From an optimization exercise on the open Yosys and OpenROAD flow, aimed at small area and a short achievable clock period; shortcuts taken in it are not production practice.
Where RTL was checked, it was by simulation tests only, not by an equivalence proof against the original.
Not every run is shown, and edits may drop behaviour that the tests do not exercise.
For run 6, only the layout was checked, not whether the RTL still works.
No activity file was given, so power comes from the tool's default toggle rates.

File: design.v
`timescale 1ns / 1ps
module decoder#(
		parameter ADDRESS_WIDTH = 16,
		parameter INSTR_WIDTH =16,
		parameter OPERRATOR_WIDTH = 4,
		parameter REG_WIDTH = 4)(
		input [ADDRESS_WIDTH-1:0] PC,
		input [INSTR_WIDTH-1:0] instruction,
		output reg [REG_WIDTH-1:0] r_reg_A, 
		output reg [REG_WIDTH-1:0] r_reg_B, 
		output reg [15:0] immediate,
		output reg [2:0] ALU_SRC,
		output reg [REG_WIDTH-1:0] regsrc_A,
		output reg [REG_WIDTH-1:0] regsrc_B,
		output reg [REG_WIDTH-1:0] regsrc_sw,
		output is_jump,
		output is_branch,
		output reg [1:0] eqz,
		output [OPERRATOR_WIDTH-1:0] ALU_OP,
		output mem_read,
		output mem_write,
		output REG_WRI,
		output reg [REG_WIDTH-1:0] w_reg,
		output MemToReg          
    );
	parameter SP = 4'b1000;
	parameter T = 4'b1001;
	parameter IH = 4'b1010;
	parameter RA = 4'b1011;
	parameter EPC = 4'b1100;
	parameter EMP_REG = 4'b1111;
	parameter ADD = 4'b0000;
	parameter AND = 4'b0001;
	parameter OR = 4'b0010;
	parameter SLL = 4'b0011;
	parameter SRL = 4'b0100;
	parameter SRA = 4'b0101;
	parameter SUB = 4'b0110;
	parameter EQUAL = 4'b0111;
	parameter LESS = 4'b1000;
	parameter MOVE = 4'b1001;
	parameter EMPTY = 4'b1111;
	parameter SRC_NULL = 3'b000;
	parameter r1_r2 = 3'b001;
	parameter r1_im = 3'b010;
	parameter r1_nu = 3'b011;
	parameter im_nu = 3'b100;
	parameter r2_r1 = 3'b101;
	parameter B_IMME = 2'b00;
	parameter EQU_ZERO = 2'b01;
	parameter NOT_EQU_ZERO = 2'b10;
	reg is_jump_temp ;
	reg is_branch_temp ;
	reg [OPERRATOR_WIDTH-1:0] ALU_OP_temp;
	reg mem_read_temp ;
	reg mem_write_temp ;
	reg REG_WRI_temp ;
	reg MemToReg_temp ;
	assign is_jump = is_jump_temp;
	assign is_branch = is_branch_temp;
	assign ALU_OP = ALU_OP_temp;
	assign mem_read = mem_read_temp;
	assign mem_write = mem_write_temp;
	assign REG_WRI = REG_WRI_temp;
	assign MemToReg = MemToReg_temp;
	always @(*) begin
		ALU_OP_temp <= EMPTY;
		r_reg_A <= EMP_REG;
		r_reg_B <= EMP_REG;
		immediate <= 16'h0000;
		ALU_SRC <= SRC_NULL;
		regsrc_A <= EMP_REG;
		regsrc_B <= EMP_REG;
		regsrc_sw <= EMP_REG;
		is_jump_temp <= 1'b0;
		is_branch_temp <= 1'b0;
		eqz <= B_IMME;
		mem_read_temp <= 1'b0;
		mem_write_temp <= 1'b0;
		REG_WRI_temp <= 1'b0;
		w_reg <= EMP_REG;
		MemToReg_temp <= 1'b0;
		case (instruction[15:11])
			5'b01001:begin 	 
				ALU_OP_temp <= ADD;
				r_reg_A <= {1'b0,instruction[10:8]};
				r_reg_B <= EMP_REG;
				case(instruction[7])
					1'b1:begin immediate[15:0] <= {8'b11111111,instruction[7:0]};end
					1'b0:begin immediate[15:0] <= {8'b00000000,instruction[7:0]};end
				endcase
				ALU_SRC <= r1_im;
				regsrc_A <= {1'b0,instruction[10:8]};
				regsrc_B <= EMP_REG;
				regsrc_sw <= EMP_REG;
				is_jump_temp <= 1'b0;
				is_branch_temp <= 1'b0;
				mem_read_temp <= 1'b0;
				mem_write_temp <= 1'b0;
				REG_WRI_temp <= 1'b1;
				w_reg <= {1'b0,instruction[10:8]};
				MemToReg_temp <= 1'b0;
			end
			5'b01000:begin 	 
				ALU_OP_temp <= ADD;
				r_reg_A <= {1'b0,instruction[10:8]};
				r_reg_B <= EMP_REG;
				case(instruction[3])
					1'b1:begin immediate[15:0] <= {12'b111111111111,instruction[3:0]};end
					1'b0:begin immediate[15:0] <= {12'b000000000000,instruction[3:0]};end
				endcase
				ALU_SRC <= r1_im;
				regsrc_A <= {1'b0,instruction[10:8]};
				regsrc_B <= EMP_REG;
				regsrc_sw <= EMP_REG;
				is_jump_temp <= 1'b0;
				is_branch_temp <= 1'b0;
				mem_read_temp <= 1'b0;
				mem_write_temp <= 1'b0;
				REG_WRI_temp <= 1'b1;
				w_reg <= {1'b0,instruction[7:5]};
				MemToReg_temp <= 1'b0;
			end
			5'b01100:begin 	 
				case(instruction[10:8])
					3'b011:begin	 
						ALU_OP_temp <= ADD;
						r_reg_A <= SP;
						r_reg_B <= EMP_REG;
						case(instruction[7])
							1'b1:begin immediate[15:0] <= {8'b11111111,instruction[7:0]};end
							1'b0:begin immediate[15:0] <= {8'b00000000,instruction[7:0]};end
						endcase
						ALU_SRC <= r1_im;
						regsrc_A <= SP;
						regsrc_B <= EMP_REG;
						regsrc_sw <= EMP_REG;
						is_jump_temp <= 1'b0;
						is_branch_temp <= 1'b0;
						mem_read_temp <= 1'b0;
						mem_write_temp <= 1'b0;
						REG_WRI_temp <= 1'b1;
						w_reg <= SP;
						MemToReg_temp <= 1'b0;
					end
					3'b000:begin	 
						ALU_OP_temp <= EMPTY;
						r_reg_A <= T;
						r_reg_B <= EMP_REG;
						case(instruction[7])
							1'b1:begin immediate[15:0] <= {8'b11111111,instruction[7:0]};end
							1'b0:begin immediate[15:0] <= {8'b00000000,instruction[7:0]};end
						endcase
						ALU_SRC <= SRC_NULL;
						regsrc_A <= EMP_REG;
						regsrc_B <= EMP_REG;
						regsrc_sw <= EMP_REG;
						is_jump_temp <= 1'b0;
						is_branch_temp <= 1'b1;
						eqz <= EQU_ZERO;
						mem_read_temp <= 1'b0;
						mem_write_temp <= 1'b0;
						REG_WRI_temp <= 1'b0;
						w_reg <= EMP_REG;
						MemToReg_temp <= 1'b0;
					end
					3'b100:begin	 
						ALU_OP_temp <= MOVE;
						r_reg_A <= {1'b0,instruction[7:5]};
						r_reg_B <= EMP_REG;
						immediate <= 16'h0000;
						ALU_SRC <= r1_nu;
						regsrc_A <= {1'b0,instruction[7:5]};
						regsrc_B <= EMP_REG;
						regsrc_sw <= EMP_REG;
						is_jump_temp <= 1'b0;
						is_branch_temp <= 1'b0;
						mem_read_temp <= 1'b0;
						mem_write_temp <= 1'b0;
						REG_WRI_temp <= 1'b1;
						w_reg <= SP;
						MemToReg_temp <= 1'b0;
					end
					3'b001:begin	 
						ALU_OP_temp <= EMPTY;
						r_reg_A <= T;
						r_reg_B <= EMP_REG;
						case(instruction[7])
							1'b1:begin immediate[15:0] <= {8'b11111111,instruction[7:0]};end
							1'b0:begin immediate[15:0] <= {8'b00000000,instruction[7:0]};end
						endcase
						ALU_SRC <= SRC_NULL;
						regsrc_A <= EMP_REG;
						regsrc_B <= EMP_REG;
						regsrc_sw <= EMP_REG;
						eqz <= NOT_EQU_ZERO;
						is_jump_temp <= 1'b0;
						is_branch_temp <= 1'b1;
						mem_read_temp <= 1'b0;
						mem_write_temp <= 1'b0;
						REG_WRI_temp <= 1'b0;
						w_reg <= EMP_REG;
						MemToReg_temp <= 1'b0;
					end
					3'b010:begin	 
						ALU_OP_temp <= ADD;
						r_reg_A <= SP;
						r_reg_B <= RA;
						case(instruction[7])
							1'b1:begin immediate[15:0] <= {8'b11111111,instruction[7:0]};end
							1'b0:begin immediate[15:0] <= {8'b00000000,instruction[7:0]};end
						endcase
						ALU_SRC <= r1_im;
						regsrc_A <= SP;
						regsrc_B <= EMP_REG;
						regsrc_sw <= RA;
						is_jump_temp <= 1'b0;
						is_branch_temp <= 1'b0;
						mem_read_temp <= 1'b0;
						mem_write_temp <= 1'b1;
						REG_WRI_temp <= 1'b0;
						w_reg <= EMP_REG;
						MemToReg_temp <= 1'b0;
					end
				endcase
			end
			5'b11100:begin		 
				case(instruction[1:0])
					2'b01:begin		 
						ALU_OP_temp <= ADD;
						r_reg_A <= {1'b0,instruction[10:8]};
						r_reg_B <= {1'b0,instruction[7:5]};
						immediate <= 16'h0000;
						ALU_SRC <= r1_r2;
						regsrc_A <= {1'b0,instruction[10:8]};
						regsrc_B <= {1'b0,instruction[7:5]};
						regsrc_sw <= EMP_REG;
						is_jump_temp <= 1'b0;
						is_branch_temp <= 1'b0;
						mem_read_temp <= 1'b0;
						mem_write_temp <= 1'b0;
						REG_WRI_temp <= 1'b1;
						w_reg <= {1'b0,instruction[4:2]};
						MemToReg_temp <= 1'b0;
					end
					2'b11:begin		 
						ALU_OP_temp <= SUB;
						r_reg_A <= {1'b0,instruction[10:8]};
						r_reg_B <= {1'b0,instruction[7:5]};
						immediate <= 16'h0000;
						ALU_SRC <= r1_r2;
						regsrc_A <= {1'b0,instruction[10:8]};
						regsrc_B <= {1'b0,instruction[7:5]};
						regsrc_sw <= EMP_REG;
						is_jump_temp <= 1'b0;
						is_branch_temp <= 1'b0;
						mem_read_temp <= 1'b0;
						mem_write_temp <= 1'b0;
						REG_WRI_temp <= 1'b1;
						w_reg <= {1'b0,instruction[4:2]};
						MemToReg_temp <= 1'b0;
					end
				endcase
			end
			5'b00010:begin		 
				ALU_OP_temp <= EMPTY;
				r_reg_A <= EMP_REG;
				r_reg_B <= EMP_REG;
				case(instruction[10])
					1'b1:begin immediate[15:0] <= {5'b11111,instruction[10:0]};end
					1'b0:begin immediate[15:0] <= {5'b00000,instruction[10:0]};end
				endcase
				ALU_SRC <= SRC_NULL;
				regsrc_A <= EMP_REG;
				regsrc_B <= EMP_REG;
				regsrc_sw <= EMP_REG;
				is_jump_temp <= 1'b0;
				is_branch_temp <= 1'b1;
				eqz <= B_IMME;
				mem_read_temp <= 1'b0;
				mem_write_temp <= 1'b0;
				REG_WRI_temp <= 1'b0;
				w_reg <= EMP_REG;
				MemToReg_temp <= 1'b0;
			end
			5'b00100:begin		 
				ALU_OP_temp <= EMPTY;
				r_reg_A <= {1'b0,instruction[10:8]};
				r_reg_B <= EMP_REG;
				case(instruction[7])
					1'b1:begin immediate[15:0] <= {8'b11111111,instruction[7:0]};end
					1'b0:begin immediate[15:0] <= {8'b00000000,instruction[7:0]};end
				endcase
				ALU_SRC <= SRC_NULL;
				regsrc_A <= EMP_REG;
				regsrc_B <= EMP_REG;
				regsrc_sw <= EMP_REG;
				is_jump_temp <= 1'b0;
				is_branch_temp <= 1'b1;
				eqz <= EQU_ZERO;
				mem_read_temp <= 1'b0;
				mem_write_temp <= 1'b0;
				REG_WRI_temp <= 1'b0;
				w_reg <= EMP_REG;
				MemToReg_temp <= 1'b0;
			end
			5'b00101:begin		 
				ALU_OP_temp <= EMPTY;
				r_reg_A <= {1'b0,instruction[10:8]};
				r_reg_B <= EMP_REG;
				case(instruction[7])
					1'b1:begin immediate[15:0] <= {8'b11111111,instruction[7:0]};end
					1'b0:begin immediate[15:0] <= {8'b00000000,instruction[7:0]};end
				endcase
				ALU_SRC <= SRC_NULL;
				regsrc_A <= EMP_REG;
				regsrc_B <= EMP_REG;
				regsrc_sw <= EMP_REG;
				is_jump_temp <= 1'b0;
				is_branch_temp <= 1'b1;
				eqz <= NOT_EQU_ZERO;
				mem_read_temp <= 1'b0;
				mem_write_temp <= 1'b0;
				REG_WRI_temp <= 1'b0;
				w_reg <= EMP_REG;
				MemToReg_temp <= 1'b0;
			end
			5'b11101:begin
				case(instruction[4:0])
					5'b01100:begin		 
						ALU_OP_temp <= AND;
						r_reg_A <= {1'b0,instruction[10:8]};
						r_reg_B <= {1'b0,instruction[7:5]};
						immediate <= 16'h0000;
						ALU_SRC <= r1_r2;
						regsrc_A <= {1'b0,instruction[10:8]};
						regsrc_B <= {1'b0,instruction[7:5]};
						regsrc_sw <= EMP_REG;
						is_jump_temp <= 1'b0;
						is_branch_temp <= 1'b0;
						mem_read_temp <= 1'b0;
						mem_write_temp <= 1'b0;
						REG_WRI_temp <= 1'b1;
						w_reg <= {1'b0,instruction[10:8]};
						MemToReg_temp <= 1'b0;
					end
					5'b01010:begin		 
						ALU_OP_temp <= EQUAL;
						r_reg_A <= {1'b0,instruction[10:8]};
						r_reg_B <= {1'b0,instruction[7:5]};
						immediate <= 16'h0000;
						ALU_SRC <= r1_r2;
						regsrc_A <= {1'b0,instruction[10:8]};
						regsrc_B <= {1'b0,instruction[7:5]};
						regsrc_sw <= EMP_REG;
						is_jump_temp <= 1'b0;
						is_branch_temp <= 1'b0;
						mem_read_temp <= 1'b0;
						mem_write_temp <= 1'b0;
						REG_WRI_temp <= 1'b1;
						w_reg <= T;
						MemToReg_temp <= 1'b0;
					end
					5'b00000:begin
						case(instruction[7:5])
							3'b000:begin		 
								ALU_OP_temp <= EMPTY;
								r_reg_A <= {1'b0,instruction[10:8]};
								r_reg_B <= EMP_REG;
								immediate <= 16'h0000;
								ALU_SRC <= SRC_NULL;
								regsrc_A <= EMP_REG;
								regsrc_B <= EMP_REG;
								regsrc_sw <= EMP_REG;
								is_jump_temp <= 1'b1;
								is_branch_temp <= 1'b0;
								mem_read_temp <= 1'b0;
								mem_write_temp <= 1'b0;
								REG_WRI_temp <= 1'b0;
								w_reg <= EMP_REG;
								MemToReg_temp <= 1'b0;
							end
							3'b010:begin		 
								ALU_OP_temp <= MOVE;
								r_reg_A <= EMP_REG;
								r_reg_B <= EMP_REG;
								immediate[15:0] <= PC[15:0];
								ALU_SRC <= im_nu;
								regsrc_A <= EMP_REG;
								regsrc_B <= EMP_REG;
								regsrc_sw <= EMP_REG;
								is_jump_temp <= 1'b0;
								is_branch_temp <= 1'b0;
								mem_read_temp <= 1'b0;
								mem_write_temp <= 1'b0;
								REG_WRI_temp <= 1'b1;
								w_reg <= {1'b0,instruction[10:8]};
								MemToReg_temp <= 1'b0;
							end
						endcase
					end
					5'b01101:begin		 
						ALU_OP_temp <= OR;
						r_reg_A <= {1'b0,instruction[10:8]};
						r_reg_B <= {1'b0,instruction[7:5]};
						immediate <= 16'h0000;
						ALU_SRC <= r1_r2;
						regsrc_A <= {1'b0,instruction[10:8]};
						regsrc_B <= {1'b0,instruction[7:5]};
						regsrc_sw <= EMP_REG;
						is_jump_temp <= 1'b0;
						is_branch_temp <= 1'b0;
						mem_read_temp <= 1'b0;
						mem_write_temp <= 1'b0;
						REG_WRI_temp <= 1'b1;
						w_reg <= {1'b0,instruction[10:8]};
						MemToReg_temp <= 1'b0;
					end
					5'b00010:begin		 
						ALU_OP_temp <= LESS;
						r_reg_A <= {1'b0,instruction[10:8]};
						r_reg_B <= {1'b0,instruction[7:5]};
						immediate <= 16'h0000;
						ALU_SRC <= r1_r2;
						regsrc_A <= {1'b0,instruction[10:8]};
						regsrc_B <= {1'b0,instruction[7:5]};
						regsrc_sw <= EMP_REG;
						is_jump_temp <= 1'b0;
						is_branch_temp <= 1'b0;
						mem_read_temp <= 1'b0;
						mem_write_temp <= 1'b0;
						REG_WRI_temp <= 1'b1;
						w_reg <= T;
						MemToReg_temp <= 1'b0;
					end
					5'b00111:begin		 
						ALU_OP_temp <= SRA;
						r_reg_A <= {1'b0,instruction[7:5]};
						r_reg_B <= {1'b0,instruction[10:8]};
						immediate <= 16'h0000;
						ALU_SRC <= r1_r2;
						regsrc_A <= {1'b0,instruction[7:5]};
						regsrc_B <= {1'b0,instruction[10:8]};
						regsrc_sw <= EMP_REG;
						is_jump_temp <= 1'b0;
						is_branch_temp <= 1'b0;
						mem_read_temp <= 1'b0;
						mem_write_temp <= 1'b0;
						REG_WRI_temp <= 1'b1;
						w_reg <= {1'b0,instruction[7:5]};
						MemToReg_temp <= 1'b0;
					end
				endcase
			end
			5'b01101:begin		 
				ALU_OP_temp <= MOVE;
				r_reg_A <= EMP_REG;
				r_reg_B <= EMP_REG;
				immediate[15:0] <= {8'b00000000,instruction[7:0]};
				ALU_SRC <= im_nu;
				regsrc_A <= EMP_REG;
				regsrc_B <= EMP_REG;
				regsrc_sw <= EMP_REG;
				is_jump_temp <= 1'b0;
				is_branch_temp <= 1'b0;
				mem_read_temp <= 1'b0;
				mem_write_temp <= 1'b0;
				REG_WRI_temp <= 1'b1;
				w_reg <= {1'b0,instruction[10:8]};
				MemToReg_temp <= 1'b0;
			end
			5'b10011:begin		 
				ALU_OP_temp <= ADD;
				r_reg_A <= {1'b0,instruction[10:8]};
				r_reg_B <= EMP_REG;
				case(instruction[4])
					1'b1:begin immediate[15:0] <= {11'b11111111111,instruction[4:0]};end
					1'b0:begin immediate[15:0] <= {11'b00000000000,instruction[4:0]};end
				endcase
				ALU_SRC <= r1_im;
				regsrc_A <= {1'b0,instruction[10:8]};
				regsrc_B <= EMP_REG;
				regsrc_sw <= EMP_REG;
				is_jump_temp <= 1'b0;
				is_branch_temp <= 1'b0;
				mem_read_temp <= 1'b1;
				mem_write_temp <= 1'b0;
				REG_WRI_temp <= 1'b1;
				w_reg <= {1'b0,instruction[7:5]};
				MemToReg_temp <= 1'b1;
			end
			5'b10010:begin		 
				ALU_OP_temp <= ADD;
				r_reg_A <= SP;
				r_reg_B <= EMP_REG;
				case(instruction[7])
					1'b1:begin immediate[15:0] <= {8'b11111111,instruction[7:0]};end
					1'b0:begin immediate[15:0] <= {8'b00000000,instruction[7:0]};end
				endcase
				ALU_SRC <= r1_im;
				regsrc_A <= SP;
				regsrc_B <= EMP_REG;
				regsrc_sw <= EMP_REG;
				is_jump_temp <= 1'b0;
				is_branch_temp <= 1'b0;
				mem_read_temp <= 1'b1;
				mem_write_temp <= 1'b0;
				REG_WRI_temp <= 1'b1;
				w_reg <= {1'b0,instruction[10:8]};
				MemToReg_temp <= 1'b1;
			end
			5'b11110:begin		 
				case(instruction[0])
					1'b0:begin		 
						ALU_OP_temp <= MOVE;
						r_reg_A <= IH;
						r_reg_B <= EMP_REG;
						immediate <= 16'h0000;
						ALU_SRC <= r1_nu;
						regsrc_A <= IH;
						regsrc_B <= EMP_REG;
						regsrc_sw <= EMP_REG;
						is_jump_temp <= 1'b0;
						is_branch_temp <= 1'b0;
						mem_read_temp <= 1'b0;
						mem_write_temp <= 1'b0;
						REG_WRI_temp <= 1'b1;
						w_reg <= {1'b0,instruction[10:8]};
						MemToReg_temp <= 1'b0;
					end
					1'b1:begin		 
						ALU_OP_temp <= MOVE;
						r_reg_A <= {1'b0,instruction[10:8]};
						r_reg_B <= EMP_REG;
						immediate <= 16'h0000;
						ALU_SRC <= r1_nu;
						regsrc_A <= {1'b0,instruction[10:8]};
						regsrc_B <= EMP_REG;
						regsrc_sw <= EMP_REG;
						is_jump_temp <= 1'b0;
						is_branch_temp <= 1'b0;
						mem_read_temp <= 1'b0;
						mem_write_temp <= 1'b0;
						REG_WRI_temp <= 1'b1;
						w_reg <= IH;
						MemToReg_temp <= 1'b0;
					end
				endcase
			end
			5'b00001:begin		 
				ALU_OP_temp <= EMPTY;
				r_reg_A <= EMP_REG;
				r_reg_B <= EMP_REG;
				immediate <= 16'h0000;
				ALU_SRC <= SRC_NULL;
				regsrc_A <= EMP_REG;
				regsrc_B <= EMP_REG;
				regsrc_sw <= EMP_REG;
				is_jump_temp <= 1'b0;
				is_branch_temp <= 1'b0;
				mem_read_temp <= 1'b0;
				mem_write_temp <= 1'b0;
				REG_WRI_temp <= 1'b0;
				w_reg <= EMP_REG;
				MemToReg_temp <= 1'b0;
			end
			5'b00110:begin
				case(instruction[1:0])
				2'b00:begin		 
					ALU_OP_temp <= SLL;
					r_reg_A <= {1'b0,instruction[7:5]};
					r_reg_B <= EMP_REG;
					if(instruction[4:2] == 3'b000)
					begin
						immediate[15:0] <= 16'b0000000000001000;
					end
					else
					begin
						immediate[15:0] <= {13'b0000000000000,instruction[4:2]};
					end
					ALU_SRC <= r1_im;
					regsrc_A <= {1'b0,instruction[7:5]};
					regsrc_B <= EMP_REG;
					regsrc_sw <= EMP_REG;
					is_jump_temp <= 1'b0;
					is_branch_temp <= 1'b0;
					mem_read_temp <= 1'b0;
					mem_write_temp <= 1'b0;
					REG_WRI_temp <= 1'b1;
					w_reg <= {1'b0,instruction[10:8]};
					MemToReg_temp <= 1'b0;
				end
				2'b11:begin		 
					ALU_OP_temp <= SRA;
					r_reg_A <= {1'b0,instruction[7:5]};
					r_reg_B <= EMP_REG;
					if(instruction[4:2] == 3'b000)
					begin
						immediate[15:0] <= 16'b0000000000001000;
					end
					else
					begin
						immediate[15:0] <= {13'b0000000000000,instruction[4:2]};
					end
					ALU_SRC <= r1_im;
					regsrc_A <= {1'b0,instruction[7:5]};
					regsrc_B <= EMP_REG;
					regsrc_sw <= EMP_REG;
					is_jump_temp <= 1'b0;
					is_branch_temp <= 1'b0;
					mem_read_temp <= 1'b0;
					mem_write_temp <= 1'b0;
					REG_WRI_temp <= 1'b1;
					w_reg <= {1'b0,instruction[10:8]};
					MemToReg_temp <= 1'b0;
				end
				endcase
			end
			5'b11011:begin		 
				ALU_OP_temp <= ADD;
				r_reg_A <= {1'b0,instruction[10:8]};
				r_reg_B <= {1'b0,instruction[7:5]};
				case(instruction[4])
					1'b1:begin immediate[15:0] <= {11'b11111111111,instruction[4:0]};end
					1'b0:begin immediate[15:0] <= {11'b00000000000,instruction[4:0]};end
				endcase
				ALU_SRC <= r1_im;
				regsrc_A <= {1'b0,instruction[10:8]};
				regsrc_B <= EMP_REG;
				regsrc_sw <= {1'b0,instruction[7:5]};
				is_jump_temp <= 1'b0;
				is_branch_temp <= 1'b0;
				mem_read_temp <= 1'b0;
				mem_write_temp <= 1'b1;
				REG_WRI_temp <= 1'b0;
				w_reg <= EMP_REG;
				MemToReg_temp <= 1'b0;
			end
			5'b11010:begin		 
				ALU_OP_temp <= ADD;
				r_reg_A <= SP;
				r_reg_B <= {1'b0,instruction[10:8]};
				case(instruction[7])
					1'b1:begin immediate[15:0] <= {8'b11111111,instruction[7:0]};end
					1'b0:begin immediate[15:0] <= {8'b00000000,instruction[7:0]};end
				endcase
				ALU_SRC <= r1_im;
				regsrc_A <= SP;
				regsrc_B <= EMP_REG;
				regsrc_sw <= {1'b0,instruction[10:8]};
				is_jump_temp <= 1'b0;
				is_branch_temp <= 1'b0;
				mem_read_temp <= 1'b0;
				mem_write_temp <= 1'b1;
				REG_WRI_temp <= 1'b0;
				w_reg <= EMP_REG;
				MemToReg_temp <= 1'b0;
			end
			5'b01110:begin		 
				ALU_OP_temp <= EQUAL;
				r_reg_A <= {1'b0,instruction[10:8]};
				r_reg_B <= EMP_REG;
				case(instruction[7])
					1'b1:begin immediate[15:0] <= {8'b11111111,instruction[7:0]};end
					1'b0:begin immediate[15:0] <= {8'b00000000,instruction[7:0]};end
				endcase
				ALU_SRC <= r1_im;
				regsrc_A <= {1'b0,instruction[10:8]};
				regsrc_B <= EMP_REG;
				regsrc_sw <= EMP_REG;
				is_jump_temp <= 1'b0;
				is_branch_temp <= 1'b0;
				mem_read_temp <= 1'b0;
				mem_write_temp <= 1'b0;
				REG_WRI_temp <= 1'b1;
				w_reg <= T;
				MemToReg_temp <= 1'b0;
			end
			5'b11111:begin		 
				ALU_OP_temp <= EMPTY;
				case(instruction[3:0])
				4'b1111:begin
					r_reg_A <= EPC;
				end
				4'b0000:begin
					r_reg_A <= IH;
				end
				endcase
				r_reg_B <= EMP_REG;
				immediate <= 16'h0000;
				ALU_SRC <= SRC_NULL;
				regsrc_A <= EMP_REG;
				regsrc_B <= EMP_REG;
				regsrc_sw <= EMP_REG;
				is_jump_temp <= 1'b1;
				is_branch_temp <= 1'b0;
				mem_read_temp <= 1'b0;
				mem_write_temp <= 1'b0;
				REG_WRI_temp <= 1'b0;
				w_reg <= EMP_REG;
				MemToReg_temp <= 1'b0;
			end
			default:begin		
				ALU_OP_temp <= EMPTY;
				r_reg_A <= EMP_REG;
				r_reg_B <= EMP_REG;
				immediate <= 16'h0000;
				ALU_SRC <= SRC_NULL;
				regsrc_A <= EMP_REG;
				regsrc_B <= EMP_REG;
				regsrc_sw <= EMP_REG;
				is_jump_temp <= 1'b0;
				is_branch_temp <= 1'b0;
				mem_read_temp <= 1'b0;
				mem_write_temp <= 1'b0;
				REG_WRI_temp <= 1'b0;
				w_reg <= EMP_REG;
				MemToReg_temp <= 1'b0;
			end
		endcase
	end
endmodule
`timescale 1ns / 1ps
module zzcpu(
	input clk,
	input rst,
	output [15:0] light,
	output [17:0] Ram1Addr,
	input [15:0] Ram1Din,
	output [15:0] Ram1Dout,
	output Ram1Doe,
	output Ram1OE,
	output Ram1WE,
	output Ram1EN,
	output [17:0] Ram2Addr,
	input [15:0] Ram2Din,
	output [15:0] Ram2Dout,
	output Ram2Doe,
	output Ram2OE,
	output Ram2WE,
	output Ram2EN,
	input data_ready,
	input tbre,
	input tsre,
	output wrn,
	output rdn
    );
	localparam [15:0] NOP = 16'b0000100000000000;
	reg [15:0]  pc;
	reg         rflag;       
	reg [7:0]   pcl;         
	reg [15:0]  p1l;         
	reg [15:0]  pil;         
	reg         plock;       
	reg [255:0] pt;          
	reg [15:0]  ir;
	reg         e_we, e_ld, e_st;
	reg [3:0]   e_dst;
	reg [15:0]  e_a, e_b, e_m;
	reg         e_sub, e_and, e_or, e_sll, e_sra, e_eq, e_lt;
	reg         m_we, m_ld, m_st;
	reg [3:0]   m_dst;
	reg [15:0]  m_res, m_data;
	reg         m_z;
	reg         w_we;
	reg [3:0]   w_dst;
	reg [15:0]  w_res;
	reg [15:0]  rf [0:11];
	reg [11:0]  vld;
	wire [3:0]  rA, rB, regsrc_A, regsrc_B, regsrc_sw, wdst;
	wire [15:0] imm;
	wire [2:0]  alusrc;
	wire        isjump, isbranch, dec_ld, dec_st, dec_we, dec_m2r;
	wire [1:0]  eqz;
	wire [3:0]  aluop;
	decoder _decoder(
		.PC(p1l),
		.instruction(ir),
		.r_reg_A(rA),
		.r_reg_B(rB),
		.immediate(imm),
		.ALU_SRC(alusrc),
		.regsrc_A(regsrc_A),
		.regsrc_B(regsrc_B),
		.regsrc_sw(regsrc_sw),
		.is_jump(isjump),
		.is_branch(isbranch),
		.eqz(eqz),
		.ALU_OP(aluop),
		.mem_read(dec_ld),
		.mem_write(dec_st),
		.REG_WRI(dec_we),
		.w_reg(wdst),
		.MemToReg(dec_m2r)
	);
	wire [15:0] bx = e_b ^ {16{e_sub}};
	wire [15:0] sum = e_a + bx + {15'd0, e_sub};
	wire        ne = |(e_a ^ e_b);
	wire        lt = (e_a[15] ^ e_b[15]) ? e_a[15] : sum[15];
	wire [15:0] shl = e_a << e_b[3:0];
	wire [3:0]  sa = (|e_b[15:4]) ? 4'd15 : e_b[3:0];
	wire [15:0] shr = $signed(e_a) >>> sa;
	wire        other = e_and | e_or | e_sll | e_sra | e_eq | e_lt;
	wire [15:0] ores = ({16{e_and}} & (e_a & e_b))
	                 | ({16{e_or}}  & (e_a | e_b))
	                 | ({16{e_sll}} & shl)
	                 | ({16{e_sra}} & shr)
	                 | {15'd0, (e_eq & ne) | (e_lt & lt)};
	wire [15:0] alu = other ? ores : sum;
	wire [15:0] kp = e_a ^ bx;
	wire [15:0] kg = e_a | bx;
	wire        zsum = (kp == {kg[14:0], e_sub});
	wire        alu_z = other ? ~|ores : zsum;
	wire        m_acc   = m_ld | m_st;
	wire        is_ram2 = ~m_res[15] & m_acc;
	wire        u00     = (m_res == 16'hbf00);
	wire        u01     = (m_res == 16'hbf01);
	wire        is_ram1 = m_res[15] & ~u00 & ~u01;
	wire [15:0] memres  = is_ram2 ? Ram2Din :
	                      (u01 ? {14'd0, data_ready, tbre & tsre} : Ram1Din);
	wire [15:0] res_next = m_ld ? memres : m_res;
	assign rdn      = ~(u00 & m_ld);
	assign wrn      = ~(u00 & m_st);
	assign Ram1OE   = is_ram1 & m_st;
	assign Ram1WE   = ~(is_ram1 & m_st);
	assign Ram1EN   = ~(is_ram1 & m_acc);
	assign Ram1Doe  = m_st;
	assign Ram1Dout = m_data;
	assign Ram1Addr = {2'b00, m_res};
	assign Ram2OE   = is_ram2 & m_st;
	assign Ram2WE   = ~(is_ram2 & m_st);
	assign Ram2EN   = 1'b0;
	assign Ram2Doe  = is_ram2 & m_st;
	assign Ram2Dout = m_data;
	assign Ram2Addr = {2'b00, (is_ram2 ? m_res : pc)};
	function [15:0] rfrd;
		input [3:0] a;
		begin
			if (a[3:2] == 2'b11)
				rfrd = 16'h0000;
			else if (w_we && (w_dst == a))
				rfrd = w_res;
			else
				rfrd = vld[a] ? rf[a] : 16'h0000;
		end
	endfunction
	wire        fa_ex  = e_we && (e_dst == rA);
	wire        fa_mem = m_we && (m_dst == rA);
	wire        fb_ex  = e_we && (e_dst == rB);
	wire        fb_mem = m_we && (m_dst == rB);
	wire [15:0] rfa = rfrd(rA);
	wire [15:0] rfb = rfrd(rB);
	wire [15:0] valA = fa_ex ? alu : (fa_mem ? res_next : rfa);
	wire [15:0] valB = fb_ex ? alu : (fb_mem ? res_next : rfb);
	wire        zA = fa_ex ? alu_z : (fa_mem ? m_z : ~|rfa);
	wire conflictLW  = e_ld && ((regsrc_A == e_dst) || (regsrc_B == e_dst) || (regsrc_sw == e_dst));
	wire conflictJRB = (isbranch || isjump) && m_ld && (rA == m_dst);
	wire stall = conflictLW || is_ram2 || conflictJRB;
	wire ifbranch = isbranch && ((eqz == 2'b00) || ((eqz == 2'b01) && zA) || ((eqz == 2'b10) && !zA));
	wire prewrong = isbranch ? (plock ^ ifbranch) : plock;
	wire pw = prewrong && !stall;
	wire [15:0] ext = (Ram2Din[15:11] == 5'b00010) ? {{5{Ram2Din[10]}}, Ram2Din[10:0]}
	                                               : {{8{Ram2Din[7]}}, Ram2Din[7:0]};
	wire [15:0] pcplus1 = pc + 16'd1;
	wire [15:0] pcplusimm = pcplus1 + ext;
	wire        pt_raw = pt[pc[7:0]];
	wire        pres = pt_raw ^ (pw && (pcl == pc[7:0]));
	wire [15:0] nextpc = isjump ? valA :
	                     (pw ? (plock ? p1l : pil) : (pt_raw ? pcplusimm : pcplus1));
	assign light = {pc[7:0], ir[7:0]};
	always @(posedge clk or negedge rst) begin
		if (!rst) begin
			pc <= 16'h0000;
			rflag <= 1'b1;
			pcl <= 8'h00;
			p1l <= 16'h0001;
			pil <= 16'h0000;
			plock <= 1'b0;
		end else if (!stall) begin
			if (rflag) begin
				rflag <= 1'b0;
			end else begin
				pcl <= pc[7:0];
				p1l <= pcplus1;
				pil <= pcplusimm;
				pc <= nextpc;
				plock <= pres;
			end
		end
	end
	always @(posedge clk or negedge rst) begin
		if (!rst)
			pt <= 256'd0;
		else if (pw)
			pt <= pt ^ ({255'd0, 1'b1} << pcl);
	end
	always @(posedge clk or negedge rst) begin
		if (!rst)
			ir <= NOP;
		else if (!stall)
			ir <= (pw || isjump) ? NOP : Ram2Din;
	end
	always @(posedge clk or negedge rst) begin
		if (!rst) begin
			e_we <= 1'b0;
			e_ld <= 1'b0;
			e_st <= 1'b0;
			m_we <= 1'b0;
			m_ld <= 1'b0;
			m_st <= 1'b0;
			w_we <= 1'b0;
		end else begin
			e_we <= !stall && dec_we;
			e_ld <= !stall && dec_ld;
			e_st <= !stall && dec_st;
			m_we <= e_we;
			m_ld <= e_ld;
			m_st <= e_st;
			w_we <= m_we;
		end
	end
	always @(posedge clk) begin
		e_dst <= wdst;
		e_a <= valA;
		e_b <= (alusrc == 3'b001) ? valB : imm;
		e_m <= valB;
		e_sub <= (aluop == 4'b0110) || (aluop == 4'b1000);
		e_and <= (aluop == 4'b0001);
		e_or  <= (aluop == 4'b0010);
		e_sll <= (aluop == 4'b0011);
		e_sra <= (aluop == 4'b0101);
		e_eq  <= (aluop == 4'b0111);
		e_lt  <= (aluop == 4'b1000);
		m_dst <= e_dst;
		m_res <= alu;
		m_data <= e_m;
		m_z <= alu_z;
		w_dst <= m_dst;
		w_res <= res_next;
	end
	always @(posedge clk or negedge rst) begin
		if (!rst)
			vld <= 12'd0;
		else if (w_we && (w_dst[3:2] != 2'b11))
			vld[w_dst] <= 1'b1;
	end
	always @(posedge clk) begin
		if (w_we && (w_dst[3:2] != 2'b11))
			rf[w_dst] <= w_res;
	end
endmodule
File: run.sh
#!/bin/bash
# synth_recipe.tcl (not shown) runs the flow's synth.tcl, then flattens the netlist and writes it again
# the make line also repeats each setting of config.mk as NAME=value (left out here)
make -C /OpenROAD-flow-scripts/flow DESIGN_CONFIG=/design/flow/config.mk WORK_HOME=/design/flow/orfs CLKGATE_MAP_FILE= SYNTH_SCRIPT=/design/flow/synth_recipe.tcl finish
File: config.mk
export PLATFORM = sky130hd
export DESIGN_NAME = zzcpu
export DESIGN_NICKNAME = zzcpu
export VERILOG_FILES = /design/flow/design.v
export SDC_FILE = /design/flow/constraint.sdc
export NUM_CORES = 4
export LEC_CHECK = 0
export CAP_MARGIN = 20
export CORE_MARGIN = 2
export CORE_UTILIZATION = 40
export SLEW_MARGIN = 20
File: constraint.sdc
create_clock -name core_clock -period 11.0 [get_ports {clk}]
set_input_delay 2.2000 -clock core_clock [delete_from_list [all_inputs] [get_ports {clk}]]
set_output_delay 2.2000 -clock core_clock [all_outputs]
set_load 0.01 [all_outputs]
Figure 1. Gate families picked out (run 1).
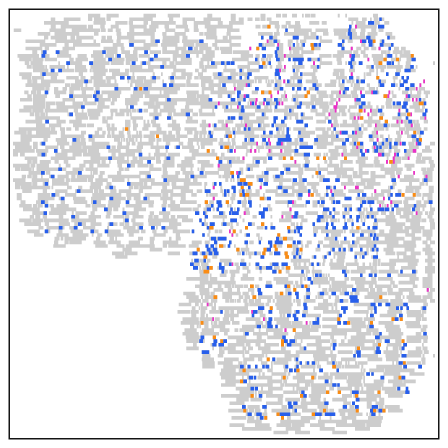
inv cells -> magenta  # cells 129, most used inv_1
aoi and oai cells -> blue  # cells 731, most used a21oi_1
and/or cells -> orange  # cells 122, most used and2_1
fraction of standard cell area in multi-input logic: 46.8%
final non-filler cell total: 5194

Figure 2. Placement view (run 1).
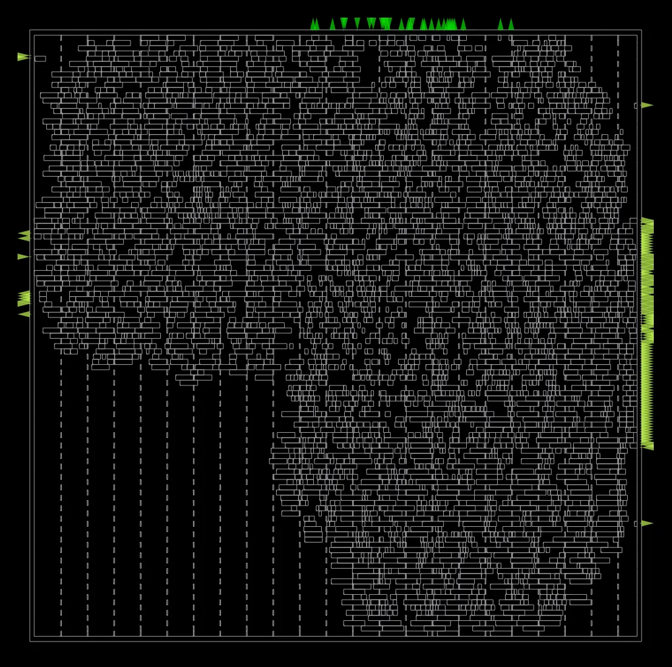
number of fill cells in the layout: 9161
number of cell rows: 115
sequential cell count: 657

==> flow_summary.yaml, run 1 <==
pwr:
  intPower_mw: 7.90
  top_power_group: "combinational cells"
  ir_drop_uv: 253
  power_density_nw_per_um2: 342
layout:
  design.final.nets: 3971
  multi_input_comb_cells: 2764
  fraction_of_layout_instances_using_a_drive_strength_above_1_pct: 11.1
  regArea_sq_um: 16800
  signal_buffer_area_fraction_pct: 4.38
  clock_area_share_pct: 6.26
  biggestCellCategory: "multi-input gates"
  clockBufferCount: 102
  seq_share_pct: 37.8
timing:
  grt_setup_unrepaired: "no"
  final_total_negative_setup_slack_ns: 0
  timing.final.hold_violations: 0
  finalMaxSlewViolations: 0
  finalSetupViolCount: 0
  relSlewSlack_pct: 17.2
logic_synthesis:
  yosysTopAreaCellShare_pct: 21.9
  seq_area_frac_synth_pct: 42.6
  netlist.top_cell.by_area: "sky130_fd_sc_hd__dfrtp_1"
  post_synth_instance_area_sq_um: 39500
  top_area_cells_in_the_synthesized_netlist: "sky130_fd_sc_hd__dfrtp_1 22%, sky130_fd_sc_hd__edfxtp_1 15%, sky130_fd_sc_hd__xor2_1 6.6%, sky130_fd_sc_hd__mux4_2 5.9%, sky130_fd_sc_hd__dfxtp_1 5.9%"
  post_synthesis_compound_gate_area_fraction_pct: 18.3
  synth-edff-count: 192
  synth.mux.area_fraction_pct: 10.4
clock_tree:
  cts_made_buffers: 77
  htreeDepth: 3
  cts.sink_count: 657
  tritoncts: "built"
  cts.clk_slew.worst_paths_ns: 0.07
route:
  via_per_inst: 6.16
  route.detailed.wl_per_inst_microns: 26.2
  max_layer_used: "met5"
  drc_errors: 0
placement:
  pre_cts_slack_ns: 2.79
  detailed_place.area_sq_um: 41700
  buffer_ports.inserted: 125
  place_inst: 5051
critical_path:
  worstRegToRegCells: 18
  critical_path_class: "reg -> reg"
  worst_setup_path_start_kind: "flop"
  timing.critical_path.fanout_max: 89
  path_delay_family: "compound AO/OA/AOI/OAI gates"
grt:
  grt_pass1_vias: 30700
  grt_overflow: 0
hold_path:
  min_delay_path_depth: 0
die:
  design.portCount: 131
  tapcell.inserted: 1287
outcome:
  status: "timing/DRC/antenna clean"
Figure 3. Sequential cells coloured by netlist name (run 1).
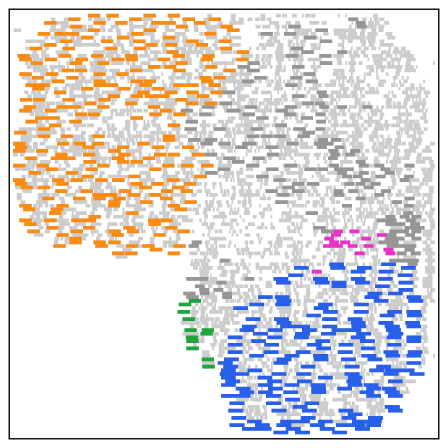
rf -> blue  # sequential cells 192
pt -> orange  # sequential cells 256
vld -> green  # sequential cells 12, where bottom centre
w_res -> magenta  # sequential cells 16, where middle right
not coloured = 181

Figure 4. Metal 2 (run 1).
Bar = 100 microns.
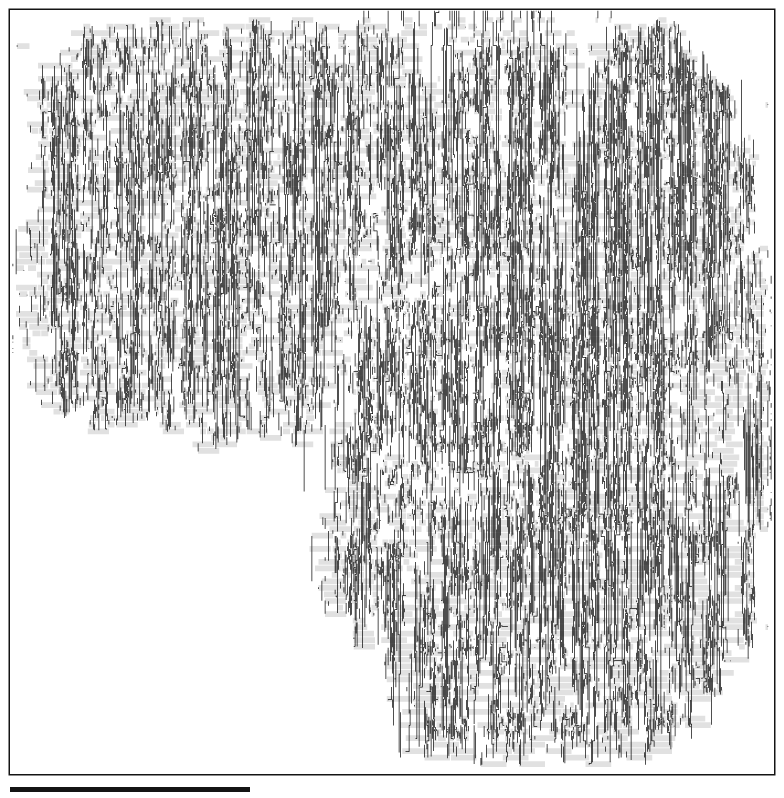

==> inputs of run 2 (changes only) <==
--- a/design.v
+++ b/design.v
@@ -750,8 +750,12 @@
 	reg         rflag;       
-	reg [7:0]   pcl;         
+	reg         nolock;      
 	reg [15:0]  p1l;         
-	reg [15:0]  pil;         
 	reg         plock;       
 	reg [255:0] pt;          
+	reg         pend_v;      
+	reg [7:0]   pend_idx;
 	reg [15:0]  ir;
+	reg [3:0]   d_rA, d_rB;  
+	reg         d_uA, d_uB, d_jump, d_branch;
+	reg [1:0]   d_eqz;
 	reg         e_we, e_ld, e_st;
@@ -759,2 +763,3 @@
 	reg [15:0]  e_a, e_b, e_m;
+	reg         e_sat;
 	reg         e_sub, e_and, e_or, e_sll, e_sra, e_eq, e_lt;
@@ -763,3 +768,4 @@
 	reg [15:0]  m_res, m_data;
-	reg         m_z;
+	reg         m_z, m_ram2, m_u01;
+	reg         o_rdn, o_wrn, o_r1oe, o_r1we, o_r1en, o_r2oe, o_r2we;
 	reg         w_we;
@@ -769,7 +775,29 @@
 	reg [11:0]  vld;
-	wire [3:0]  rA, rB, regsrc_A, regsrc_B, regsrc_sw, wdst;
+	wire [3:0]  f_rA, f_rB, f_sA, f_sB, f_sW;
+	wire        f_jump, f_branch;
+	wire [1:0]  f_eqz;
+	decoder _pdec(
+		.PC(16'h0000),
+		.instruction(Ram2Din),
+		.r_reg_A(f_rA),
+		.r_reg_B(f_rB),
+		.immediate(),
+		.ALU_SRC(),
+		.regsrc_A(f_sA),
+		.regsrc_B(f_sB),
+		.regsrc_sw(f_sW),
+		.is_jump(f_jump),
+		.is_branch(f_branch),
+		.eqz(f_eqz),
+		.ALU_OP(),
+		.mem_read(),
+		.mem_write(),
+		.REG_WRI(),
+		.w_reg(),
+		.MemToReg()
+	);
+	wire [3:0]  wdst;
 	wire [15:0] imm;
 	wire [2:0]  alusrc;
-	wire        isjump, isbranch, dec_ld, dec_st, dec_we, dec_m2r;
-	wire [1:0]  eqz;
+	wire        dec_ld, dec_st, dec_we;
 	wire [3:0]  aluop;
@@ -778,12 +806,12 @@
 		.instruction(ir),
-		.r_reg_A(rA),
-		.r_reg_B(rB),
+		.r_reg_A(),
+		.r_reg_B(),
 		.immediate(imm),
 		.ALU_SRC(alusrc),
-		.regsrc_A(regsrc_A),
-		.regsrc_B(regsrc_B),
-		.regsrc_sw(regsrc_sw),
-		.is_jump(isjump),
-		.is_branch(isbranch),
-		.eqz(eqz),
+		.regsrc_A(),
+		.regsrc_B(),
+		.regsrc_sw(),
+		.is_jump(),
+		.is_branch(),
+		.eqz(),
 		.ALU_OP(aluop),
@@ -793,3 +821,3 @@
 		.w_reg(wdst),
-		.MemToReg(dec_m2r)
+		.MemToReg()
 	);
@@ -800,3 +828,3 @@
 	wire [15:0] shl = e_a << e_b[3:0];
-	wire [3:0]  sa = (|e_b[15:4]) ? 4'd15 : e_b[3:0];
+	wire [3:0]  sa = e_sat ? 4'd15 : e_b[3:0];
 	wire [15:0] shr = $signed(e_a) >>> sa;
@@ -813,15 +841,15 @@
 	wire        alu_z = other ? ~|ores : zsum;
-	wire        m_acc   = m_ld | m_st;
-	wire        is_ram2 = ~m_res[15] & m_acc;
-	wire        u00     = (m_res == 16'hbf00);
-	wire        u01     = (m_res == 16'hbf01);
-	wire        is_ram1 = m_res[15] & ~u00 & ~u01;
-	wire [15:0] memres  = is_ram2 ? Ram2Din :
-	                      (u01 ? {14'd0, data_ready, tbre & tsre} : Ram1Din);
+	wire        x_acc  = e_ld | e_st;
+	wire        x_u00  = (alu == 16'hbf00);
+	wire        x_u01  = (alu == 16'hbf01);
+	wire        x_ram2 = ~alu[15] & x_acc;
+	wire        x_ram1 = alu[15] & ~x_u00 & ~x_u01;
+	wire [15:0] memres = m_ram2 ? Ram2Din :
+	                     (m_u01 ? {14'd0, data_ready, tbre & tsre} : Ram1Din);
 	wire [15:0] res_next = m_ld ? memres : m_res;
-	assign rdn      = ~(u00 & m_ld);
-	assign wrn      = ~(u00 & m_st);
-	assign Ram1OE   = is_ram1 & m_st;
-	assign Ram1WE   = ~(is_ram1 & m_st);
-	assign Ram1EN   = ~(is_ram1 & m_acc);
+	assign rdn      = o_rdn;
+	assign wrn      = o_wrn;
+	assign Ram1OE   = o_r1oe;
+	assign Ram1WE   = o_r1we;
+	assign Ram1EN   = o_r1en;
 	assign Ram1Doe  = m_st;
@@ -829,8 +857,8 @@
 	assign Ram1Addr = {2'b00, m_res};
-	assign Ram2OE   = is_ram2 & m_st;
-	assign Ram2WE   = ~(is_ram2 & m_st);
+	assign Ram2OE   = o_r2oe;
+	assign Ram2WE   = o_r2we;
 	assign Ram2EN   = 1'b0;
-	assign Ram2Doe  = is_ram2 & m_st;
+	assign Ram2Doe  = o_r2oe;
 	assign Ram2Dout = m_data;
-	assign Ram2Addr = {2'b00, (is_ram2 ? m_res : pc)};
+	assign Ram2Addr = {2'b00, (m_ram2 ? m_res : pc)};
 	function [15:0] rfrd;
@@ -846,25 +874,39 @@
 	endfunction
-	wire        fa_ex  = e_we && (e_dst == rA);
-	wire        fa_mem = m_we && (m_dst == rA);
-	wire        fb_ex  = e_we && (e_dst == rB);
-	wire        fb_mem = m_we && (m_dst == rB);
-	wire [15:0] rfa = rfrd(rA);
-	wire [15:0] rfb = rfrd(rB);
-	wire [15:0] valA = fa_ex ? alu : (fa_mem ? res_next : rfa);
-	wire [15:0] valB = fb_ex ? alu : (fb_mem ? res_next : rfb);
+	wire        fa_ex  = e_we && (e_dst == d_rA);
+	wire        fa_mem = m_we && (m_dst == d_rA);
+	wire        fb_ex  = e_we && (e_dst == d_rB);
+	wire        fb_mem = m_we && (m_dst == d_rB);
+	wire [15:0] rfa = rfrd(d_rA);
+	wire [15:0] rfb = rfrd(d_rB);
+	wire [15:0] jrA  = fa_ex ? alu : (fa_mem ? m_res : rfa);
+	wire [15:0] valA = (fa_mem && !fa_ex && m_ld) ? memres : jrA;
+	wire [15:0] valB = (fb_mem && !fb_ex && m_ld) ? memres :
+	                   (fb_ex ? alu : (fb_mem ? m_res : rfb));
 	wire        zA = fa_ex ? alu_z : (fa_mem ? m_z : ~|rfa);
-	wire conflictLW  = e_ld && ((regsrc_A == e_dst) || (regsrc_B == e_dst) || (regsrc_sw == e_dst));
-	wire conflictJRB = (isbranch || isjump) && m_ld && (rA == m_dst);
-	wire stall = conflictLW || is_ram2 || conflictJRB;
-	wire ifbranch = isbranch && ((eqz == 2'b00) || ((eqz == 2'b01) && zA) || ((eqz == 2'b10) && !zA));
-	wire prewrong = isbranch ? (plock ^ ifbranch) : plock;
+	wire conflictLW  = e_ld && ((d_uA && (d_rA == e_dst)) || (d_uB && (d_rB == e_dst)));
+	wire conflictJRB = (d_branch || d_jump) && m_ld && (d_rA == m_dst);
+	wire stall = conflictLW || m_ram2 || conflictJRB;
+	wire ifbranch = d_branch && ((d_eqz == 2'b00) || ((d_eqz == 2'b01) && zA) || ((d_eqz == 2'b10) && !zA));
+	wire prewrong = d_branch ? (plock ^ ifbranch) : plock;
 	wire pw = prewrong && !stall;
-	wire [15:0] ext = (Ram2Din[15:11] == 5'b00010) ? {{5{Ram2Din[10]}}, Ram2Din[10:0]}
-	                                               : {{8{Ram2Din[7]}}, Ram2Din[7:0]};
 	wire [15:0] pcplus1 = pc + 16'd1;
-	wire [15:0] pcplusimm = pcplus1 + ext;
-	wire        pt_raw = pt[pc[7:0]];
-	wire        pres = pt_raw ^ (pw && (pcl == pc[7:0]));
-	wire [15:0] nextpc = isjump ? valA :
-	                     (pw ? (plock ? p1l : pil) : (pt_raw ? pcplusimm : pcplus1));
+	wire        f_isB = (Ram2Din[15:11] == 5'b00010);
+	wire [8:0]  lo = {1'b0, pcplus1[7:0]} + {1'b0, Ram2Din[7:0]};
+	wire [7:0]  h = pcplus1[15:8];
+	wire [7:0]  hm1 = h - 8'd1;
+	wire [7:0]  hp1 = h + 8'd1;
+	wire [7:0]  hi8 = Ram2Din[7] ? (lo[8] ? h : hm1) : (lo[8] ? hp1 : h);
+	wire [7:0]  e3 = {{5{Ram2Din[10]}}, Ram2Din[10:8]};
+	wire [7:0]  hB0 = h + e3;
+	wire [8:0]  hB1 = {h, 1'b1} + {e3, 1'b1};
+	wire [7:0]  hiB = lo[8] ? hB1[8:1] : hB0;
+	wire [15:0] pcplusimm = {(f_isB ? hiB : hi8), lo[7:0]};
+	wire [15:0] iext = (ir[15:11] == 5'b00010) ? {{5{ir[10]}}, ir[10:0]}
+	                                          : {{8{ir[7]}}, ir[7:0]};
+	wire [15:0] pil = nolock ? 16'h0000 : (p1l + iext);
+	wire        pt_raw = pt[pc[7:0]] ^ (pend_v && (pend_idx == pc[7:0]));
+	wire        pres = pt_raw ^ (pw && (p1l[7:0] == pcplus1[7:0]));
+	wire [15:0] pc_other = d_jump ? jrA : (pw ? (plock ? p1l : pil) : pcplus1);
+	wire        sel_imm = !d_jump && !pw && pt_raw;
+	wire [15:0] nextpc = sel_imm ? pcplusimm : pc_other;
 	assign light = {pc[7:0], ir[7:0]};
@@ -874,5 +916,4 @@
 			rflag <= 1'b1;
-			pcl <= 8'h00;
+			nolock <= 1'b1;
 			p1l <= 16'h0001;
-			pil <= 16'h0000;
 			plock <= 1'b0;
@@ -882,5 +923,4 @@
 			end else begin
-				pcl <= pc[7:0];
+				nolock <= 1'b0;
 				p1l <= pcplus1;
-				pil <= pcplusimm;
 				pc <= nextpc;
@@ -891,12 +931,45 @@
 	always @(posedge clk or negedge rst) begin
-		if (!rst)
+		if (!rst) begin
 			pt <= 256'd0;
-		else if (pw)
-			pt <= pt ^ ({255'd0, 1'b1} << pcl);
+			pend_v <= 1'b0;
+		end else begin
+			if (pend_v)
+				pt <= pt ^ ({255'd0, 1'b1} << pend_idx);
+			pend_v <= pw;
+		end
+	end
+	always @(posedge clk) begin
+		pend_idx <= p1l[7:0] - 8'd1;
 	end
 	always @(posedge clk or negedge rst) begin
-		if (!rst)
+		if (!rst) begin
 			ir <= NOP;
-		else if (!stall)
-			ir <= (pw || isjump) ? NOP : Ram2Din;
+			d_rA <= 4'hF;
+			d_rB <= 4'hF;
+			d_uA <= 1'b0;
+			d_uB <= 1'b0;
+			d_jump <= 1'b0;
+			d_branch <= 1'b0;
+			d_eqz <= 2'b00;
+		end else if (!stall) begin
+			if (pw || d_jump) begin
+				ir <= NOP;
+				d_rA <= 4'hF;
+				d_rB <= 4'hF;
+				d_uA <= 1'b0;
+				d_uB <= 1'b0;
+				d_jump <= 1'b0;
+				d_branch <= 1'b0;
+				d_eqz <= 2'b00;
+			end else begin
+				ir <= Ram2Din;
+				d_rA <= f_rA;
+				d_rB <= f_rB;
+				d_uA <= (f_sA != 4'hF);
+				d_uB <= (f_sB != 4'hF) || (f_sW != 4'hF);
+				d_jump <= f_jump;
+				d_branch <= f_branch;
+				d_eqz <= f_eqz;
+			end
+		end
 	end
@@ -910,2 +983,10 @@
 			m_st <= 1'b0;
+			m_ram2 <= 1'b0;
+			o_rdn <= 1'b1;
+			o_wrn <= 1'b1;
+			o_r1oe <= 1'b0;
+			o_r1we <= 1'b1;
+			o_r1en <= 1'b1;
+			o_r2oe <= 1'b0;
+			o_r2we <= 1'b1;
 			w_we <= 1'b0;
@@ -918,2 +999,10 @@
 			m_st <= e_st;
+			m_ram2 <= x_ram2;
+			o_rdn <= !(x_u00 && e_ld);
+			o_wrn <= !(x_u00 && e_st);
+			o_r1oe <= x_ram1 && e_st;
+			o_r1we <= !(x_ram1 && e_st);
+			o_r1en <= !(x_ram1 && x_acc);
+			o_r2oe <= x_ram2 && e_st;
+			o_r2we <= !(x_ram2 && e_st);
 			w_we <= m_we;
@@ -921,2 +1010,3 @@
 	end
+	wire [15:0] bsel = (alusrc == 3'b001) ? valB : imm;
 	always @(posedge clk) begin
@@ -924,3 +1014,4 @@
 		e_a <= valA;
-		e_b <= (alusrc == 3'b001) ? valB : imm;
+		e_b <= bsel;
+		e_sat <= |bsel[15:4];
 		e_m <= valB;
@@ -937,2 +1028,3 @@
 		m_z <= alu_z;
+		m_u01 <= x_u01;
 		w_dst <= m_dst;
--- a/config.mk
+++ b/config.mk
@@ -9,3 +9,5 @@
 export CORE_MARGIN = 2
-export CORE_UTILIZATION = 40
+export CORE_UTILIZATION = 65
+export CTS_BUF_LIST = sky130_fd_sc_hd__clkbuf_4 sky130_fd_sc_hd__clkbuf_8
+export SETUP_SLACK_MARGIN = 5
 export SLEW_MARGIN = 20
Figure 5. Metal 2 (run 2).
Bar = 50 microns.
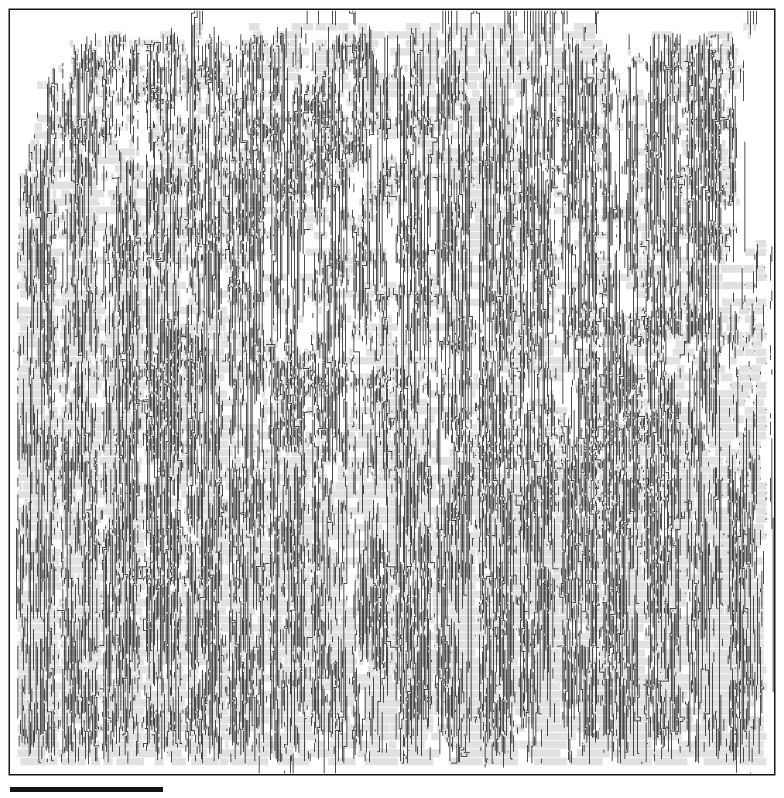
longest straight run = 109 microns
share of all routed wire = 45%
main direction = vertical
nets with wire on the layer = 3367
wire length on this layer = 59.6 mm

==> run 2 against run 1 <==
  * Final cell count down 12%
  * Clock skew up 0.019 ns
  * Sequential share of layout area up 1.9 points
  * Die area down 39%
  * Critical path depth down 5
  * Final area down 3.6%
  * Synthesized cell count down 6.2%
  * Global-route usage up 16 points
  * Setup slack better by 2.5 ns
  * Wire length down 3.5%
  * Power down 20%
  * Maximum frequency up 44%
  * Largest cell class unchanged
  * Largest power group unchanged
  * Highest routed layer unchanged
==> flow_summary.yaml, run 2 <==
critical_path:
  worstRegToRegCells: 13
  cp-end-kind: "flop"
  worst_setup_path_start_kind: "flop"
  critical_path_class: "reg -> reg"
  timing.critical_path.fanout_max: 54
  crit_path_end: "d_jump$_DFFE_PN0N_"
  crit_slowest_cell: "sky130_fd_sc_hd__buf_4"
  launch_point_of_the_worst_reg_to_reg_path: "d_rA[1]$_DFFE_PN1N_"
  path_delay_family: "simple AND/OR/NAND/NOR gates"
logic_synthesis:
  netlist.top_cell.by_area: "sky130_fd_sc_hd__dfrtp_1"
  top_area_cells_in_the_synthesized_netlist: "sky130_fd_sc_hd__dfrtp_1 21%, sky130_fd_sc_hd__edfxtp_1 15%, sky130_fd_sc_hd__mux4_2 11%, sky130_fd_sc_hd__dfxtp_1 6.5%, sky130_fd_sc_hd__xor2_1 5.3%"
  post_synthesis_compound_gate_area_fraction_pct: 11.7
  synth.mux.area_fraction_pct: 14.7
  synth-edff-count: 192
  seq_area_frac_synth_pct: 43.7
  synth.most_common_cell: "sky130_fd_sc_hd__nor2_1"
  yosysTopAreaCellShare_pct: 21.3
outcome:
  status: "timing/DRC/antenna clean"
hold_path:
  min_delay_path_depth: 0
placement:
  pre_cts_slack_ns: 4.43
  detailed_place.area_sq_um: 40500
  buffer_ports.inserted: 125
  place_inst: 4365
grt:
  grt.total_usage_pct: 42.1
  initial_antenna_violation_count: 8
  grt_overflow: 0
layout:
  design.final.nets: 3851
  multi_input_comb_cells: 2616
  final_core_density_pct: 72.5
  multi_input_area_share_pct: 47.4
  clockBufferCount: 163
  regArea_sq_um: 17100
  signal_buffer_area_fraction_pct: 4.12
  largest_register_ffs: 256
  sequential_cell_count: 667
  final_non_filler_cell_total: 4561
  seq_share_pct: 39.8
  fillerInstances: 3954
  fraction_of_layout_instances_using_a_drive_strength_above_1_pct: 15.1
  biggestCellCategory: "multi-input gates"
timing:
  relSlewSlack_pct: 19.0
  timing.final.hold_violations: 0
  finalMaxSlewViolations: 0
  final_critical_path_setup_slack_ns: 5.22
  final_total_negative_setup_slack_ns: 0
  worst_pin_slew_ns: 1.21
clock_tree:
  cts.sink_count: 667
  clock_latency_ns: 0.77
  cts.clk_slew.worst_paths_ns: 0.06
  tritoncts: "built"
  htreeDepth: 3
route:
  route.detailed.wl_per_inst_microns: 28.8
  drc_errors: 0
  via_per_inst: 6.98
  wl_met3_microns: 15700
pwr:
  ir_drop_uv: 175
  intPower_mw: 6.81
  power_density_nw_per_um2: 285
  top_power_group: "combinational cells"
die:
  placementRows: 89
  design.portCount: 131
  tapcell.inserted: 773
Figure 6. Sequential cells coloured by netlist name (run 2).
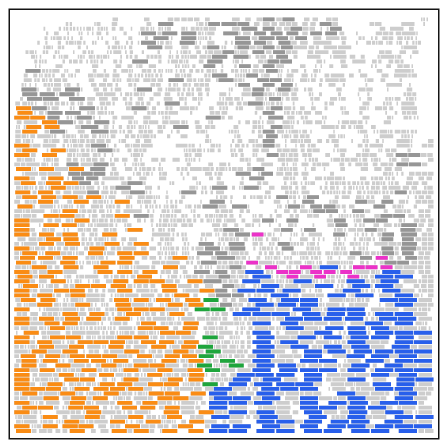
vld -> green  # sequential cells 12, where bottom centre
w_res -> magenta  # sequential cells 16
rf -> blue  # sequential cells 192
pt -> orange  # sequential cells 256
not coloured = 191

Figure 7. Cell classes on the final placement (run 2).
Bar = 50 microns.
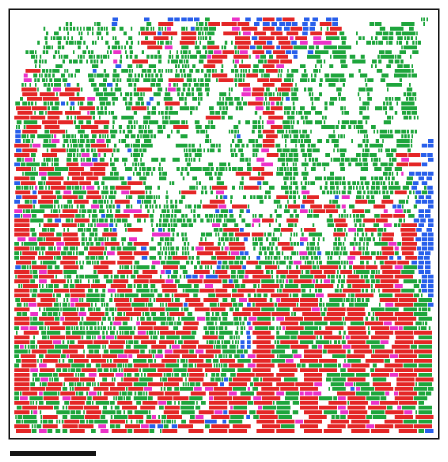

==> run 3: too many edits to list; what changed since run 2 <==
design.v: 1043 -> 1066 lines; modules unchanged: 0
  zzcpu: edited, 320 -> 1027 lines
  zz_ifnext: new, 38 lines
  removed: decoder
==> module zz_ifnext as of run 3 <==
module zz_ifnext(
	input  [15:0] d,         
	input  [15:0] p1,        
	input  [15:0] other,     
	input         sel,
	output [15:0] pc_d
    );
	function [8:0] ks8;
		input [7:0] a, b;
		input ci;
		reg [7:0] g, p, gg, pp;
		integer i, st;
		begin
			g = a & b;
			p = a ^ b;
			g[0] = g[0] | (p[0] & ci);
			gg = g;
			pp = p;
			for (st = 1; st < 8; st = st * 2)
				for (i = 7; i >= st; i = i - 1) begin
					gg[i] = gg[i] | (pp[i] & gg[i - st]);
					pp[i] = pp[i] & pp[i - st];
				end
			ks8 = {gg[7], p ^ {gg[6:0], ci}};
		end
	endfunction
	wire        f_isB = (d[15:11] == 5'b00010);
	wire [8:0]  lo = ks8(p1[7:0], d[7:0], 1'b0);
	wire [7:0]  h = p1[15:8];
	wire [7:0]  hm1 = h - 8'd1;
	wire [7:0]  hp1 = h + 8'd1;
	wire [7:0]  e3 = {{5{d[10]}}, d[10:8]};
	wire [8:0]  hB0 = ks8(h, e3, 1'b0);
	wire [8:0]  hB1 = ks8(h, e3, 1'b1);
	wire [7:0]  hic1 = f_isB ? hB1[7:0] : (d[7] ? h : hp1);
	wire [7:0]  hic0 = f_isB ? hB0[7:0] : (d[7] ? hm1 : h);
	assign pc_d = sel ? {(lo[8] ? hic1 : hic0), lo[7:0]} : other;
endmodule
==> flow/run.sh (new file) <==
#!/bin/bash
set -euo pipefail
bash standard.sh SETUP_SLACK_MARGIN=7.5 'BUFFER_PORTS_ARGS=-buffer_cell sky130_fd_sc_hd__buf_2' finish > standard_flow.log 2>&1
==> standard.sh (new file) <==
#!/bin/bash
# synth_recipe.tcl (not shown) runs the flow's synth.tcl, then flattens the netlist and writes it again
# the make line also repeats each setting of config.mk as NAME=value (left out here)
make -C /OpenROAD-flow-scripts/flow DESIGN_CONFIG=/design/flow/config.mk WORK_HOME=/design/flow/orfs CLKGATE_MAP_FILE= SYNTH_SCRIPT=/design/flow/synth_recipe.tcl "${@:-finish}"
--- a/config.mk
+++ b/config.mk
@@ -9,5 +9,7 @@
 export CORE_MARGIN = 2
 export CORE_UTILIZATION = 65
-export CTS_BUF_LIST = sky130_fd_sc_hd__clkbuf_4 sky130_fd_sc_hd__clkbuf_8
-export SETUP_SLACK_MARGIN = 5
+export CTS_BUF_LIST = sky130_fd_sc_hd__clkbuf_8 sky130_fd_sc_hd__clkbuf_16
+export CTS_CLUSTER_DIAMETER = 60
+export CTS_CLUSTER_SIZE = 20
 export SLEW_MARGIN = 20
+export SYNTH_HIERARCHICAL = 1
removed: run.sh
Figure 8. Cell classes on the final placement (run 3).
Bar = 100 microns.
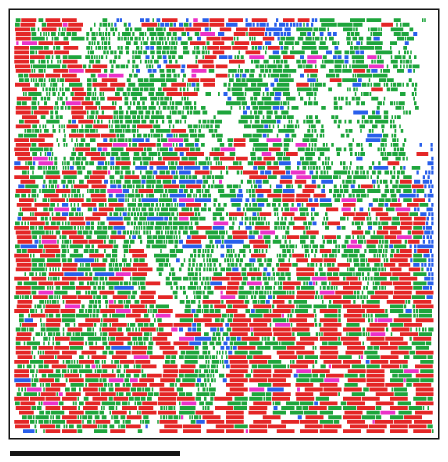
registers -> red  # cells 680
clock drivers and dummy loads -> magenta  # cells 87
remaining buffers and delay cells -> blue  # cells 342
remaining logic cells -> green  # cells 2880

Figure 9. Sequential cells coloured by netlist name (run 3).
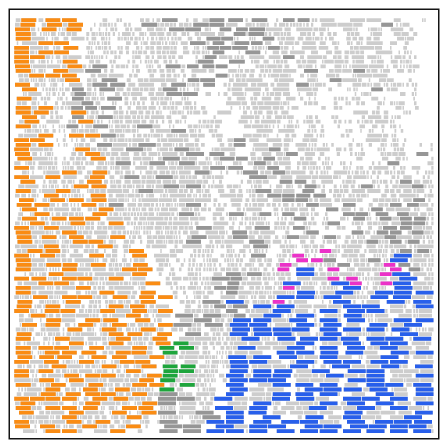
pt -> orange  # sequential cells 256
rf -> blue  # sequential cells 192
w_res -> magenta  # sequential cells 16, where middle right
vld -> green  # sequential cells 12
not coloured = 204
fraction of area in registers: 37.7%
Final Core Density: 76.8%
Reg area: 17500 sq um
sequential power: 4.59 mW

==> run 3 against run 2 <==
  * Sequential power up 5.8%
  * Clock power down 19%
  * Worst hold slack improved by 0.013 ns
  * Largest power group unchanged
  * Critical path type unchanged
  * Largest cell class unchanged
  * Power increased by 25%
  * Final area up 8.4%
  * Core utilization increased by 4.2 points
==> flow_summary.yaml, run 3 <==
layout:
  multi_input_combinational_cell_area_sq_um: 22600
  sequential_cell_count: 680
  final_non_filler_cell_total: 4777
  largest_register: "pt"
  design.final.nets: 4117
  clock_area_share_pct: 3.39
  multi_input_comb_cells: 2763
  fillerInstances: 3857
  largest_register_ffs: 256
  clockBufferCount: 52
  biggestCellCategory: "multi-input gates"
  fraction_of_layout_instances_using_a_drive_strength_above_1_pct: 23.5
  n_all_buffers: 342
  syn_to_final_growth_pct: 16.2
  final_common_cell: "sky130_fd_sc_hd__nor2_1"
  signal_buffer_area_fraction_pct: 7.16
  final_area_sq_um: 46500
  multi_input_area_share_pct: 48.6
route:
  via_per_inst: 7.13
  route.detailed.wl_per_inst_microns: 30.1
  wl_met3_microns: 17300
  max_layer_used: "met5"
  drc_errors: 0
logic_synthesis:
  async_reset_ff_share_pct: 51.5
  yosysTopAreaCellShare_pct: 20.8
  top_area_cells_in_the_synthesized_netlist: "sky130_fd_sc_hd__dfrtp_1 21%, sky130_fd_sc_hd__edfxtp_1 15%, sky130_fd_sc_hd__mux4_2 9.4%, sky130_fd_sc_hd__dfxtp_1 6.3%, sky130_fd_sc_hd__xor2_1 5.7%"
  post_synthesis_compound_gate_area_fraction_pct: 12.2
  synth_simple_gate_area_share_pct: 13.1
  netlist.top_cell.by_area: "sky130_fd_sc_hd__dfrtp_1"
  synth.most_common_cell: "sky130_fd_sc_hd__nor2_1"
  ys_top_cells_by_count: "408 x sky130_fd_sc_hd__nor2_1, 390 x sky130_fd_sc_hd__nand2_1, 332 x sky130_fd_sc_hd__dfrtp_1"
  synth-edff-count: 204
  synth.mux.area_fraction_pct: 13.9
  syn-instance-count: 3837
  synthAdderAreaFrac_pct: 4.20
  synth_flop_cell: "sky130_fd_sc_hd__dfrtp_1"
  seq_area_frac_synth_pct: 43.6
pwr:
  intPower_mw: 8.19
  clock_share_of_power_pct: 12.2
  power_leakage_nw: 19.8
  top_power_group: "combinational cells"
  power_density_nw_per_um2: 328
  switchingPower_mw: 7.09
  ir_drop_uv: 225
critical_path:
  worstRegToRegCells: 15
  worstPathBufferInverterCount: 3
  cp_data_required_time_ns: 11.57
  path_delay_family: "simple AND/OR/NAND/NOR gates"
  timing.critical_path.fanout_max: 6
  critical_path_arrival_ns: 4.76
  ff2ff_setup_slack_ns: 6.82
  crit_path_end: "d_rA[3]$_DFFE_PN1P_"
  crit_slowest_cell: "sky130_fd_sc_hd__or4_4"
  critical_path_class: "reg -> reg"
  path_depth: 15
  launch_point_of_the_worst_reg_to_reg_path: "e_a[0]$_DFF_P_"
  worst_setup_path_start_kind: "flop"
  max_stage_delay_ns: 0.56
  cp-end-kind: "flop"
grt:
  grt.total_usage_pct: 44.7
  grt_pass1_vias: 33400
  grt_pass1_wl_microns: 212000
  initial_antenna_violation_count: 9
  grt_max_degree: 146
  grt_overflow: 0
placement:
  detailed_place.area_sq_um: 41000
  place_inst: 4516
  buffer_ports.inserted: 125
  pre_cts_slack_ns: 5.33
clock_tree:
  max-clock-path-buffers: 3
  postCtsResizedCells: 360
  cts.clk_slew.worst_paths_ns: 0.08
  clock_latency_ns: 0.64
  tritoncts: "built"
  htreeDepth: 2
  cts_root_buffer: "sky130_fd_sc_hd__clkbuf_16"
  cts.sink_count: 680
hold_path:
  worst_hold_path_type: "reg -> reg"
  min_delay_path_depth: 0
timing:
  layout_worst_path_cycle_share_pct: 38.0
  final.min_clock_period_ns: 4.18
  relSlewSlack_pct: 20.2
  timing.final.hold_violations: 0
  final_total_negative_setup_slack_ns: 0
  final_critical_path_setup_slack_ns: 6.82
  finalMaxSlewViolations: 0
  worst_pin_slew_ns: 1.19
die:
  design.core.area_sq_um: 60600
  placementRows: 90
  die_width_microns: 252
  fp.dieH_microns: 252
  tapcell.inserted: 782
  design.portCount: 131
job:
  max-cap-violations: 0
outcome:
  status: "timing/DRC/antenna clean"
Figure 10. Placement view (run 3).
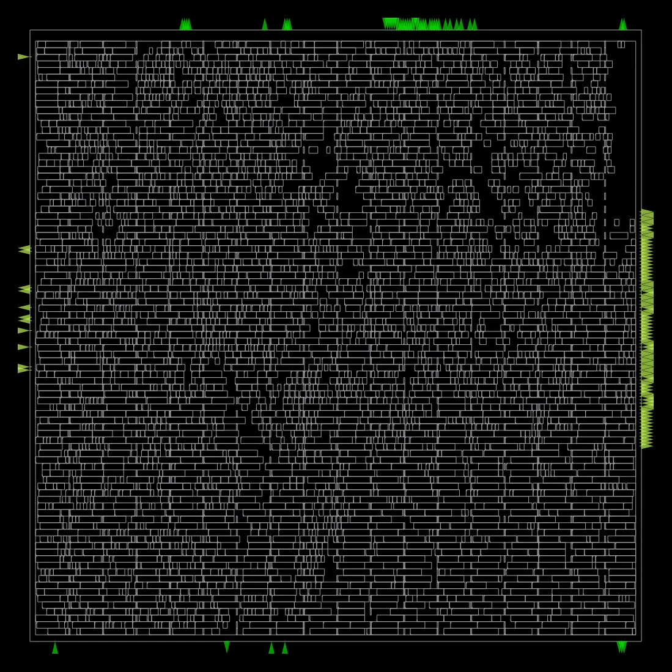

==> inputs of run 4 (changes only) <==
--- a/design.v
+++ b/design.v
@@ -48,2 +48,3 @@
 	reg         m_ram2n;     
+	reg         m_ram2h;     
 	reg         o_rdn, o_wrn, o_r1oe, o_r1we, o_r1en, o_r2oe, o_r2we;
@@ -839,3 +840,3 @@
 	assign Ram2Dout = m_data;
-	assign Ram2Addr = {2'b00, (m_ram2n ? pc : m_res)};
+	assign Ram2Addr = {2'b00, (m_ram2h ? pc[15:8] : m_res[15:8]), (m_ram2n ? pc[7:0] : m_res[7:0])};
 	function [15:0] rfrd;
@@ -873,4 +874,4 @@
 	wire ifb0 = (d_eqz == 2'b00) || (d_eqz == 2'b10);
-	wire pw1 = !stall && (d_branch ? (plock ^ ifb1) : plock);
-	wire pw0 = !stall && (d_branch ? (plock ^ ifb0) : plock);
+	wire pw1 = !stall && !rflag && (d_branch ? (plock ^ ifb1) : plock);
+	wire pw0 = !stall && !rflag && (d_branch ? (plock ^ ifb0) : plock);
 	wire pwr = zrest ? pw1 : pw0;
@@ -884,6 +885,8 @@
 	wire        pc_en = !stall && !rflag;
-	wire [15:0] pc_other = !pc_en ? pc : (d_jump ? jrA : (pw ? (plock ? p1l : pil) : pcplus1));
-	wire        sel_imm = pc_en && !d_jump && !pw && pt_raw;
-	wire [15:0] pc_d;
-	zz_ifnext _ifnext(.d(Ram2Din), .p1(pcplus1), .other(pc_other), .sel(sel_imm), .pc_d(pc_d));
+	wire [15:0] pc_other = !pc_en ? pc : (d_jump ? jrA : pcplus1);
+	wire        sel_imm = pc_en && !d_jump && pt_raw;
+	wire [15:0] pc_nopw;
+	zz_ifnext _ifnext(.d(Ram2Din), .p1(pcplus1), .other(pc_other), .sel(sel_imm), .pc_d(pc_nopw));
+	wire [15:0] pc_pw = d_jump ? jrA : (plock ? p1l : pil);
+	wire [15:0] pc_d = pw ? pc_pw : pc_nopw;
 	assign light = {pc[7:0], ir[7:0]};
@@ -934,4 +937,13 @@
 			d_eqz <= 2'b00;
+		end else if (pw) begin
+			ir <= NOP;
+			d_rA <= 4'hF;
+			d_rB <= 4'hF;
+			d_uA <= 1'b0;
+			d_uB <= 1'b0;
+			d_jump <= 1'b0;
+			d_branch <= 1'b0;
+			d_eqz <= 2'b00;
 		end else if (!stall) begin
-			if (pw || d_jump) begin
+			if (d_jump) begin
 				ir <= NOP;
@@ -966,2 +978,3 @@
 			m_ram2n <= 1'b1;
+			m_ram2h <= 1'b1;
 			o_rdn <= 1'b1;
@@ -983,2 +996,3 @@
 			m_ram2n <= !x_ram2;
+			m_ram2h <= sum[15] | !x_acc;
 			o_rdn <= !(x_u00 && e_ld);
==> flow/run.sh (replaced) <==
#!/bin/bash
set -euo pipefail
bash standard.sh SETUP_SLACK_MARGIN=7.0 'BUFFER_PORTS_ARGS=-buffer_cell sky130_fd_sc_hd__buf_2' finish > standard_flow.log 2>&1
Figure 11. Placement view (run 4).
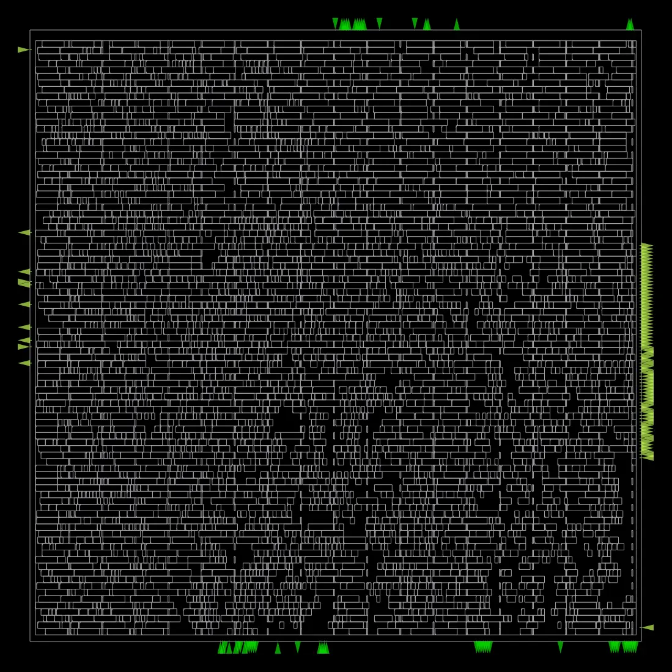
number of well taps: 837
Final Core Density: 74.8%
placeable core area: 61900 sq um
sequential cell count: 680

Figure 12. Gate families picked out (run 4).
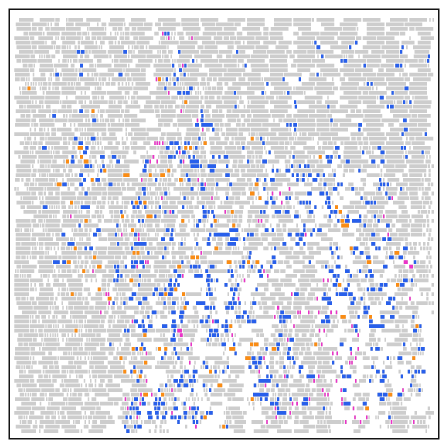
aoi and oai cells -> blue  # cells 674, most used o21ai_0
inv cells -> magenta  # cells 130, most used inv_1
and/or cells -> orange  # cells 97, most used and3_1
most common library cell in the layout ignoring fill and taps: sky130_fd_sc_hd__nand2_1
fraction of standard cell area in multi-input logic: 49.2%

==> run 4 against run 3 <==
  * First-iteration DRC count increased by 3.0%
  * Still clean
  * Highest routed layer unchanged
  * Largest cell class unchanged
  * Non-clock buffer count decreased by 28
  * Clock power increased by 3%
==> flow_summary.yaml, run 4 <==
outcome:
  status: "timing/DRC/antenna clean"
layout:
  clockBufferCount: 54
  biggestCellCategory: "multi-input gates"
  seq_share_pct: 37.8
  largest_register_ffs: 256
  design.final.nets: 4233
  final_area_sq_um: 46300
  largest_register: "pt"
  n_all_buffers: 314
  fillerInstances: 4185
  multi_input_comb_cells: 2893
  syn_to_final_growth_pct: 13.4
  multi_input_combinational_cell_area_sq_um: 22800
  fraction_of_layout_instances_using_a_drive_strength_above_1_pct: 20.9
  regArea_sq_um: 17500
  final_non_filler_cell_total: 4950
  clock_area_share_pct: 3.57
  signal_buffer_area_fraction_pct: 6.06
die:
  design.portCount: 131
  placementRows: 91
  fp.dieH_microns: 255
  floorplan.die_area_sq_um: 64900
  die_width_microns: 255
pwr:
  ir_drop_uv: 219
  seq-power_mw: 4.43
  power_leakage_nw: 19.7
  power_density_nw_per_um2: 313
  top_power_group: "combinational cells"
  switchingPower_mw: 6.73
  clock_share_of_power_pct: 13.3
  intPower_mw: 7.79
logic_synthesis:
  ys_top_cells_by_count: "435 x sky130_fd_sc_hd__nand2_1, 367 x sky130_fd_sc_hd__nor2_1, 332 x sky130_fd_sc_hd__dfrtp_1"
  synth_xor_xnor_area_share_pct: 8.57
  yosysTopAreaCellShare_pct: 20.3
  synthAdderAreaFrac_pct: 4.12
  top_area_cells_in_the_synthesized_netlist: "sky130_fd_sc_hd__dfrtp_1 20%, sky130_fd_sc_hd__edfxtp_1 15%, sky130_fd_sc_hd__mux4_2 9.0%, sky130_fd_sc_hd__dfxtp_1 6.2%, sky130_fd_sc_hd__xor2_1 4.5%"
  synth_simple_gate_area_share_pct: 13.7
  seq_area_frac_synth_pct: 42.7
  post_synth_instance_area_sq_um: 40900
  syn-instance-count: 3999
  synth-edff-count: 204
  netlist.top_cell.by_area: "sky130_fd_sc_hd__dfrtp_1"
  post_synthesis_compound_gate_area_fraction_pct: 13.0
  synth.mux.area_fraction_pct: 13.4
  async_reset_ff_share_pct: 51.5
  synth.most_common_cell: "sky130_fd_sc_hd__nand2_1"
critical_path:
  timing.critical_path.fanout_max: 5
  critical_path_class: "reg -> out"
  cp-end-kind: "primary output"
  worst_setup_path_start_kind: "flop"
  worstPathBufferInverterCount: 2
  max_stage_delay_ns: 0.69
  cp_data_required_time_ns: 8.80
  path_delay_family: "flip-flops"
  crit_path_end: "Ram2Addr[1]"
  worstRegToRegCells: 18
  launch_point_of_the_worst_reg_to_reg_path: "e_b[0]$_DFF_P_"
  ff2ff_setup_slack_ns: 6.87
  crit_slowest_cell: "sky130_fd_sc_hd__dfstp_4"
route:
  route.detailed.wl_per_inst_microns: 29.8
  drc_errors: 0
  via_per_inst: 7.14
  max_layer_used: "met5"
  wl_met3_microns: 18900
timing:
  worst_pin_slew_ns: 1.14
  max_freq_ghz: 0.239
  final_total_negative_setup_slack_ns: 0
  layout_worst_path_cycle_share_pct: 38.0
  timing.final.hold_violations: 0
  relSlewSlack_pct: 23.7
  final_critical_path_setup_slack_ns: 6.82
  finalMaxSlewViolations: 0
  final.min_clock_period_ns: 4.18
clock_tree:
  cts_root_buffer: "sky130_fd_sc_hd__clkbuf_16"
  clock_latency_ns: 0.65
  cts.sink_count: 680
  htreeDepth: 2
  cts.clk_slew.worst_paths_ns: 0.09
  tritoncts: "built"
grt:
  initial_antenna_violation_count: 9
  grt_overflow: 0
  grt_pass1_vias: 34300
  use_met2_pct: 69.3
  grt_pass1_wl_microns: 217000
  grt_max_degree: 87
placement:
  buffer_ports.inserted: 125
  place_inst: 4729
  pre_cts_slack_ns: 5.55
  detailed_place.area_sq_um: 41900
job:
  max-cap-violations: 0
hold_path:
  min_delay_path_depth: 0
Figure 13. Metal 2 (run 4).
Bar = 100 microns.
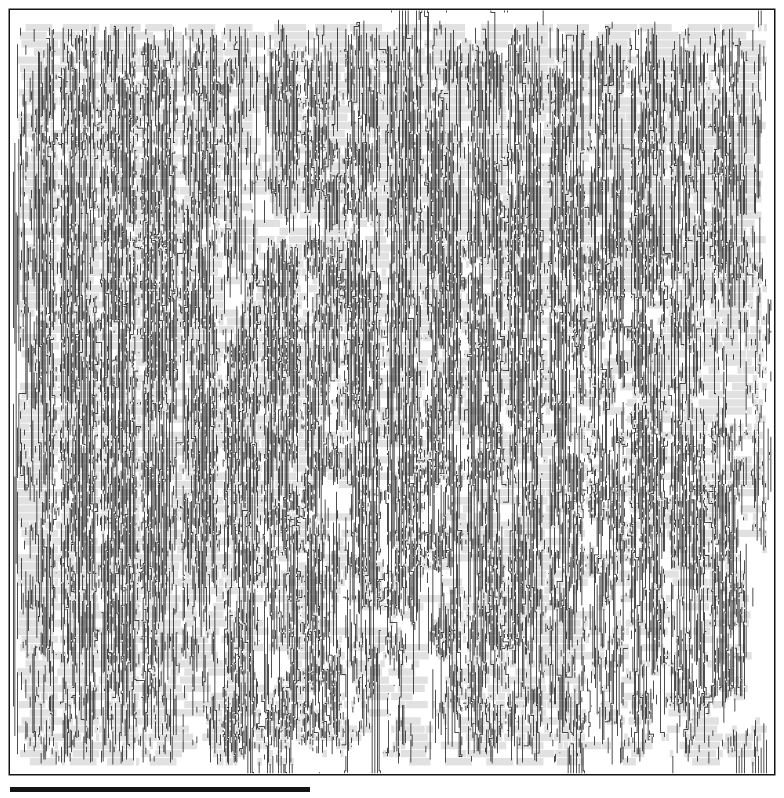

==> inputs of run 5 (changes only) <==
--- a/design.v
+++ b/design.v
@@ -40,3 +40,4 @@
 	reg [3:0]   e_dst;
-	reg [15:0]  e_a, e_b, e_m;
+	reg [15:0]  e_a, e_m;
+	reg [15:0]  e_b;         
 	reg         e_sat;
@@ -784,3 +785,3 @@
 	assign wdst = ddec[4:1];
-	wire [15:0] bx = e_b ^ {16{e_sub}};
+	wire [15:0] bx = e_b;
 	wire [16:0] sum1 = {e_a, 1'b1} + {bx, e_sub};
@@ -788,3 +789,3 @@
 	wire        ne = |(e_a ^ e_b);
-	wire        lt = (e_a[15] ^ e_b[15]) ? e_a[15] : sum[15];
+	wire        lt = (e_a[15] == e_b[15]) ? e_a[15] : sum[15];
 	wire [15:0] shl = e_a << e_b[3:0];
@@ -1011,3 +1012,3 @@
 		e_a <= valA;
-		e_b <= bsel;
+		e_b <= bsel ^ {16{(aluop == 4'b0110) || (aluop == 4'b1000)}};
 		e_sat <= (alusrc == 3'b001) ? hiB_or : |imm[15:4];
Figure 14. Metal 2 (run 5).
Bar = 100 microns.
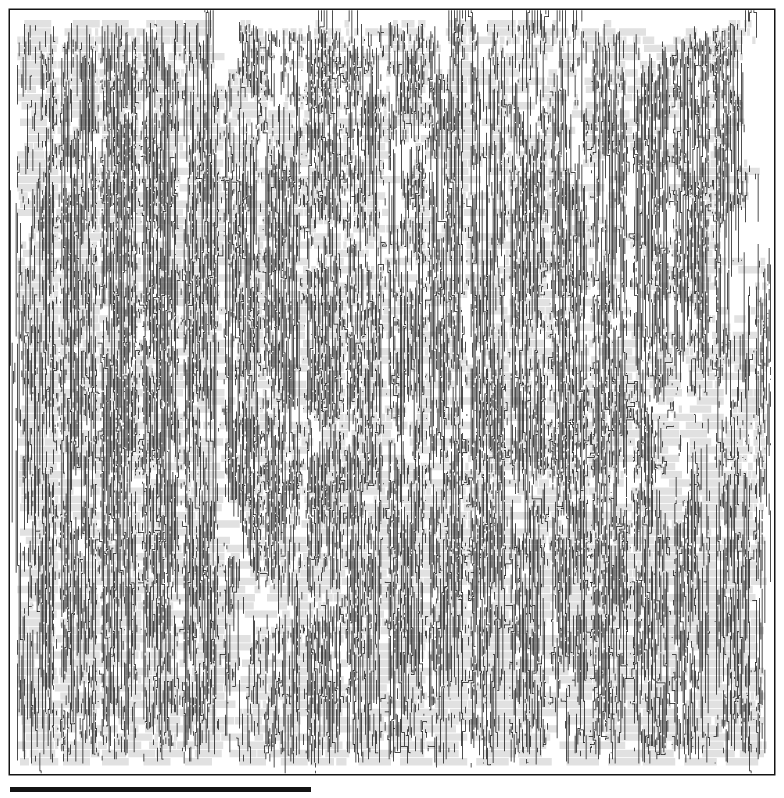
nets with wire on the layer = 3590
main direction = vertical

==> run 5 against run 4 <==
  * Setup slack improved by 0.063 ns
  * Clock power decreased by 4%
  * Sequential power increased by 2%
  * Register-to-register slack improved by 0.06 ns
  * Non-clock buffer count decreased by 23
  * Maximum frequency increased by 1.5%
  * Clock-buffer cell count decreased by 2
  * Global-route usage decreased by 1.6 points
  * Via count decreased by 3.7%
  * First-iteration DRC count decreased by 5.5%
  * Synthesized area decreased by 1.0%
  * Die area decreased by 1.0%
  * Critical endpoint is now Ram2Addr[15]
  * Largest cell class unchanged
==> flow_summary.yaml, run 5 <==
layout:
  clockBufferCount: 52
  sequential_cell_count: 680
  final_common_cell: "sky130_fd_sc_hd__nand2_1"
  design.final.nets: 4116
  regArea_sq_um: 17500
  layout_common_cells: "443 x sky130_fd_sc_hd__nand2_1, 378 x sky130_fd_sc_hd__nor2_1, 324 x sky130_fd_sc_hd__dfrtp_1"
  signal_buffer_area_fraction_pct: 5.63
  antennaDiodeCount: 5
  final_non_filler_cell_total: 4857
  syn_to_final_growth_pct: 11.9
  multi_input_combinational_cell_area_sq_um: 22000
  multi_input_comb_cells: 2827
  fillerInstances: 4280
  largest_register: "pt"
pwr:
  switchingPower_mw: 6.71
  power_density_nw_per_um2: 317
  seq-power_mw: 4.51
  power_leakage_nw: 19.1
  clock_share_of_power_pct: 12.9
  intPower_mw: 7.63
  ir_drop_uv: 209
die:
  design.portCount: 131
  die_width_microns: 253
  floorplan.die_area_sq_um: 64200
  tapcell.inserted: 837
  fp.dieH_microns: 253
logic_synthesis:
  top_area_cells_in_the_synthesized_netlist: "sky130_fd_sc_hd__dfrtp_1 21%, sky130_fd_sc_hd__edfxtp_1 15%, sky130_fd_sc_hd__mux4_2 9.6%, sky130_fd_sc_hd__dfxtp_1 6.2%, sky130_fd_sc_hd__xor2_1 4.4%"
  synth-edff-count: 204
  ys_top_cells_by_count: "457 x sky130_fd_sc_hd__nand2_1, 386 x sky130_fd_sc_hd__nor2_1, 332 x sky130_fd_sc_hd__dfrtp_1"
  synthAdderAreaFrac_pct: 3.43
  synth.mux.area_fraction_pct: 14.3
  synth.most_common_cell: "sky130_fd_sc_hd__nand2_1"
  post_synthesis_compound_gate_area_fraction_pct: 12.3
  async_reset_ff_share_pct: 51.5
  yosysTopAreaCellShare_pct: 20.5
  synth_xor_xnor_area_share_pct: 8.62
  syn-instance-count: 3925
  synth_simple_gate_area_share_pct: 13.6
  seq_area_frac_synth_pct: 43.1
critical_path:
  timing.critical_path.fanout_max: 7
  cp_data_required_time_ns: 8.80
  path_delay_family: "flip-flops"
  worstPathBufferInverterCount: 2
  ff2ff_setup_slack_ns: 6.93
  launch_point_of_the_worst_reg_to_reg_path: "e_a[11]$_DFF_P_"
  critical_path_class: "reg -> out"
  cp-end-kind: "primary output"
  worstRegToRegCells: 14
route:
  max_layer_used: "met5"
  route.detailed.wl_per_inst_microns: 29.4
  via_per_inst: 7.01
  detail_route.first_pass.iterations: 6
  drc_errors: 0
  wl_met2_microns: 64400
  wl_met3_microns: 17300
grt:
  use_met2_pct: 67.8
  grt_overflow: 0
  grt_max_degree: 128
  grt.total_usage_pct: 43.4
  grt_pass1_wl_microns: 208000
  grt_pass1_vias: 33100
  initial_antenna_violation_count: 11
clock_tree:
  cts_made_buffers: 49
  cts.clk_slew.worst_paths_ns: 0.07
  tritoncts: "built"
  cts.sink_count: 680
  clock_latency_ns: 0.65
  htreeDepth: 2
  cts_root_buffer: "sky130_fd_sc_hd__clkbuf_16"
  post_cts_repair_timing_setup_buffer_count: 67
placement:
  buffer_ports.inserted: 125
  place_inst: 4644
  detailed_place.area_sq_um: 41300
  pre_cts_slack_ns: 5.32
hold_path:
  min_delay_path_depth: 0
timing:
  finalMaxSlewViolations: 0
  final.min_clock_period_ns: 4.12
  relSlewSlack_pct: 18.4
  worst_pin_slew_ns: 1.22
  max_freq_ghz: 0.243
  timing.final.hold_violations: 0
  final_critical_path_setup_slack_ns: 6.88
outcome:
  status: "timing/DRC/antenna clean"
job:
  max-cap-violations: 0
Figure 15. Cell classes on the final placement (run 5).
Bar = 100 microns.
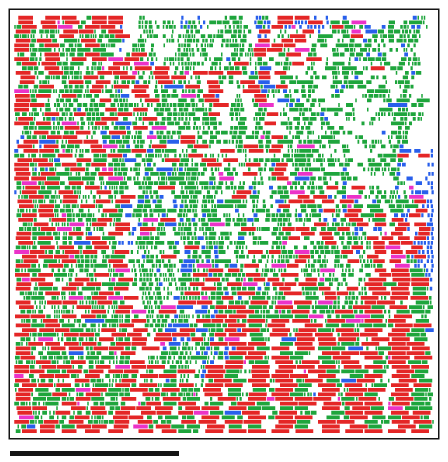
remaining buffers and delay cells -> blue  # cells 291
clock drivers and dummy loads -> magenta  # cells 90
remaining logic cells -> green  # cells 2954
registers -> red  # cells 680
number of cell rows: 91
fin area: 45300 sq um
Final Core Density: 73.5%
placeable core area: 61600 sq um
fraction of area in registers: 38.7%

Figure 16. Sequential cells coloured by netlist name (run 5).
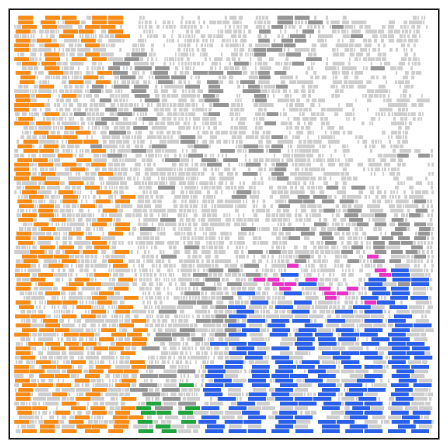

--- run 6: outline of the changes from run 5 ---
design.v: 1081 -> 1916 lines; modules unchanged: 0
  ALU: new, 63 lines
  ALUSrc: new, 47 lines
  RegisterHeap: new, 36 lines
  decoder: new, 721 lines
  ex: new, 39 lines
  ex_mem: new, 50 lines
  hazard: new, 53 lines
  id: new, 107 lines
  id_ex: new, 80 lines
  if_id: new, 33 lines
  ifetch: new, 74 lines
  mem: new, 57 lines
  mem_wb: new, 38 lines
  ram1: new, 103 lines
  ram2: new, 51 lines
  wb: new, 8 lines
  zzcpu: edited, 1042 -> 339 lines
  removed: zz_ifnext
==> module id_ex as of run 6 <==
module id_ex(
	input CLK,
	input RST,
    input regwrite_i,
    input memtoreg_i,
    input memread_i,
    input memwrite_i,
    input [15:0] memdata_i,
    input [3:0] aluop_i,
    input [15:0] alusrc1_i,
    input [15:0] alusrc2_i,
    input [3:0] regsrc1_i,
    input [3:0] regsrc2_i,
    input [3:0] regsrc_sw_i,
    input [3:0] regdst_i,
    input [15:0] epc_i,
    input flush_id_i,
    output regwrite_o,
    output memtoreg_o,
    output memread_o,
    output memwrite_o,
    output [3:0] aluop_o,
    output [15:0] alusrc1_o,
    output [15:0] alusrc2_o,
    output [3:0] regsrc1_o,
    output [3:0] regsrc2_o,
    output [3:0] regsrc_sw_o,
    output [15:0] memdata_o,
    output [3:0] regdst_o,
    output [15:0] epc_o
    );
	reg regwrite ;
	reg memtoreg ;
	reg memread ;
	reg memwrite ;
	reg [15:0] memdata ;
	reg [3:0] aluop ;
	reg [15:0] alusrc1 ;
	reg [15:0] alusrc2 ;
	reg [3:0] regsrc1 ;
	reg [3:0] regsrc2 ;
	reg [3:0] regsrc_sw ;
	reg [3:0] regdst ;
	reg [15:0] epc ;
	assign regwrite_o = regwrite;
	assign memtoreg_o = memtoreg;
	assign memread_o = memread;
	assign memwrite_o = memwrite;
	assign memdata_o = memdata;
	assign aluop_o = aluop;
	assign alusrc1_o = alusrc1;
	assign alusrc2_o = alusrc2;
	assign regsrc1_o = regsrc1;
	assign regsrc2_o = regsrc2;
	assign regsrc_sw_o = regsrc_sw;
	assign regdst_o = regdst;
	assign epc_o = epc;
	always@(posedge CLK or negedge RST) begin
		if (!RST) begin
			regwrite <= 1'b0;
			memtoreg <= 1'b0;
			memread <= 1'b0;
			memwrite <= 1'b0;
		end else begin
			regwrite <= ((!flush_id_i) & regwrite_i);
			memtoreg <= ((!flush_id_i) & memtoreg_i);
			memread <= ((!flush_id_i) & memread_i);
			memwrite <= ((!flush_id_i) & memwrite_i);
			memdata <= memdata_i;
			aluop <= aluop_i;
			alusrc1 <= alusrc1_i;
			alusrc2 <= alusrc2_i;
			regsrc1 <= regsrc1_i;
			regsrc2 <= regsrc2_i;
			regsrc_sw <= regsrc_sw_i;
			regdst <= regdst_i;
			epc <= epc_i;
		end
	end
endmodule
==> module wb as of run 6 <==
module wb(
    input memtoreg_i,
    input [15:0] alures_i,
    input [15:0] memres_i,
    output [15:0] res_o
    );
	assign res_o = (memtoreg_i) ? (memres_i) : (alures_i);
endmodule
==> module hazard as of run 6 <==
module hazard(
    input CLK,
    input interception_i,
    input ram2_conflict_i,
    input memtoreg_i,
    input memread_i,
    input [3:0] regsrc1_i,
    input [3:0] regsrc2_i,
    input [3:0] regsrc_sw_i,
    input [3:0] regdst_i,
    input memtoreg_mem_i,
    input memread_mem_i,
    input [3:0] regdst_mem_i,
    input [3:0] regsrc1_id_i,
    input isjump_i,
    output jr_o,
    input ifbranch_i,
    input isbranch_i,
    input prediction_i,
    output prewrong_o,
	output precorrc_o,
    output flush_if_o,
    output flush_id_o,
    output flush_ex_o,
    output isintzero_o,
    output stall_pc_o,
    output stall_if_o,
    input [15:0] epc_i,
    output [15:0] epc_o
    );
    wire conflictJRB;
	wire conflictLW;
    wire prewrong;
    wire precorrc;
	wire stall;      
    wire intercepted;
    assign intercepted = 1'b0;
    assign epc_o = 16'h0000;
    assign precorrc = (isbranch_i && (prediction_i === ifbranch_i));
	assign prewrong = ((isbranch_i && (prediction_i ^ ifbranch_i)) || (!isbranch_i && prediction_i));
	assign conflictLW = ((memtoreg_i && memread_i) && ((regsrc1_i === regdst_i) || (regsrc2_i === regdst_i) || (regsrc_sw_i === regdst_i)));
	assign conflictJRB = ((isbranch_i || isjump_i) && (memtoreg_mem_i && memread_mem_i) && (regsrc1_id_i === regdst_mem_i));
    assign stall = (conflictLW || ram2_conflict_i || conflictJRB);
	assign prewrong_o = (prewrong) && (!stall)  ;
	assign precorrc_o = (precorrc) && (!stall)  ;
    assign jr_o = isjump_i;
    assign isintzero_o = intercepted;
    assign flush_if_o = (prewrong || isjump_i);
    assign flush_id_o = (intercepted || stall);
    assign flush_ex_o = intercepted;
    assign stall_pc_o = stall;
    assign stall_if_o = stall;
endmodule
==> module ex_mem as of run 6 <==
module ex_mem(
	input CLK,
	input RST,
    input flush_ex_i,
    input regwrite_i,
    input memtoreg_i,
    input memread_i,
    input memwrite_i,
    input [15:0] memdata_i,
    input [3:0] regdst_i,
    input [15:0] alures_i,
    output regwrite_o,
    output memtoreg_o,
    output memread_o,
    output memwrite_o,
    output [15:0] memdata_o,
    output [3:0] regdst_o,
    output [15:0] alures_o
    );
    reg regwrite ;
    reg memtoreg ;
	reg memread ;
	reg memwrite ;
	reg [15:0] memdata ;
    reg [3:0] regdst ;
    reg [15:0] alures ;
	assign regwrite_o = regwrite;
	assign memtoreg_o = memtoreg;
	assign memread_o = memread;
	assign memwrite_o = memwrite;
	assign memdata_o = memdata;
	assign regdst_o = regdst;
	assign alures_o = alures;
	always@(posedge CLK or negedge RST) begin
		if (!RST) begin
			regwrite <= 1'b0;
			memtoreg <= 1'b0;
			memread <= 1'b0;
			memwrite <= 1'b0;
		end else begin
			memtoreg <= ((!flush_ex_i) & memtoreg_i);
			memread <= ((!flush_ex_i) & memread_i);
			memwrite <= ((!flush_ex_i) & memwrite_i);
			regwrite <= ((!flush_ex_i) & regwrite_i);
			memdata <= memdata_i;
			alures <= alures_i;
			regdst <= regdst_i;
		end
	end
endmodule
==> module if_id as of run 6 <==
module if_id(
	input CLK,
	input RST,
	input flush_if_i,
	input isintzero_i,
	input stall_if_i,
	input [15:0] epc_i,
	input [15:0] pcplus1_i,
	input [15:0] instr_i,
	output reg [15:0] epc_o,
	output reg [15:0] pcplus1_o,
	output reg [15:0] instr_o
    );
	always@(posedge CLK or negedge RST) begin
		if (!RST) begin
			instr_o <= 16'b0000100000000000;
			epc_o <= 16'h0000;
			pcplus1_o <= 16'h0000;
		end else begin
			if (isintzero_i) begin
				instr_o <= 16'b1111100000000000;		 
			end else if (!stall_if_i) begin
				if (flush_if_i) begin
					instr_o <= 16'b0000100000000000;		 
				end else begin
					epc_o <= epc_i;
					pcplus1_o <= pcplus1_i;
					instr_o <= instr_i;
				end
			end
		end
	end
endmodule
==> module RegisterHeap as of run 6 <==
module RegisterHeap(
		input CLK,
		input RST,
		input [3:0] rdreg1_i, 
		input [3:0] rdreg2_i, 
		input regwrite_i,
		input [3:0] wrreg_i,
		input [15:0] wdata_i,        
		input [15:0] epc_i,
		output [15:0] rdata1_o,
		output [15:0] rdata2_o
    );
	reg [15:0] REG_Heaps[0:11];
	function [15:0] rd;
		input [3:0] a;
		begin
			if (a[3:2] == 2'b11)
				rd = 16'h0000;
			else if (regwrite_i && (wrreg_i == a))
				rd = wdata_i;
			else
				rd = REG_Heaps[a];
		end
	endfunction
	assign rdata1_o = rd(rdreg1_i);
	assign rdata2_o = rd(rdreg2_i);
	integer i;
	always@(posedge CLK or negedge RST) begin
		if (!RST) begin
			for (i = 0; i < 12; i = i + 1)
				REG_Heaps[i] <= 16'h0000;
		end else if (regwrite_i && (wrreg_i[3:2] != 2'b11)) begin
			REG_Heaps[wrreg_i] <= wdata_i;
		end
	end
endmodule
==> module ifetch as of run 6 <==
module ifetch(
    input CLK,
    input RST,
    input stall_pc_i,
    input jr_i,
    input [15:0] address_jr_i,
    input isbranch_i,
    input prewrong_i,
    input precorrc_i,
    output preresult_o,
    input [15:0] instr_i,
    output [15:0] pc_o,
    output [15:0] pcplus1_o,
    output [15:0] epc_o
    );
    reg reset;   
    reg [15:0] pc;
    reg [15:0] pc_lock;
    reg [15:0] pcplus1_lock;
    reg [15:0] pcplusimm_lock;
    reg [15:0] extendedimm;
    wire [15:0] pcplus1;
    wire [15:0] pcplusimm;
    wire [15:0] nextpc;
	reg  [255:0]pretable ;
	wire [255:0] pretable_next;
	assign pretable_next = prewrong_i ? (pretable ^ ({255'd0, 1'b1} << pc_lock[7:0])) : pretable;
    reg preresult_lock;
    wire preresult;
    assign preresult = pretable_next[pc[7:0]] ;
    assign preresult_o = preresult_lock;
	always@(posedge CLK or negedge RST) begin
        if (!RST) begin
            pretable <= 256'd0;
        end else begin
            pretable <= pretable_next;
        end
    end
    always@(*) begin
        if (instr_i[15:11] === 5'b00010) begin
            extendedimm <= {(instr_i[10] ? 5'b11111 : 5'b00000), instr_i[10:0]};
        end else begin
			extendedimm <= {(instr_i[7] ? 8'b11111111 : 8'b00000000), instr_i[7:0]};
        end
    end
    assign pcplus1 = pc + 16'h0001;
    assign pcplusimm = pc + 16'h0001 + extendedimm;
    assign nextpc = jr_i ? address_jr_i : (prewrong_i ? (preresult_lock ? pcplus1_lock : pcplusimm_lock) : ((preresult) ? pcplusimm : pcplus1));
    assign epc_o = (isbranch_i || jr_i) ? pc_lock : pc;
    assign pc_o = pc;
    assign pcplus1_o = pcplus1;
    always@(posedge CLK or negedge RST) begin
        if (!RST) begin
			pc <= 16'h0000;
            pc_lock <= 16'h0000;
            pcplus1_lock <= 16'h0000;
            pcplusimm_lock <= 16'h0000;
            preresult_lock <= 1'b0;
			reset <= 1'b1;
        end else begin
            if (!stall_pc_i) begin
				if (reset) begin
					reset <= 1'b0;
				end else begin
					pc_lock <= pc;
					pcplus1_lock <= pcplus1;
					pcplusimm_lock <= pcplusimm;
					pc <= nextpc;
                    preresult_lock <= preresult;
				end
            end
        end
    end
endmodule
==> module ram2 as of run 6 <==
module ram2(
		output [17:0] Ram2Addr_o,
		input [15:0] Ram2Din_i,
		output [15:0] Ram2Dout_o,
		output Ram2Doe_o,
		output Ram2OE_o,
		output Ram2WE_o,
		output Ram2EN_o,
		input is_RAM2_mem_i,
		input [17:0] addr_mem_i,
		input [15:0] data_mem_i,
		input isread_mem_i,
		input iswrite_mem_i,
		input [15:0] addr_if_i,
		output [15:0] ram2res_o,
		input clk
    );
assign ram2res_o = Ram2Din_i;
reg is_ram_read;
reg en;
assign Ram2OE_o = !is_ram_read;
assign Ram2WE_o = is_ram_read;
assign Ram2EN_o = en;
assign Ram2Dout_o = data_mem_i;
assign Ram2Doe_o = !is_ram_read;
assign Ram2Addr_o = is_RAM2_mem_i ? addr_mem_i : {2'b00,addr_if_i};
always @(*) begin
	case(is_RAM2_mem_i)
		1'b0:begin
			en <= 1'b0;
			is_ram_read <= 1'b1;
		end
		1'b1:begin
			case({isread_mem_i,iswrite_mem_i})
				2'b01:begin							 
					en <= 1'b0;
					is_ram_read <= 1'b0;
				end
				2'b10:begin							 
					en <= 1'b0;
					is_ram_read <= 1'b1;
				end
				default:begin
					en <= 1'b0;
					is_ram_read <= 1'b1;
				end
			endcase
		end
	endcase
end
endmodule
==> run.sh (new file) <==
#!/bin/bash
# synth_recipe.tcl (not shown) runs the flow's synth.tcl, then flattens the netlist and writes it again
# the make line also repeats each setting of config.mk as NAME=value (left out here)
make -C /OpenROAD-flow-scripts/flow DESIGN_CONFIG=/design/flow/config.mk WORK_HOME=/design/flow/orfs CLKGATE_MAP_FILE= SYNTH_SCRIPT=/design/flow/synth_recipe.tcl finish
==> config.mk (replaced) <==
export PLATFORM = sky130hd
export DESIGN_NAME = zzcpu
export DESIGN_NICKNAME = zzcpu
export VERILOG_FILES = /design/flow/design.v
export SDC_FILE = /design/flow/constraint.sdc
export NUM_CORES = 4
export LEC_CHECK = 0
export CAP_MARGIN = 20
export CORE_MARGIN = 2
export CORE_UTILIZATION = 40
export SLEW_MARGIN = 20
removed: flow/run.sh
removed: standard.sh
Figure 17. Sequential cells coloured by netlist name (run 6).
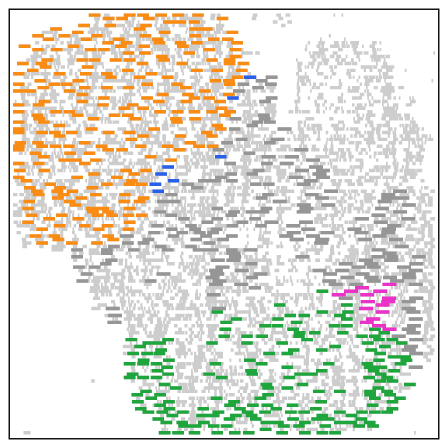
_if.pretable -> orange  # sequential cells 256
_id_ex.memdata -> magenta  # sequential cells 16
_regheap.REG_Heaps -> green  # sequential cells 192
_if.pc_lock -> blue  # sequential cells 8
not coloured = 214
fraction of area in registers: 35.3%
Final Core Density: 45.8%
Reg area: 17900 sq um
sequential power: 4.55 mW

==> run 6 against run 5 <==
  * Sequential cell count increased by 6
  * Critical path type is now reg -> reg
  * First-iteration DRC count increased by 32%
  * Via count increased by 30%
  * Non-clock buffer count increased by 54
  * Sequential share of layout area decreased by 3.4 points
  * Sequential power increased by 0.9%
  * Largest power group unchanged
  * Largest cell class unchanged
  * Power increased by 16%
  * Synthesized cell count increased by 32%
==> flow_summary.yaml, run 6 <==
logic_synthesis:
  seq_area_frac_synth_pct: 40.2
  top_area_cells_in_the_synthesized_netlist: "sky130_fd_sc_hd__dfrtp_1 31%, sky130_fd_sc_hd__edfxtp_1 9.2%, sky130_fd_sc_hd__nand2_1 4.9%, sky130_fd_sc_hd__a21oi_1 4.8%, sky130_fd_sc_hd__nor2_1 4.6%"
  synth.most_common_cell: "sky130_fd_sc_hd__nand2_1"
  async_reset_ff_share_pct: 80.2
  netlist.top_cell.by_area: "sky130_fd_sc_hd__dfrtp_1"
  syn-instance-count: 5184
  synth_xor_xnor_area_share_pct: 5.54
  ys_top_cells_by_count: "582 x sky130_fd_sc_hd__nand2_1, 548 x sky130_fd_sc_hd__nor2_1, 544 x sky130_fd_sc_hd__dfrtp_1"
  synth.mux.area_fraction_pct: 3.27
  synth-edff-count: 136
  post_synthesis_compound_gate_area_fraction_pct: 24.6
  yosysTopAreaCellShare_pct: 30.6
  post_synth.cell_area_avg_sq_um: 8.57
layout:
  multi_input_combinational_cell_area_sq_um: 24600
  largest_register: "_if.pretable"
  design.final.nets: 5307
  final_common_cell: "sky130_fd_sc_hd__nand2_1"
  multi_input_comb_cells: 3952
  signal_buffer_area_fraction_pct: 5.84
  sequential_cell_count: 686
  syn_to_final_growth_pct: 13.9
  final_area_sq_um: 50600
  clockBufferCount: 111
  clock_area_share_pct: 5.63
  antennaDiodeCount: 4
  layout_common_cells: "582 x sky130_fd_sc_hd__nand2_1, 539 x sky130_fd_sc_hd__dfrtp_1, 530 x sky130_fd_sc_hd__nor2_1"
  biggestCellCategory: "multi-input gates"
critical_path:
  cp_data_required_time_ns: 11.48
  timing.critical_path.fanout_max: 23
  ff2ff_setup_slack_ns: 0.53
  worst_setup_path_start_kind: "flop"
  worstPathBufferInverterCount: 3
  critical_path_class: "reg -> reg"
  cp-end-kind: "flop"
  crit_path_end: "_if.pc[15]$_DFFE_PN0P_"
grt:
  grt_max_degree: 173
  use_met2_pct: 49.2
  initial_antenna_violation_count: 5
  grt.total_usage_pct: 34.2
  grt_pass1_wl_microns: 288000
  grt_overflow: 0
clock_tree:
  cts.clk_slew.worst_paths_ns: 0.06
  cts_root_buffer: "sky130_fd_sc_hd__clkbuf_16"
  cts_made_buffers: 81
  clock_latency_ns: 0.67
  cts.sink_count: 686
  post_cts_hold_buffer_count: 0
  post_cts_repair_timing_setup_buffer_count: 0
pwr:
  switchingPower_mw: 8.36
  clock_share_of_power_pct: 17.6
  intPower_mw: 8.23
  design_power_total_mw: 16.6
  power_clock_mw: 2.92
  power_density_nw_per_um2: 328
  ir_drop_uv: 199
  power_leakage_nw: 20.7
route:
  drc_errors: 0
  wl_met2_microns: 81900
  via_per_inst: 6.54
  detail_route.first_pass.iterations: 7
  route.detailed.wl_per_inst_microns: 29.4
  wl_met3_microns: 25400
  max_layer_used: "met5"
  finalWirelength_microns: 198000
outcome:
  status: "timing/DRC/antenna clean"
die:
  fp.dieH_microns: 337
  design.portCount: 131
  design.core.area_sq_um: 110000
  placementRows: 122
  die_width_microns: 337
  tapcell.inserted: 1488
  floorplan.die_area_sq_um: 114000
timing:
  max_freq_ghz: 0.0955
  timing.final.hold_violations: 0
  final.min_clock_period_ns: 10.47
  final_critical_path_setup_slack_ns: 0.531
  finalMaxSlewViolations: 0
  relSlewSlack_pct: 18.3
  worst_pin_slew_ns: 1.22
placement:
  place_inst: 6597
  buffer_ports.inserted: 125
  pre_cts_slack_ns: 0.647
  detailed_place.area_sq_um: 47700
hold_path:
  min_delay_path_depth: 0
job:
  max-cap-violations: 0
Figure 18. Metal 2 (run 6).
Bar = 100 microns.
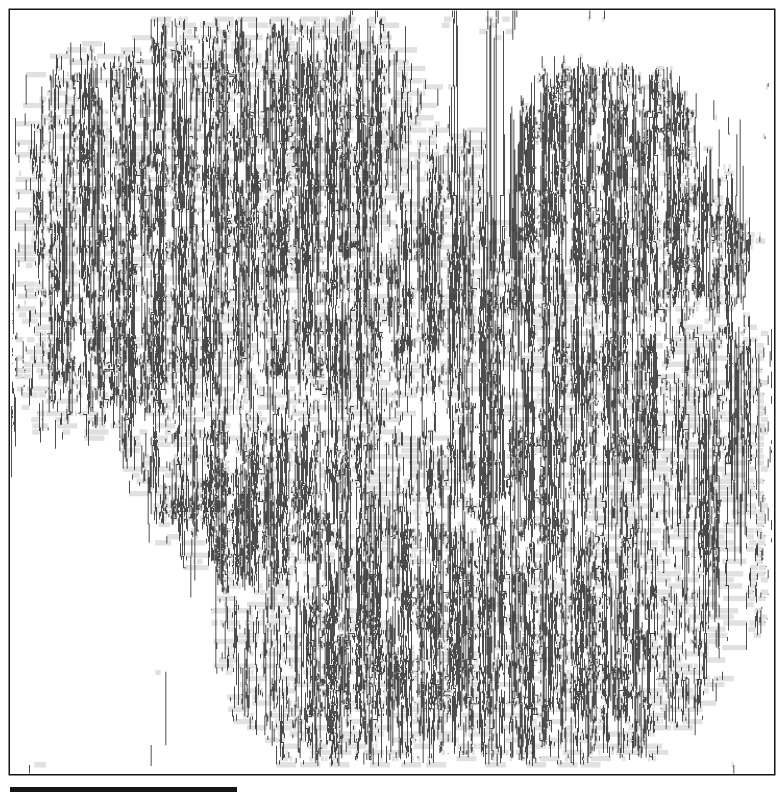
main direction = vertical
longest straight run = 106 microns
nets with wire on the layer = 4285
share of all routed wire = 41%

## port drivers added, routing unchanged
Ports are ideal in the flow. The routed layouts listed here were re-timed in OpenROAD. Step 1 assumes that a clkbuf_16 drives the clock port and a buf_2 every other input. Step 2 adds t to the input delays and takes it off the output delays; t is the mean of the earliest and latest rising clock arrival at the registers after step 1. Input paths then give back, and output paths get back, about the clock's delay inside the block. Slacks: no drivers / after step 1 / after step 2; pairs: no drivers / after step 1.
run	t (ns)	slack for setup (ns)	worst register clock-pin slew, ns	worst data-port slew with drivers (ns)
run 1	0.732	2.697 / 2.697 / 2.697	0.07 / 0.07	0.08
run 2	0.809	5.222 / 5.222 / 4.761	0.08 / 0.08	0.10
run 3	0.693	6.815 / 6.751 / 6.303	0.09 / 0.09	0.22
run 4	0.693	6.820 / 6.753 / 6.176	0.09 / 0.09	0.11
run 5	0.692	6.882 / 6.816 / 6.217	0.09 / 0.09	0.12
run 6	0.738	0.531 / 0.531 / 0.531	0.07 / 0.07	0.05
After both steps setup and hold are still met in every run listed. For run 5, which loses most, drivers alone change the setup slack by -0.066 ns; drivers and shift together by -0.665 ns.
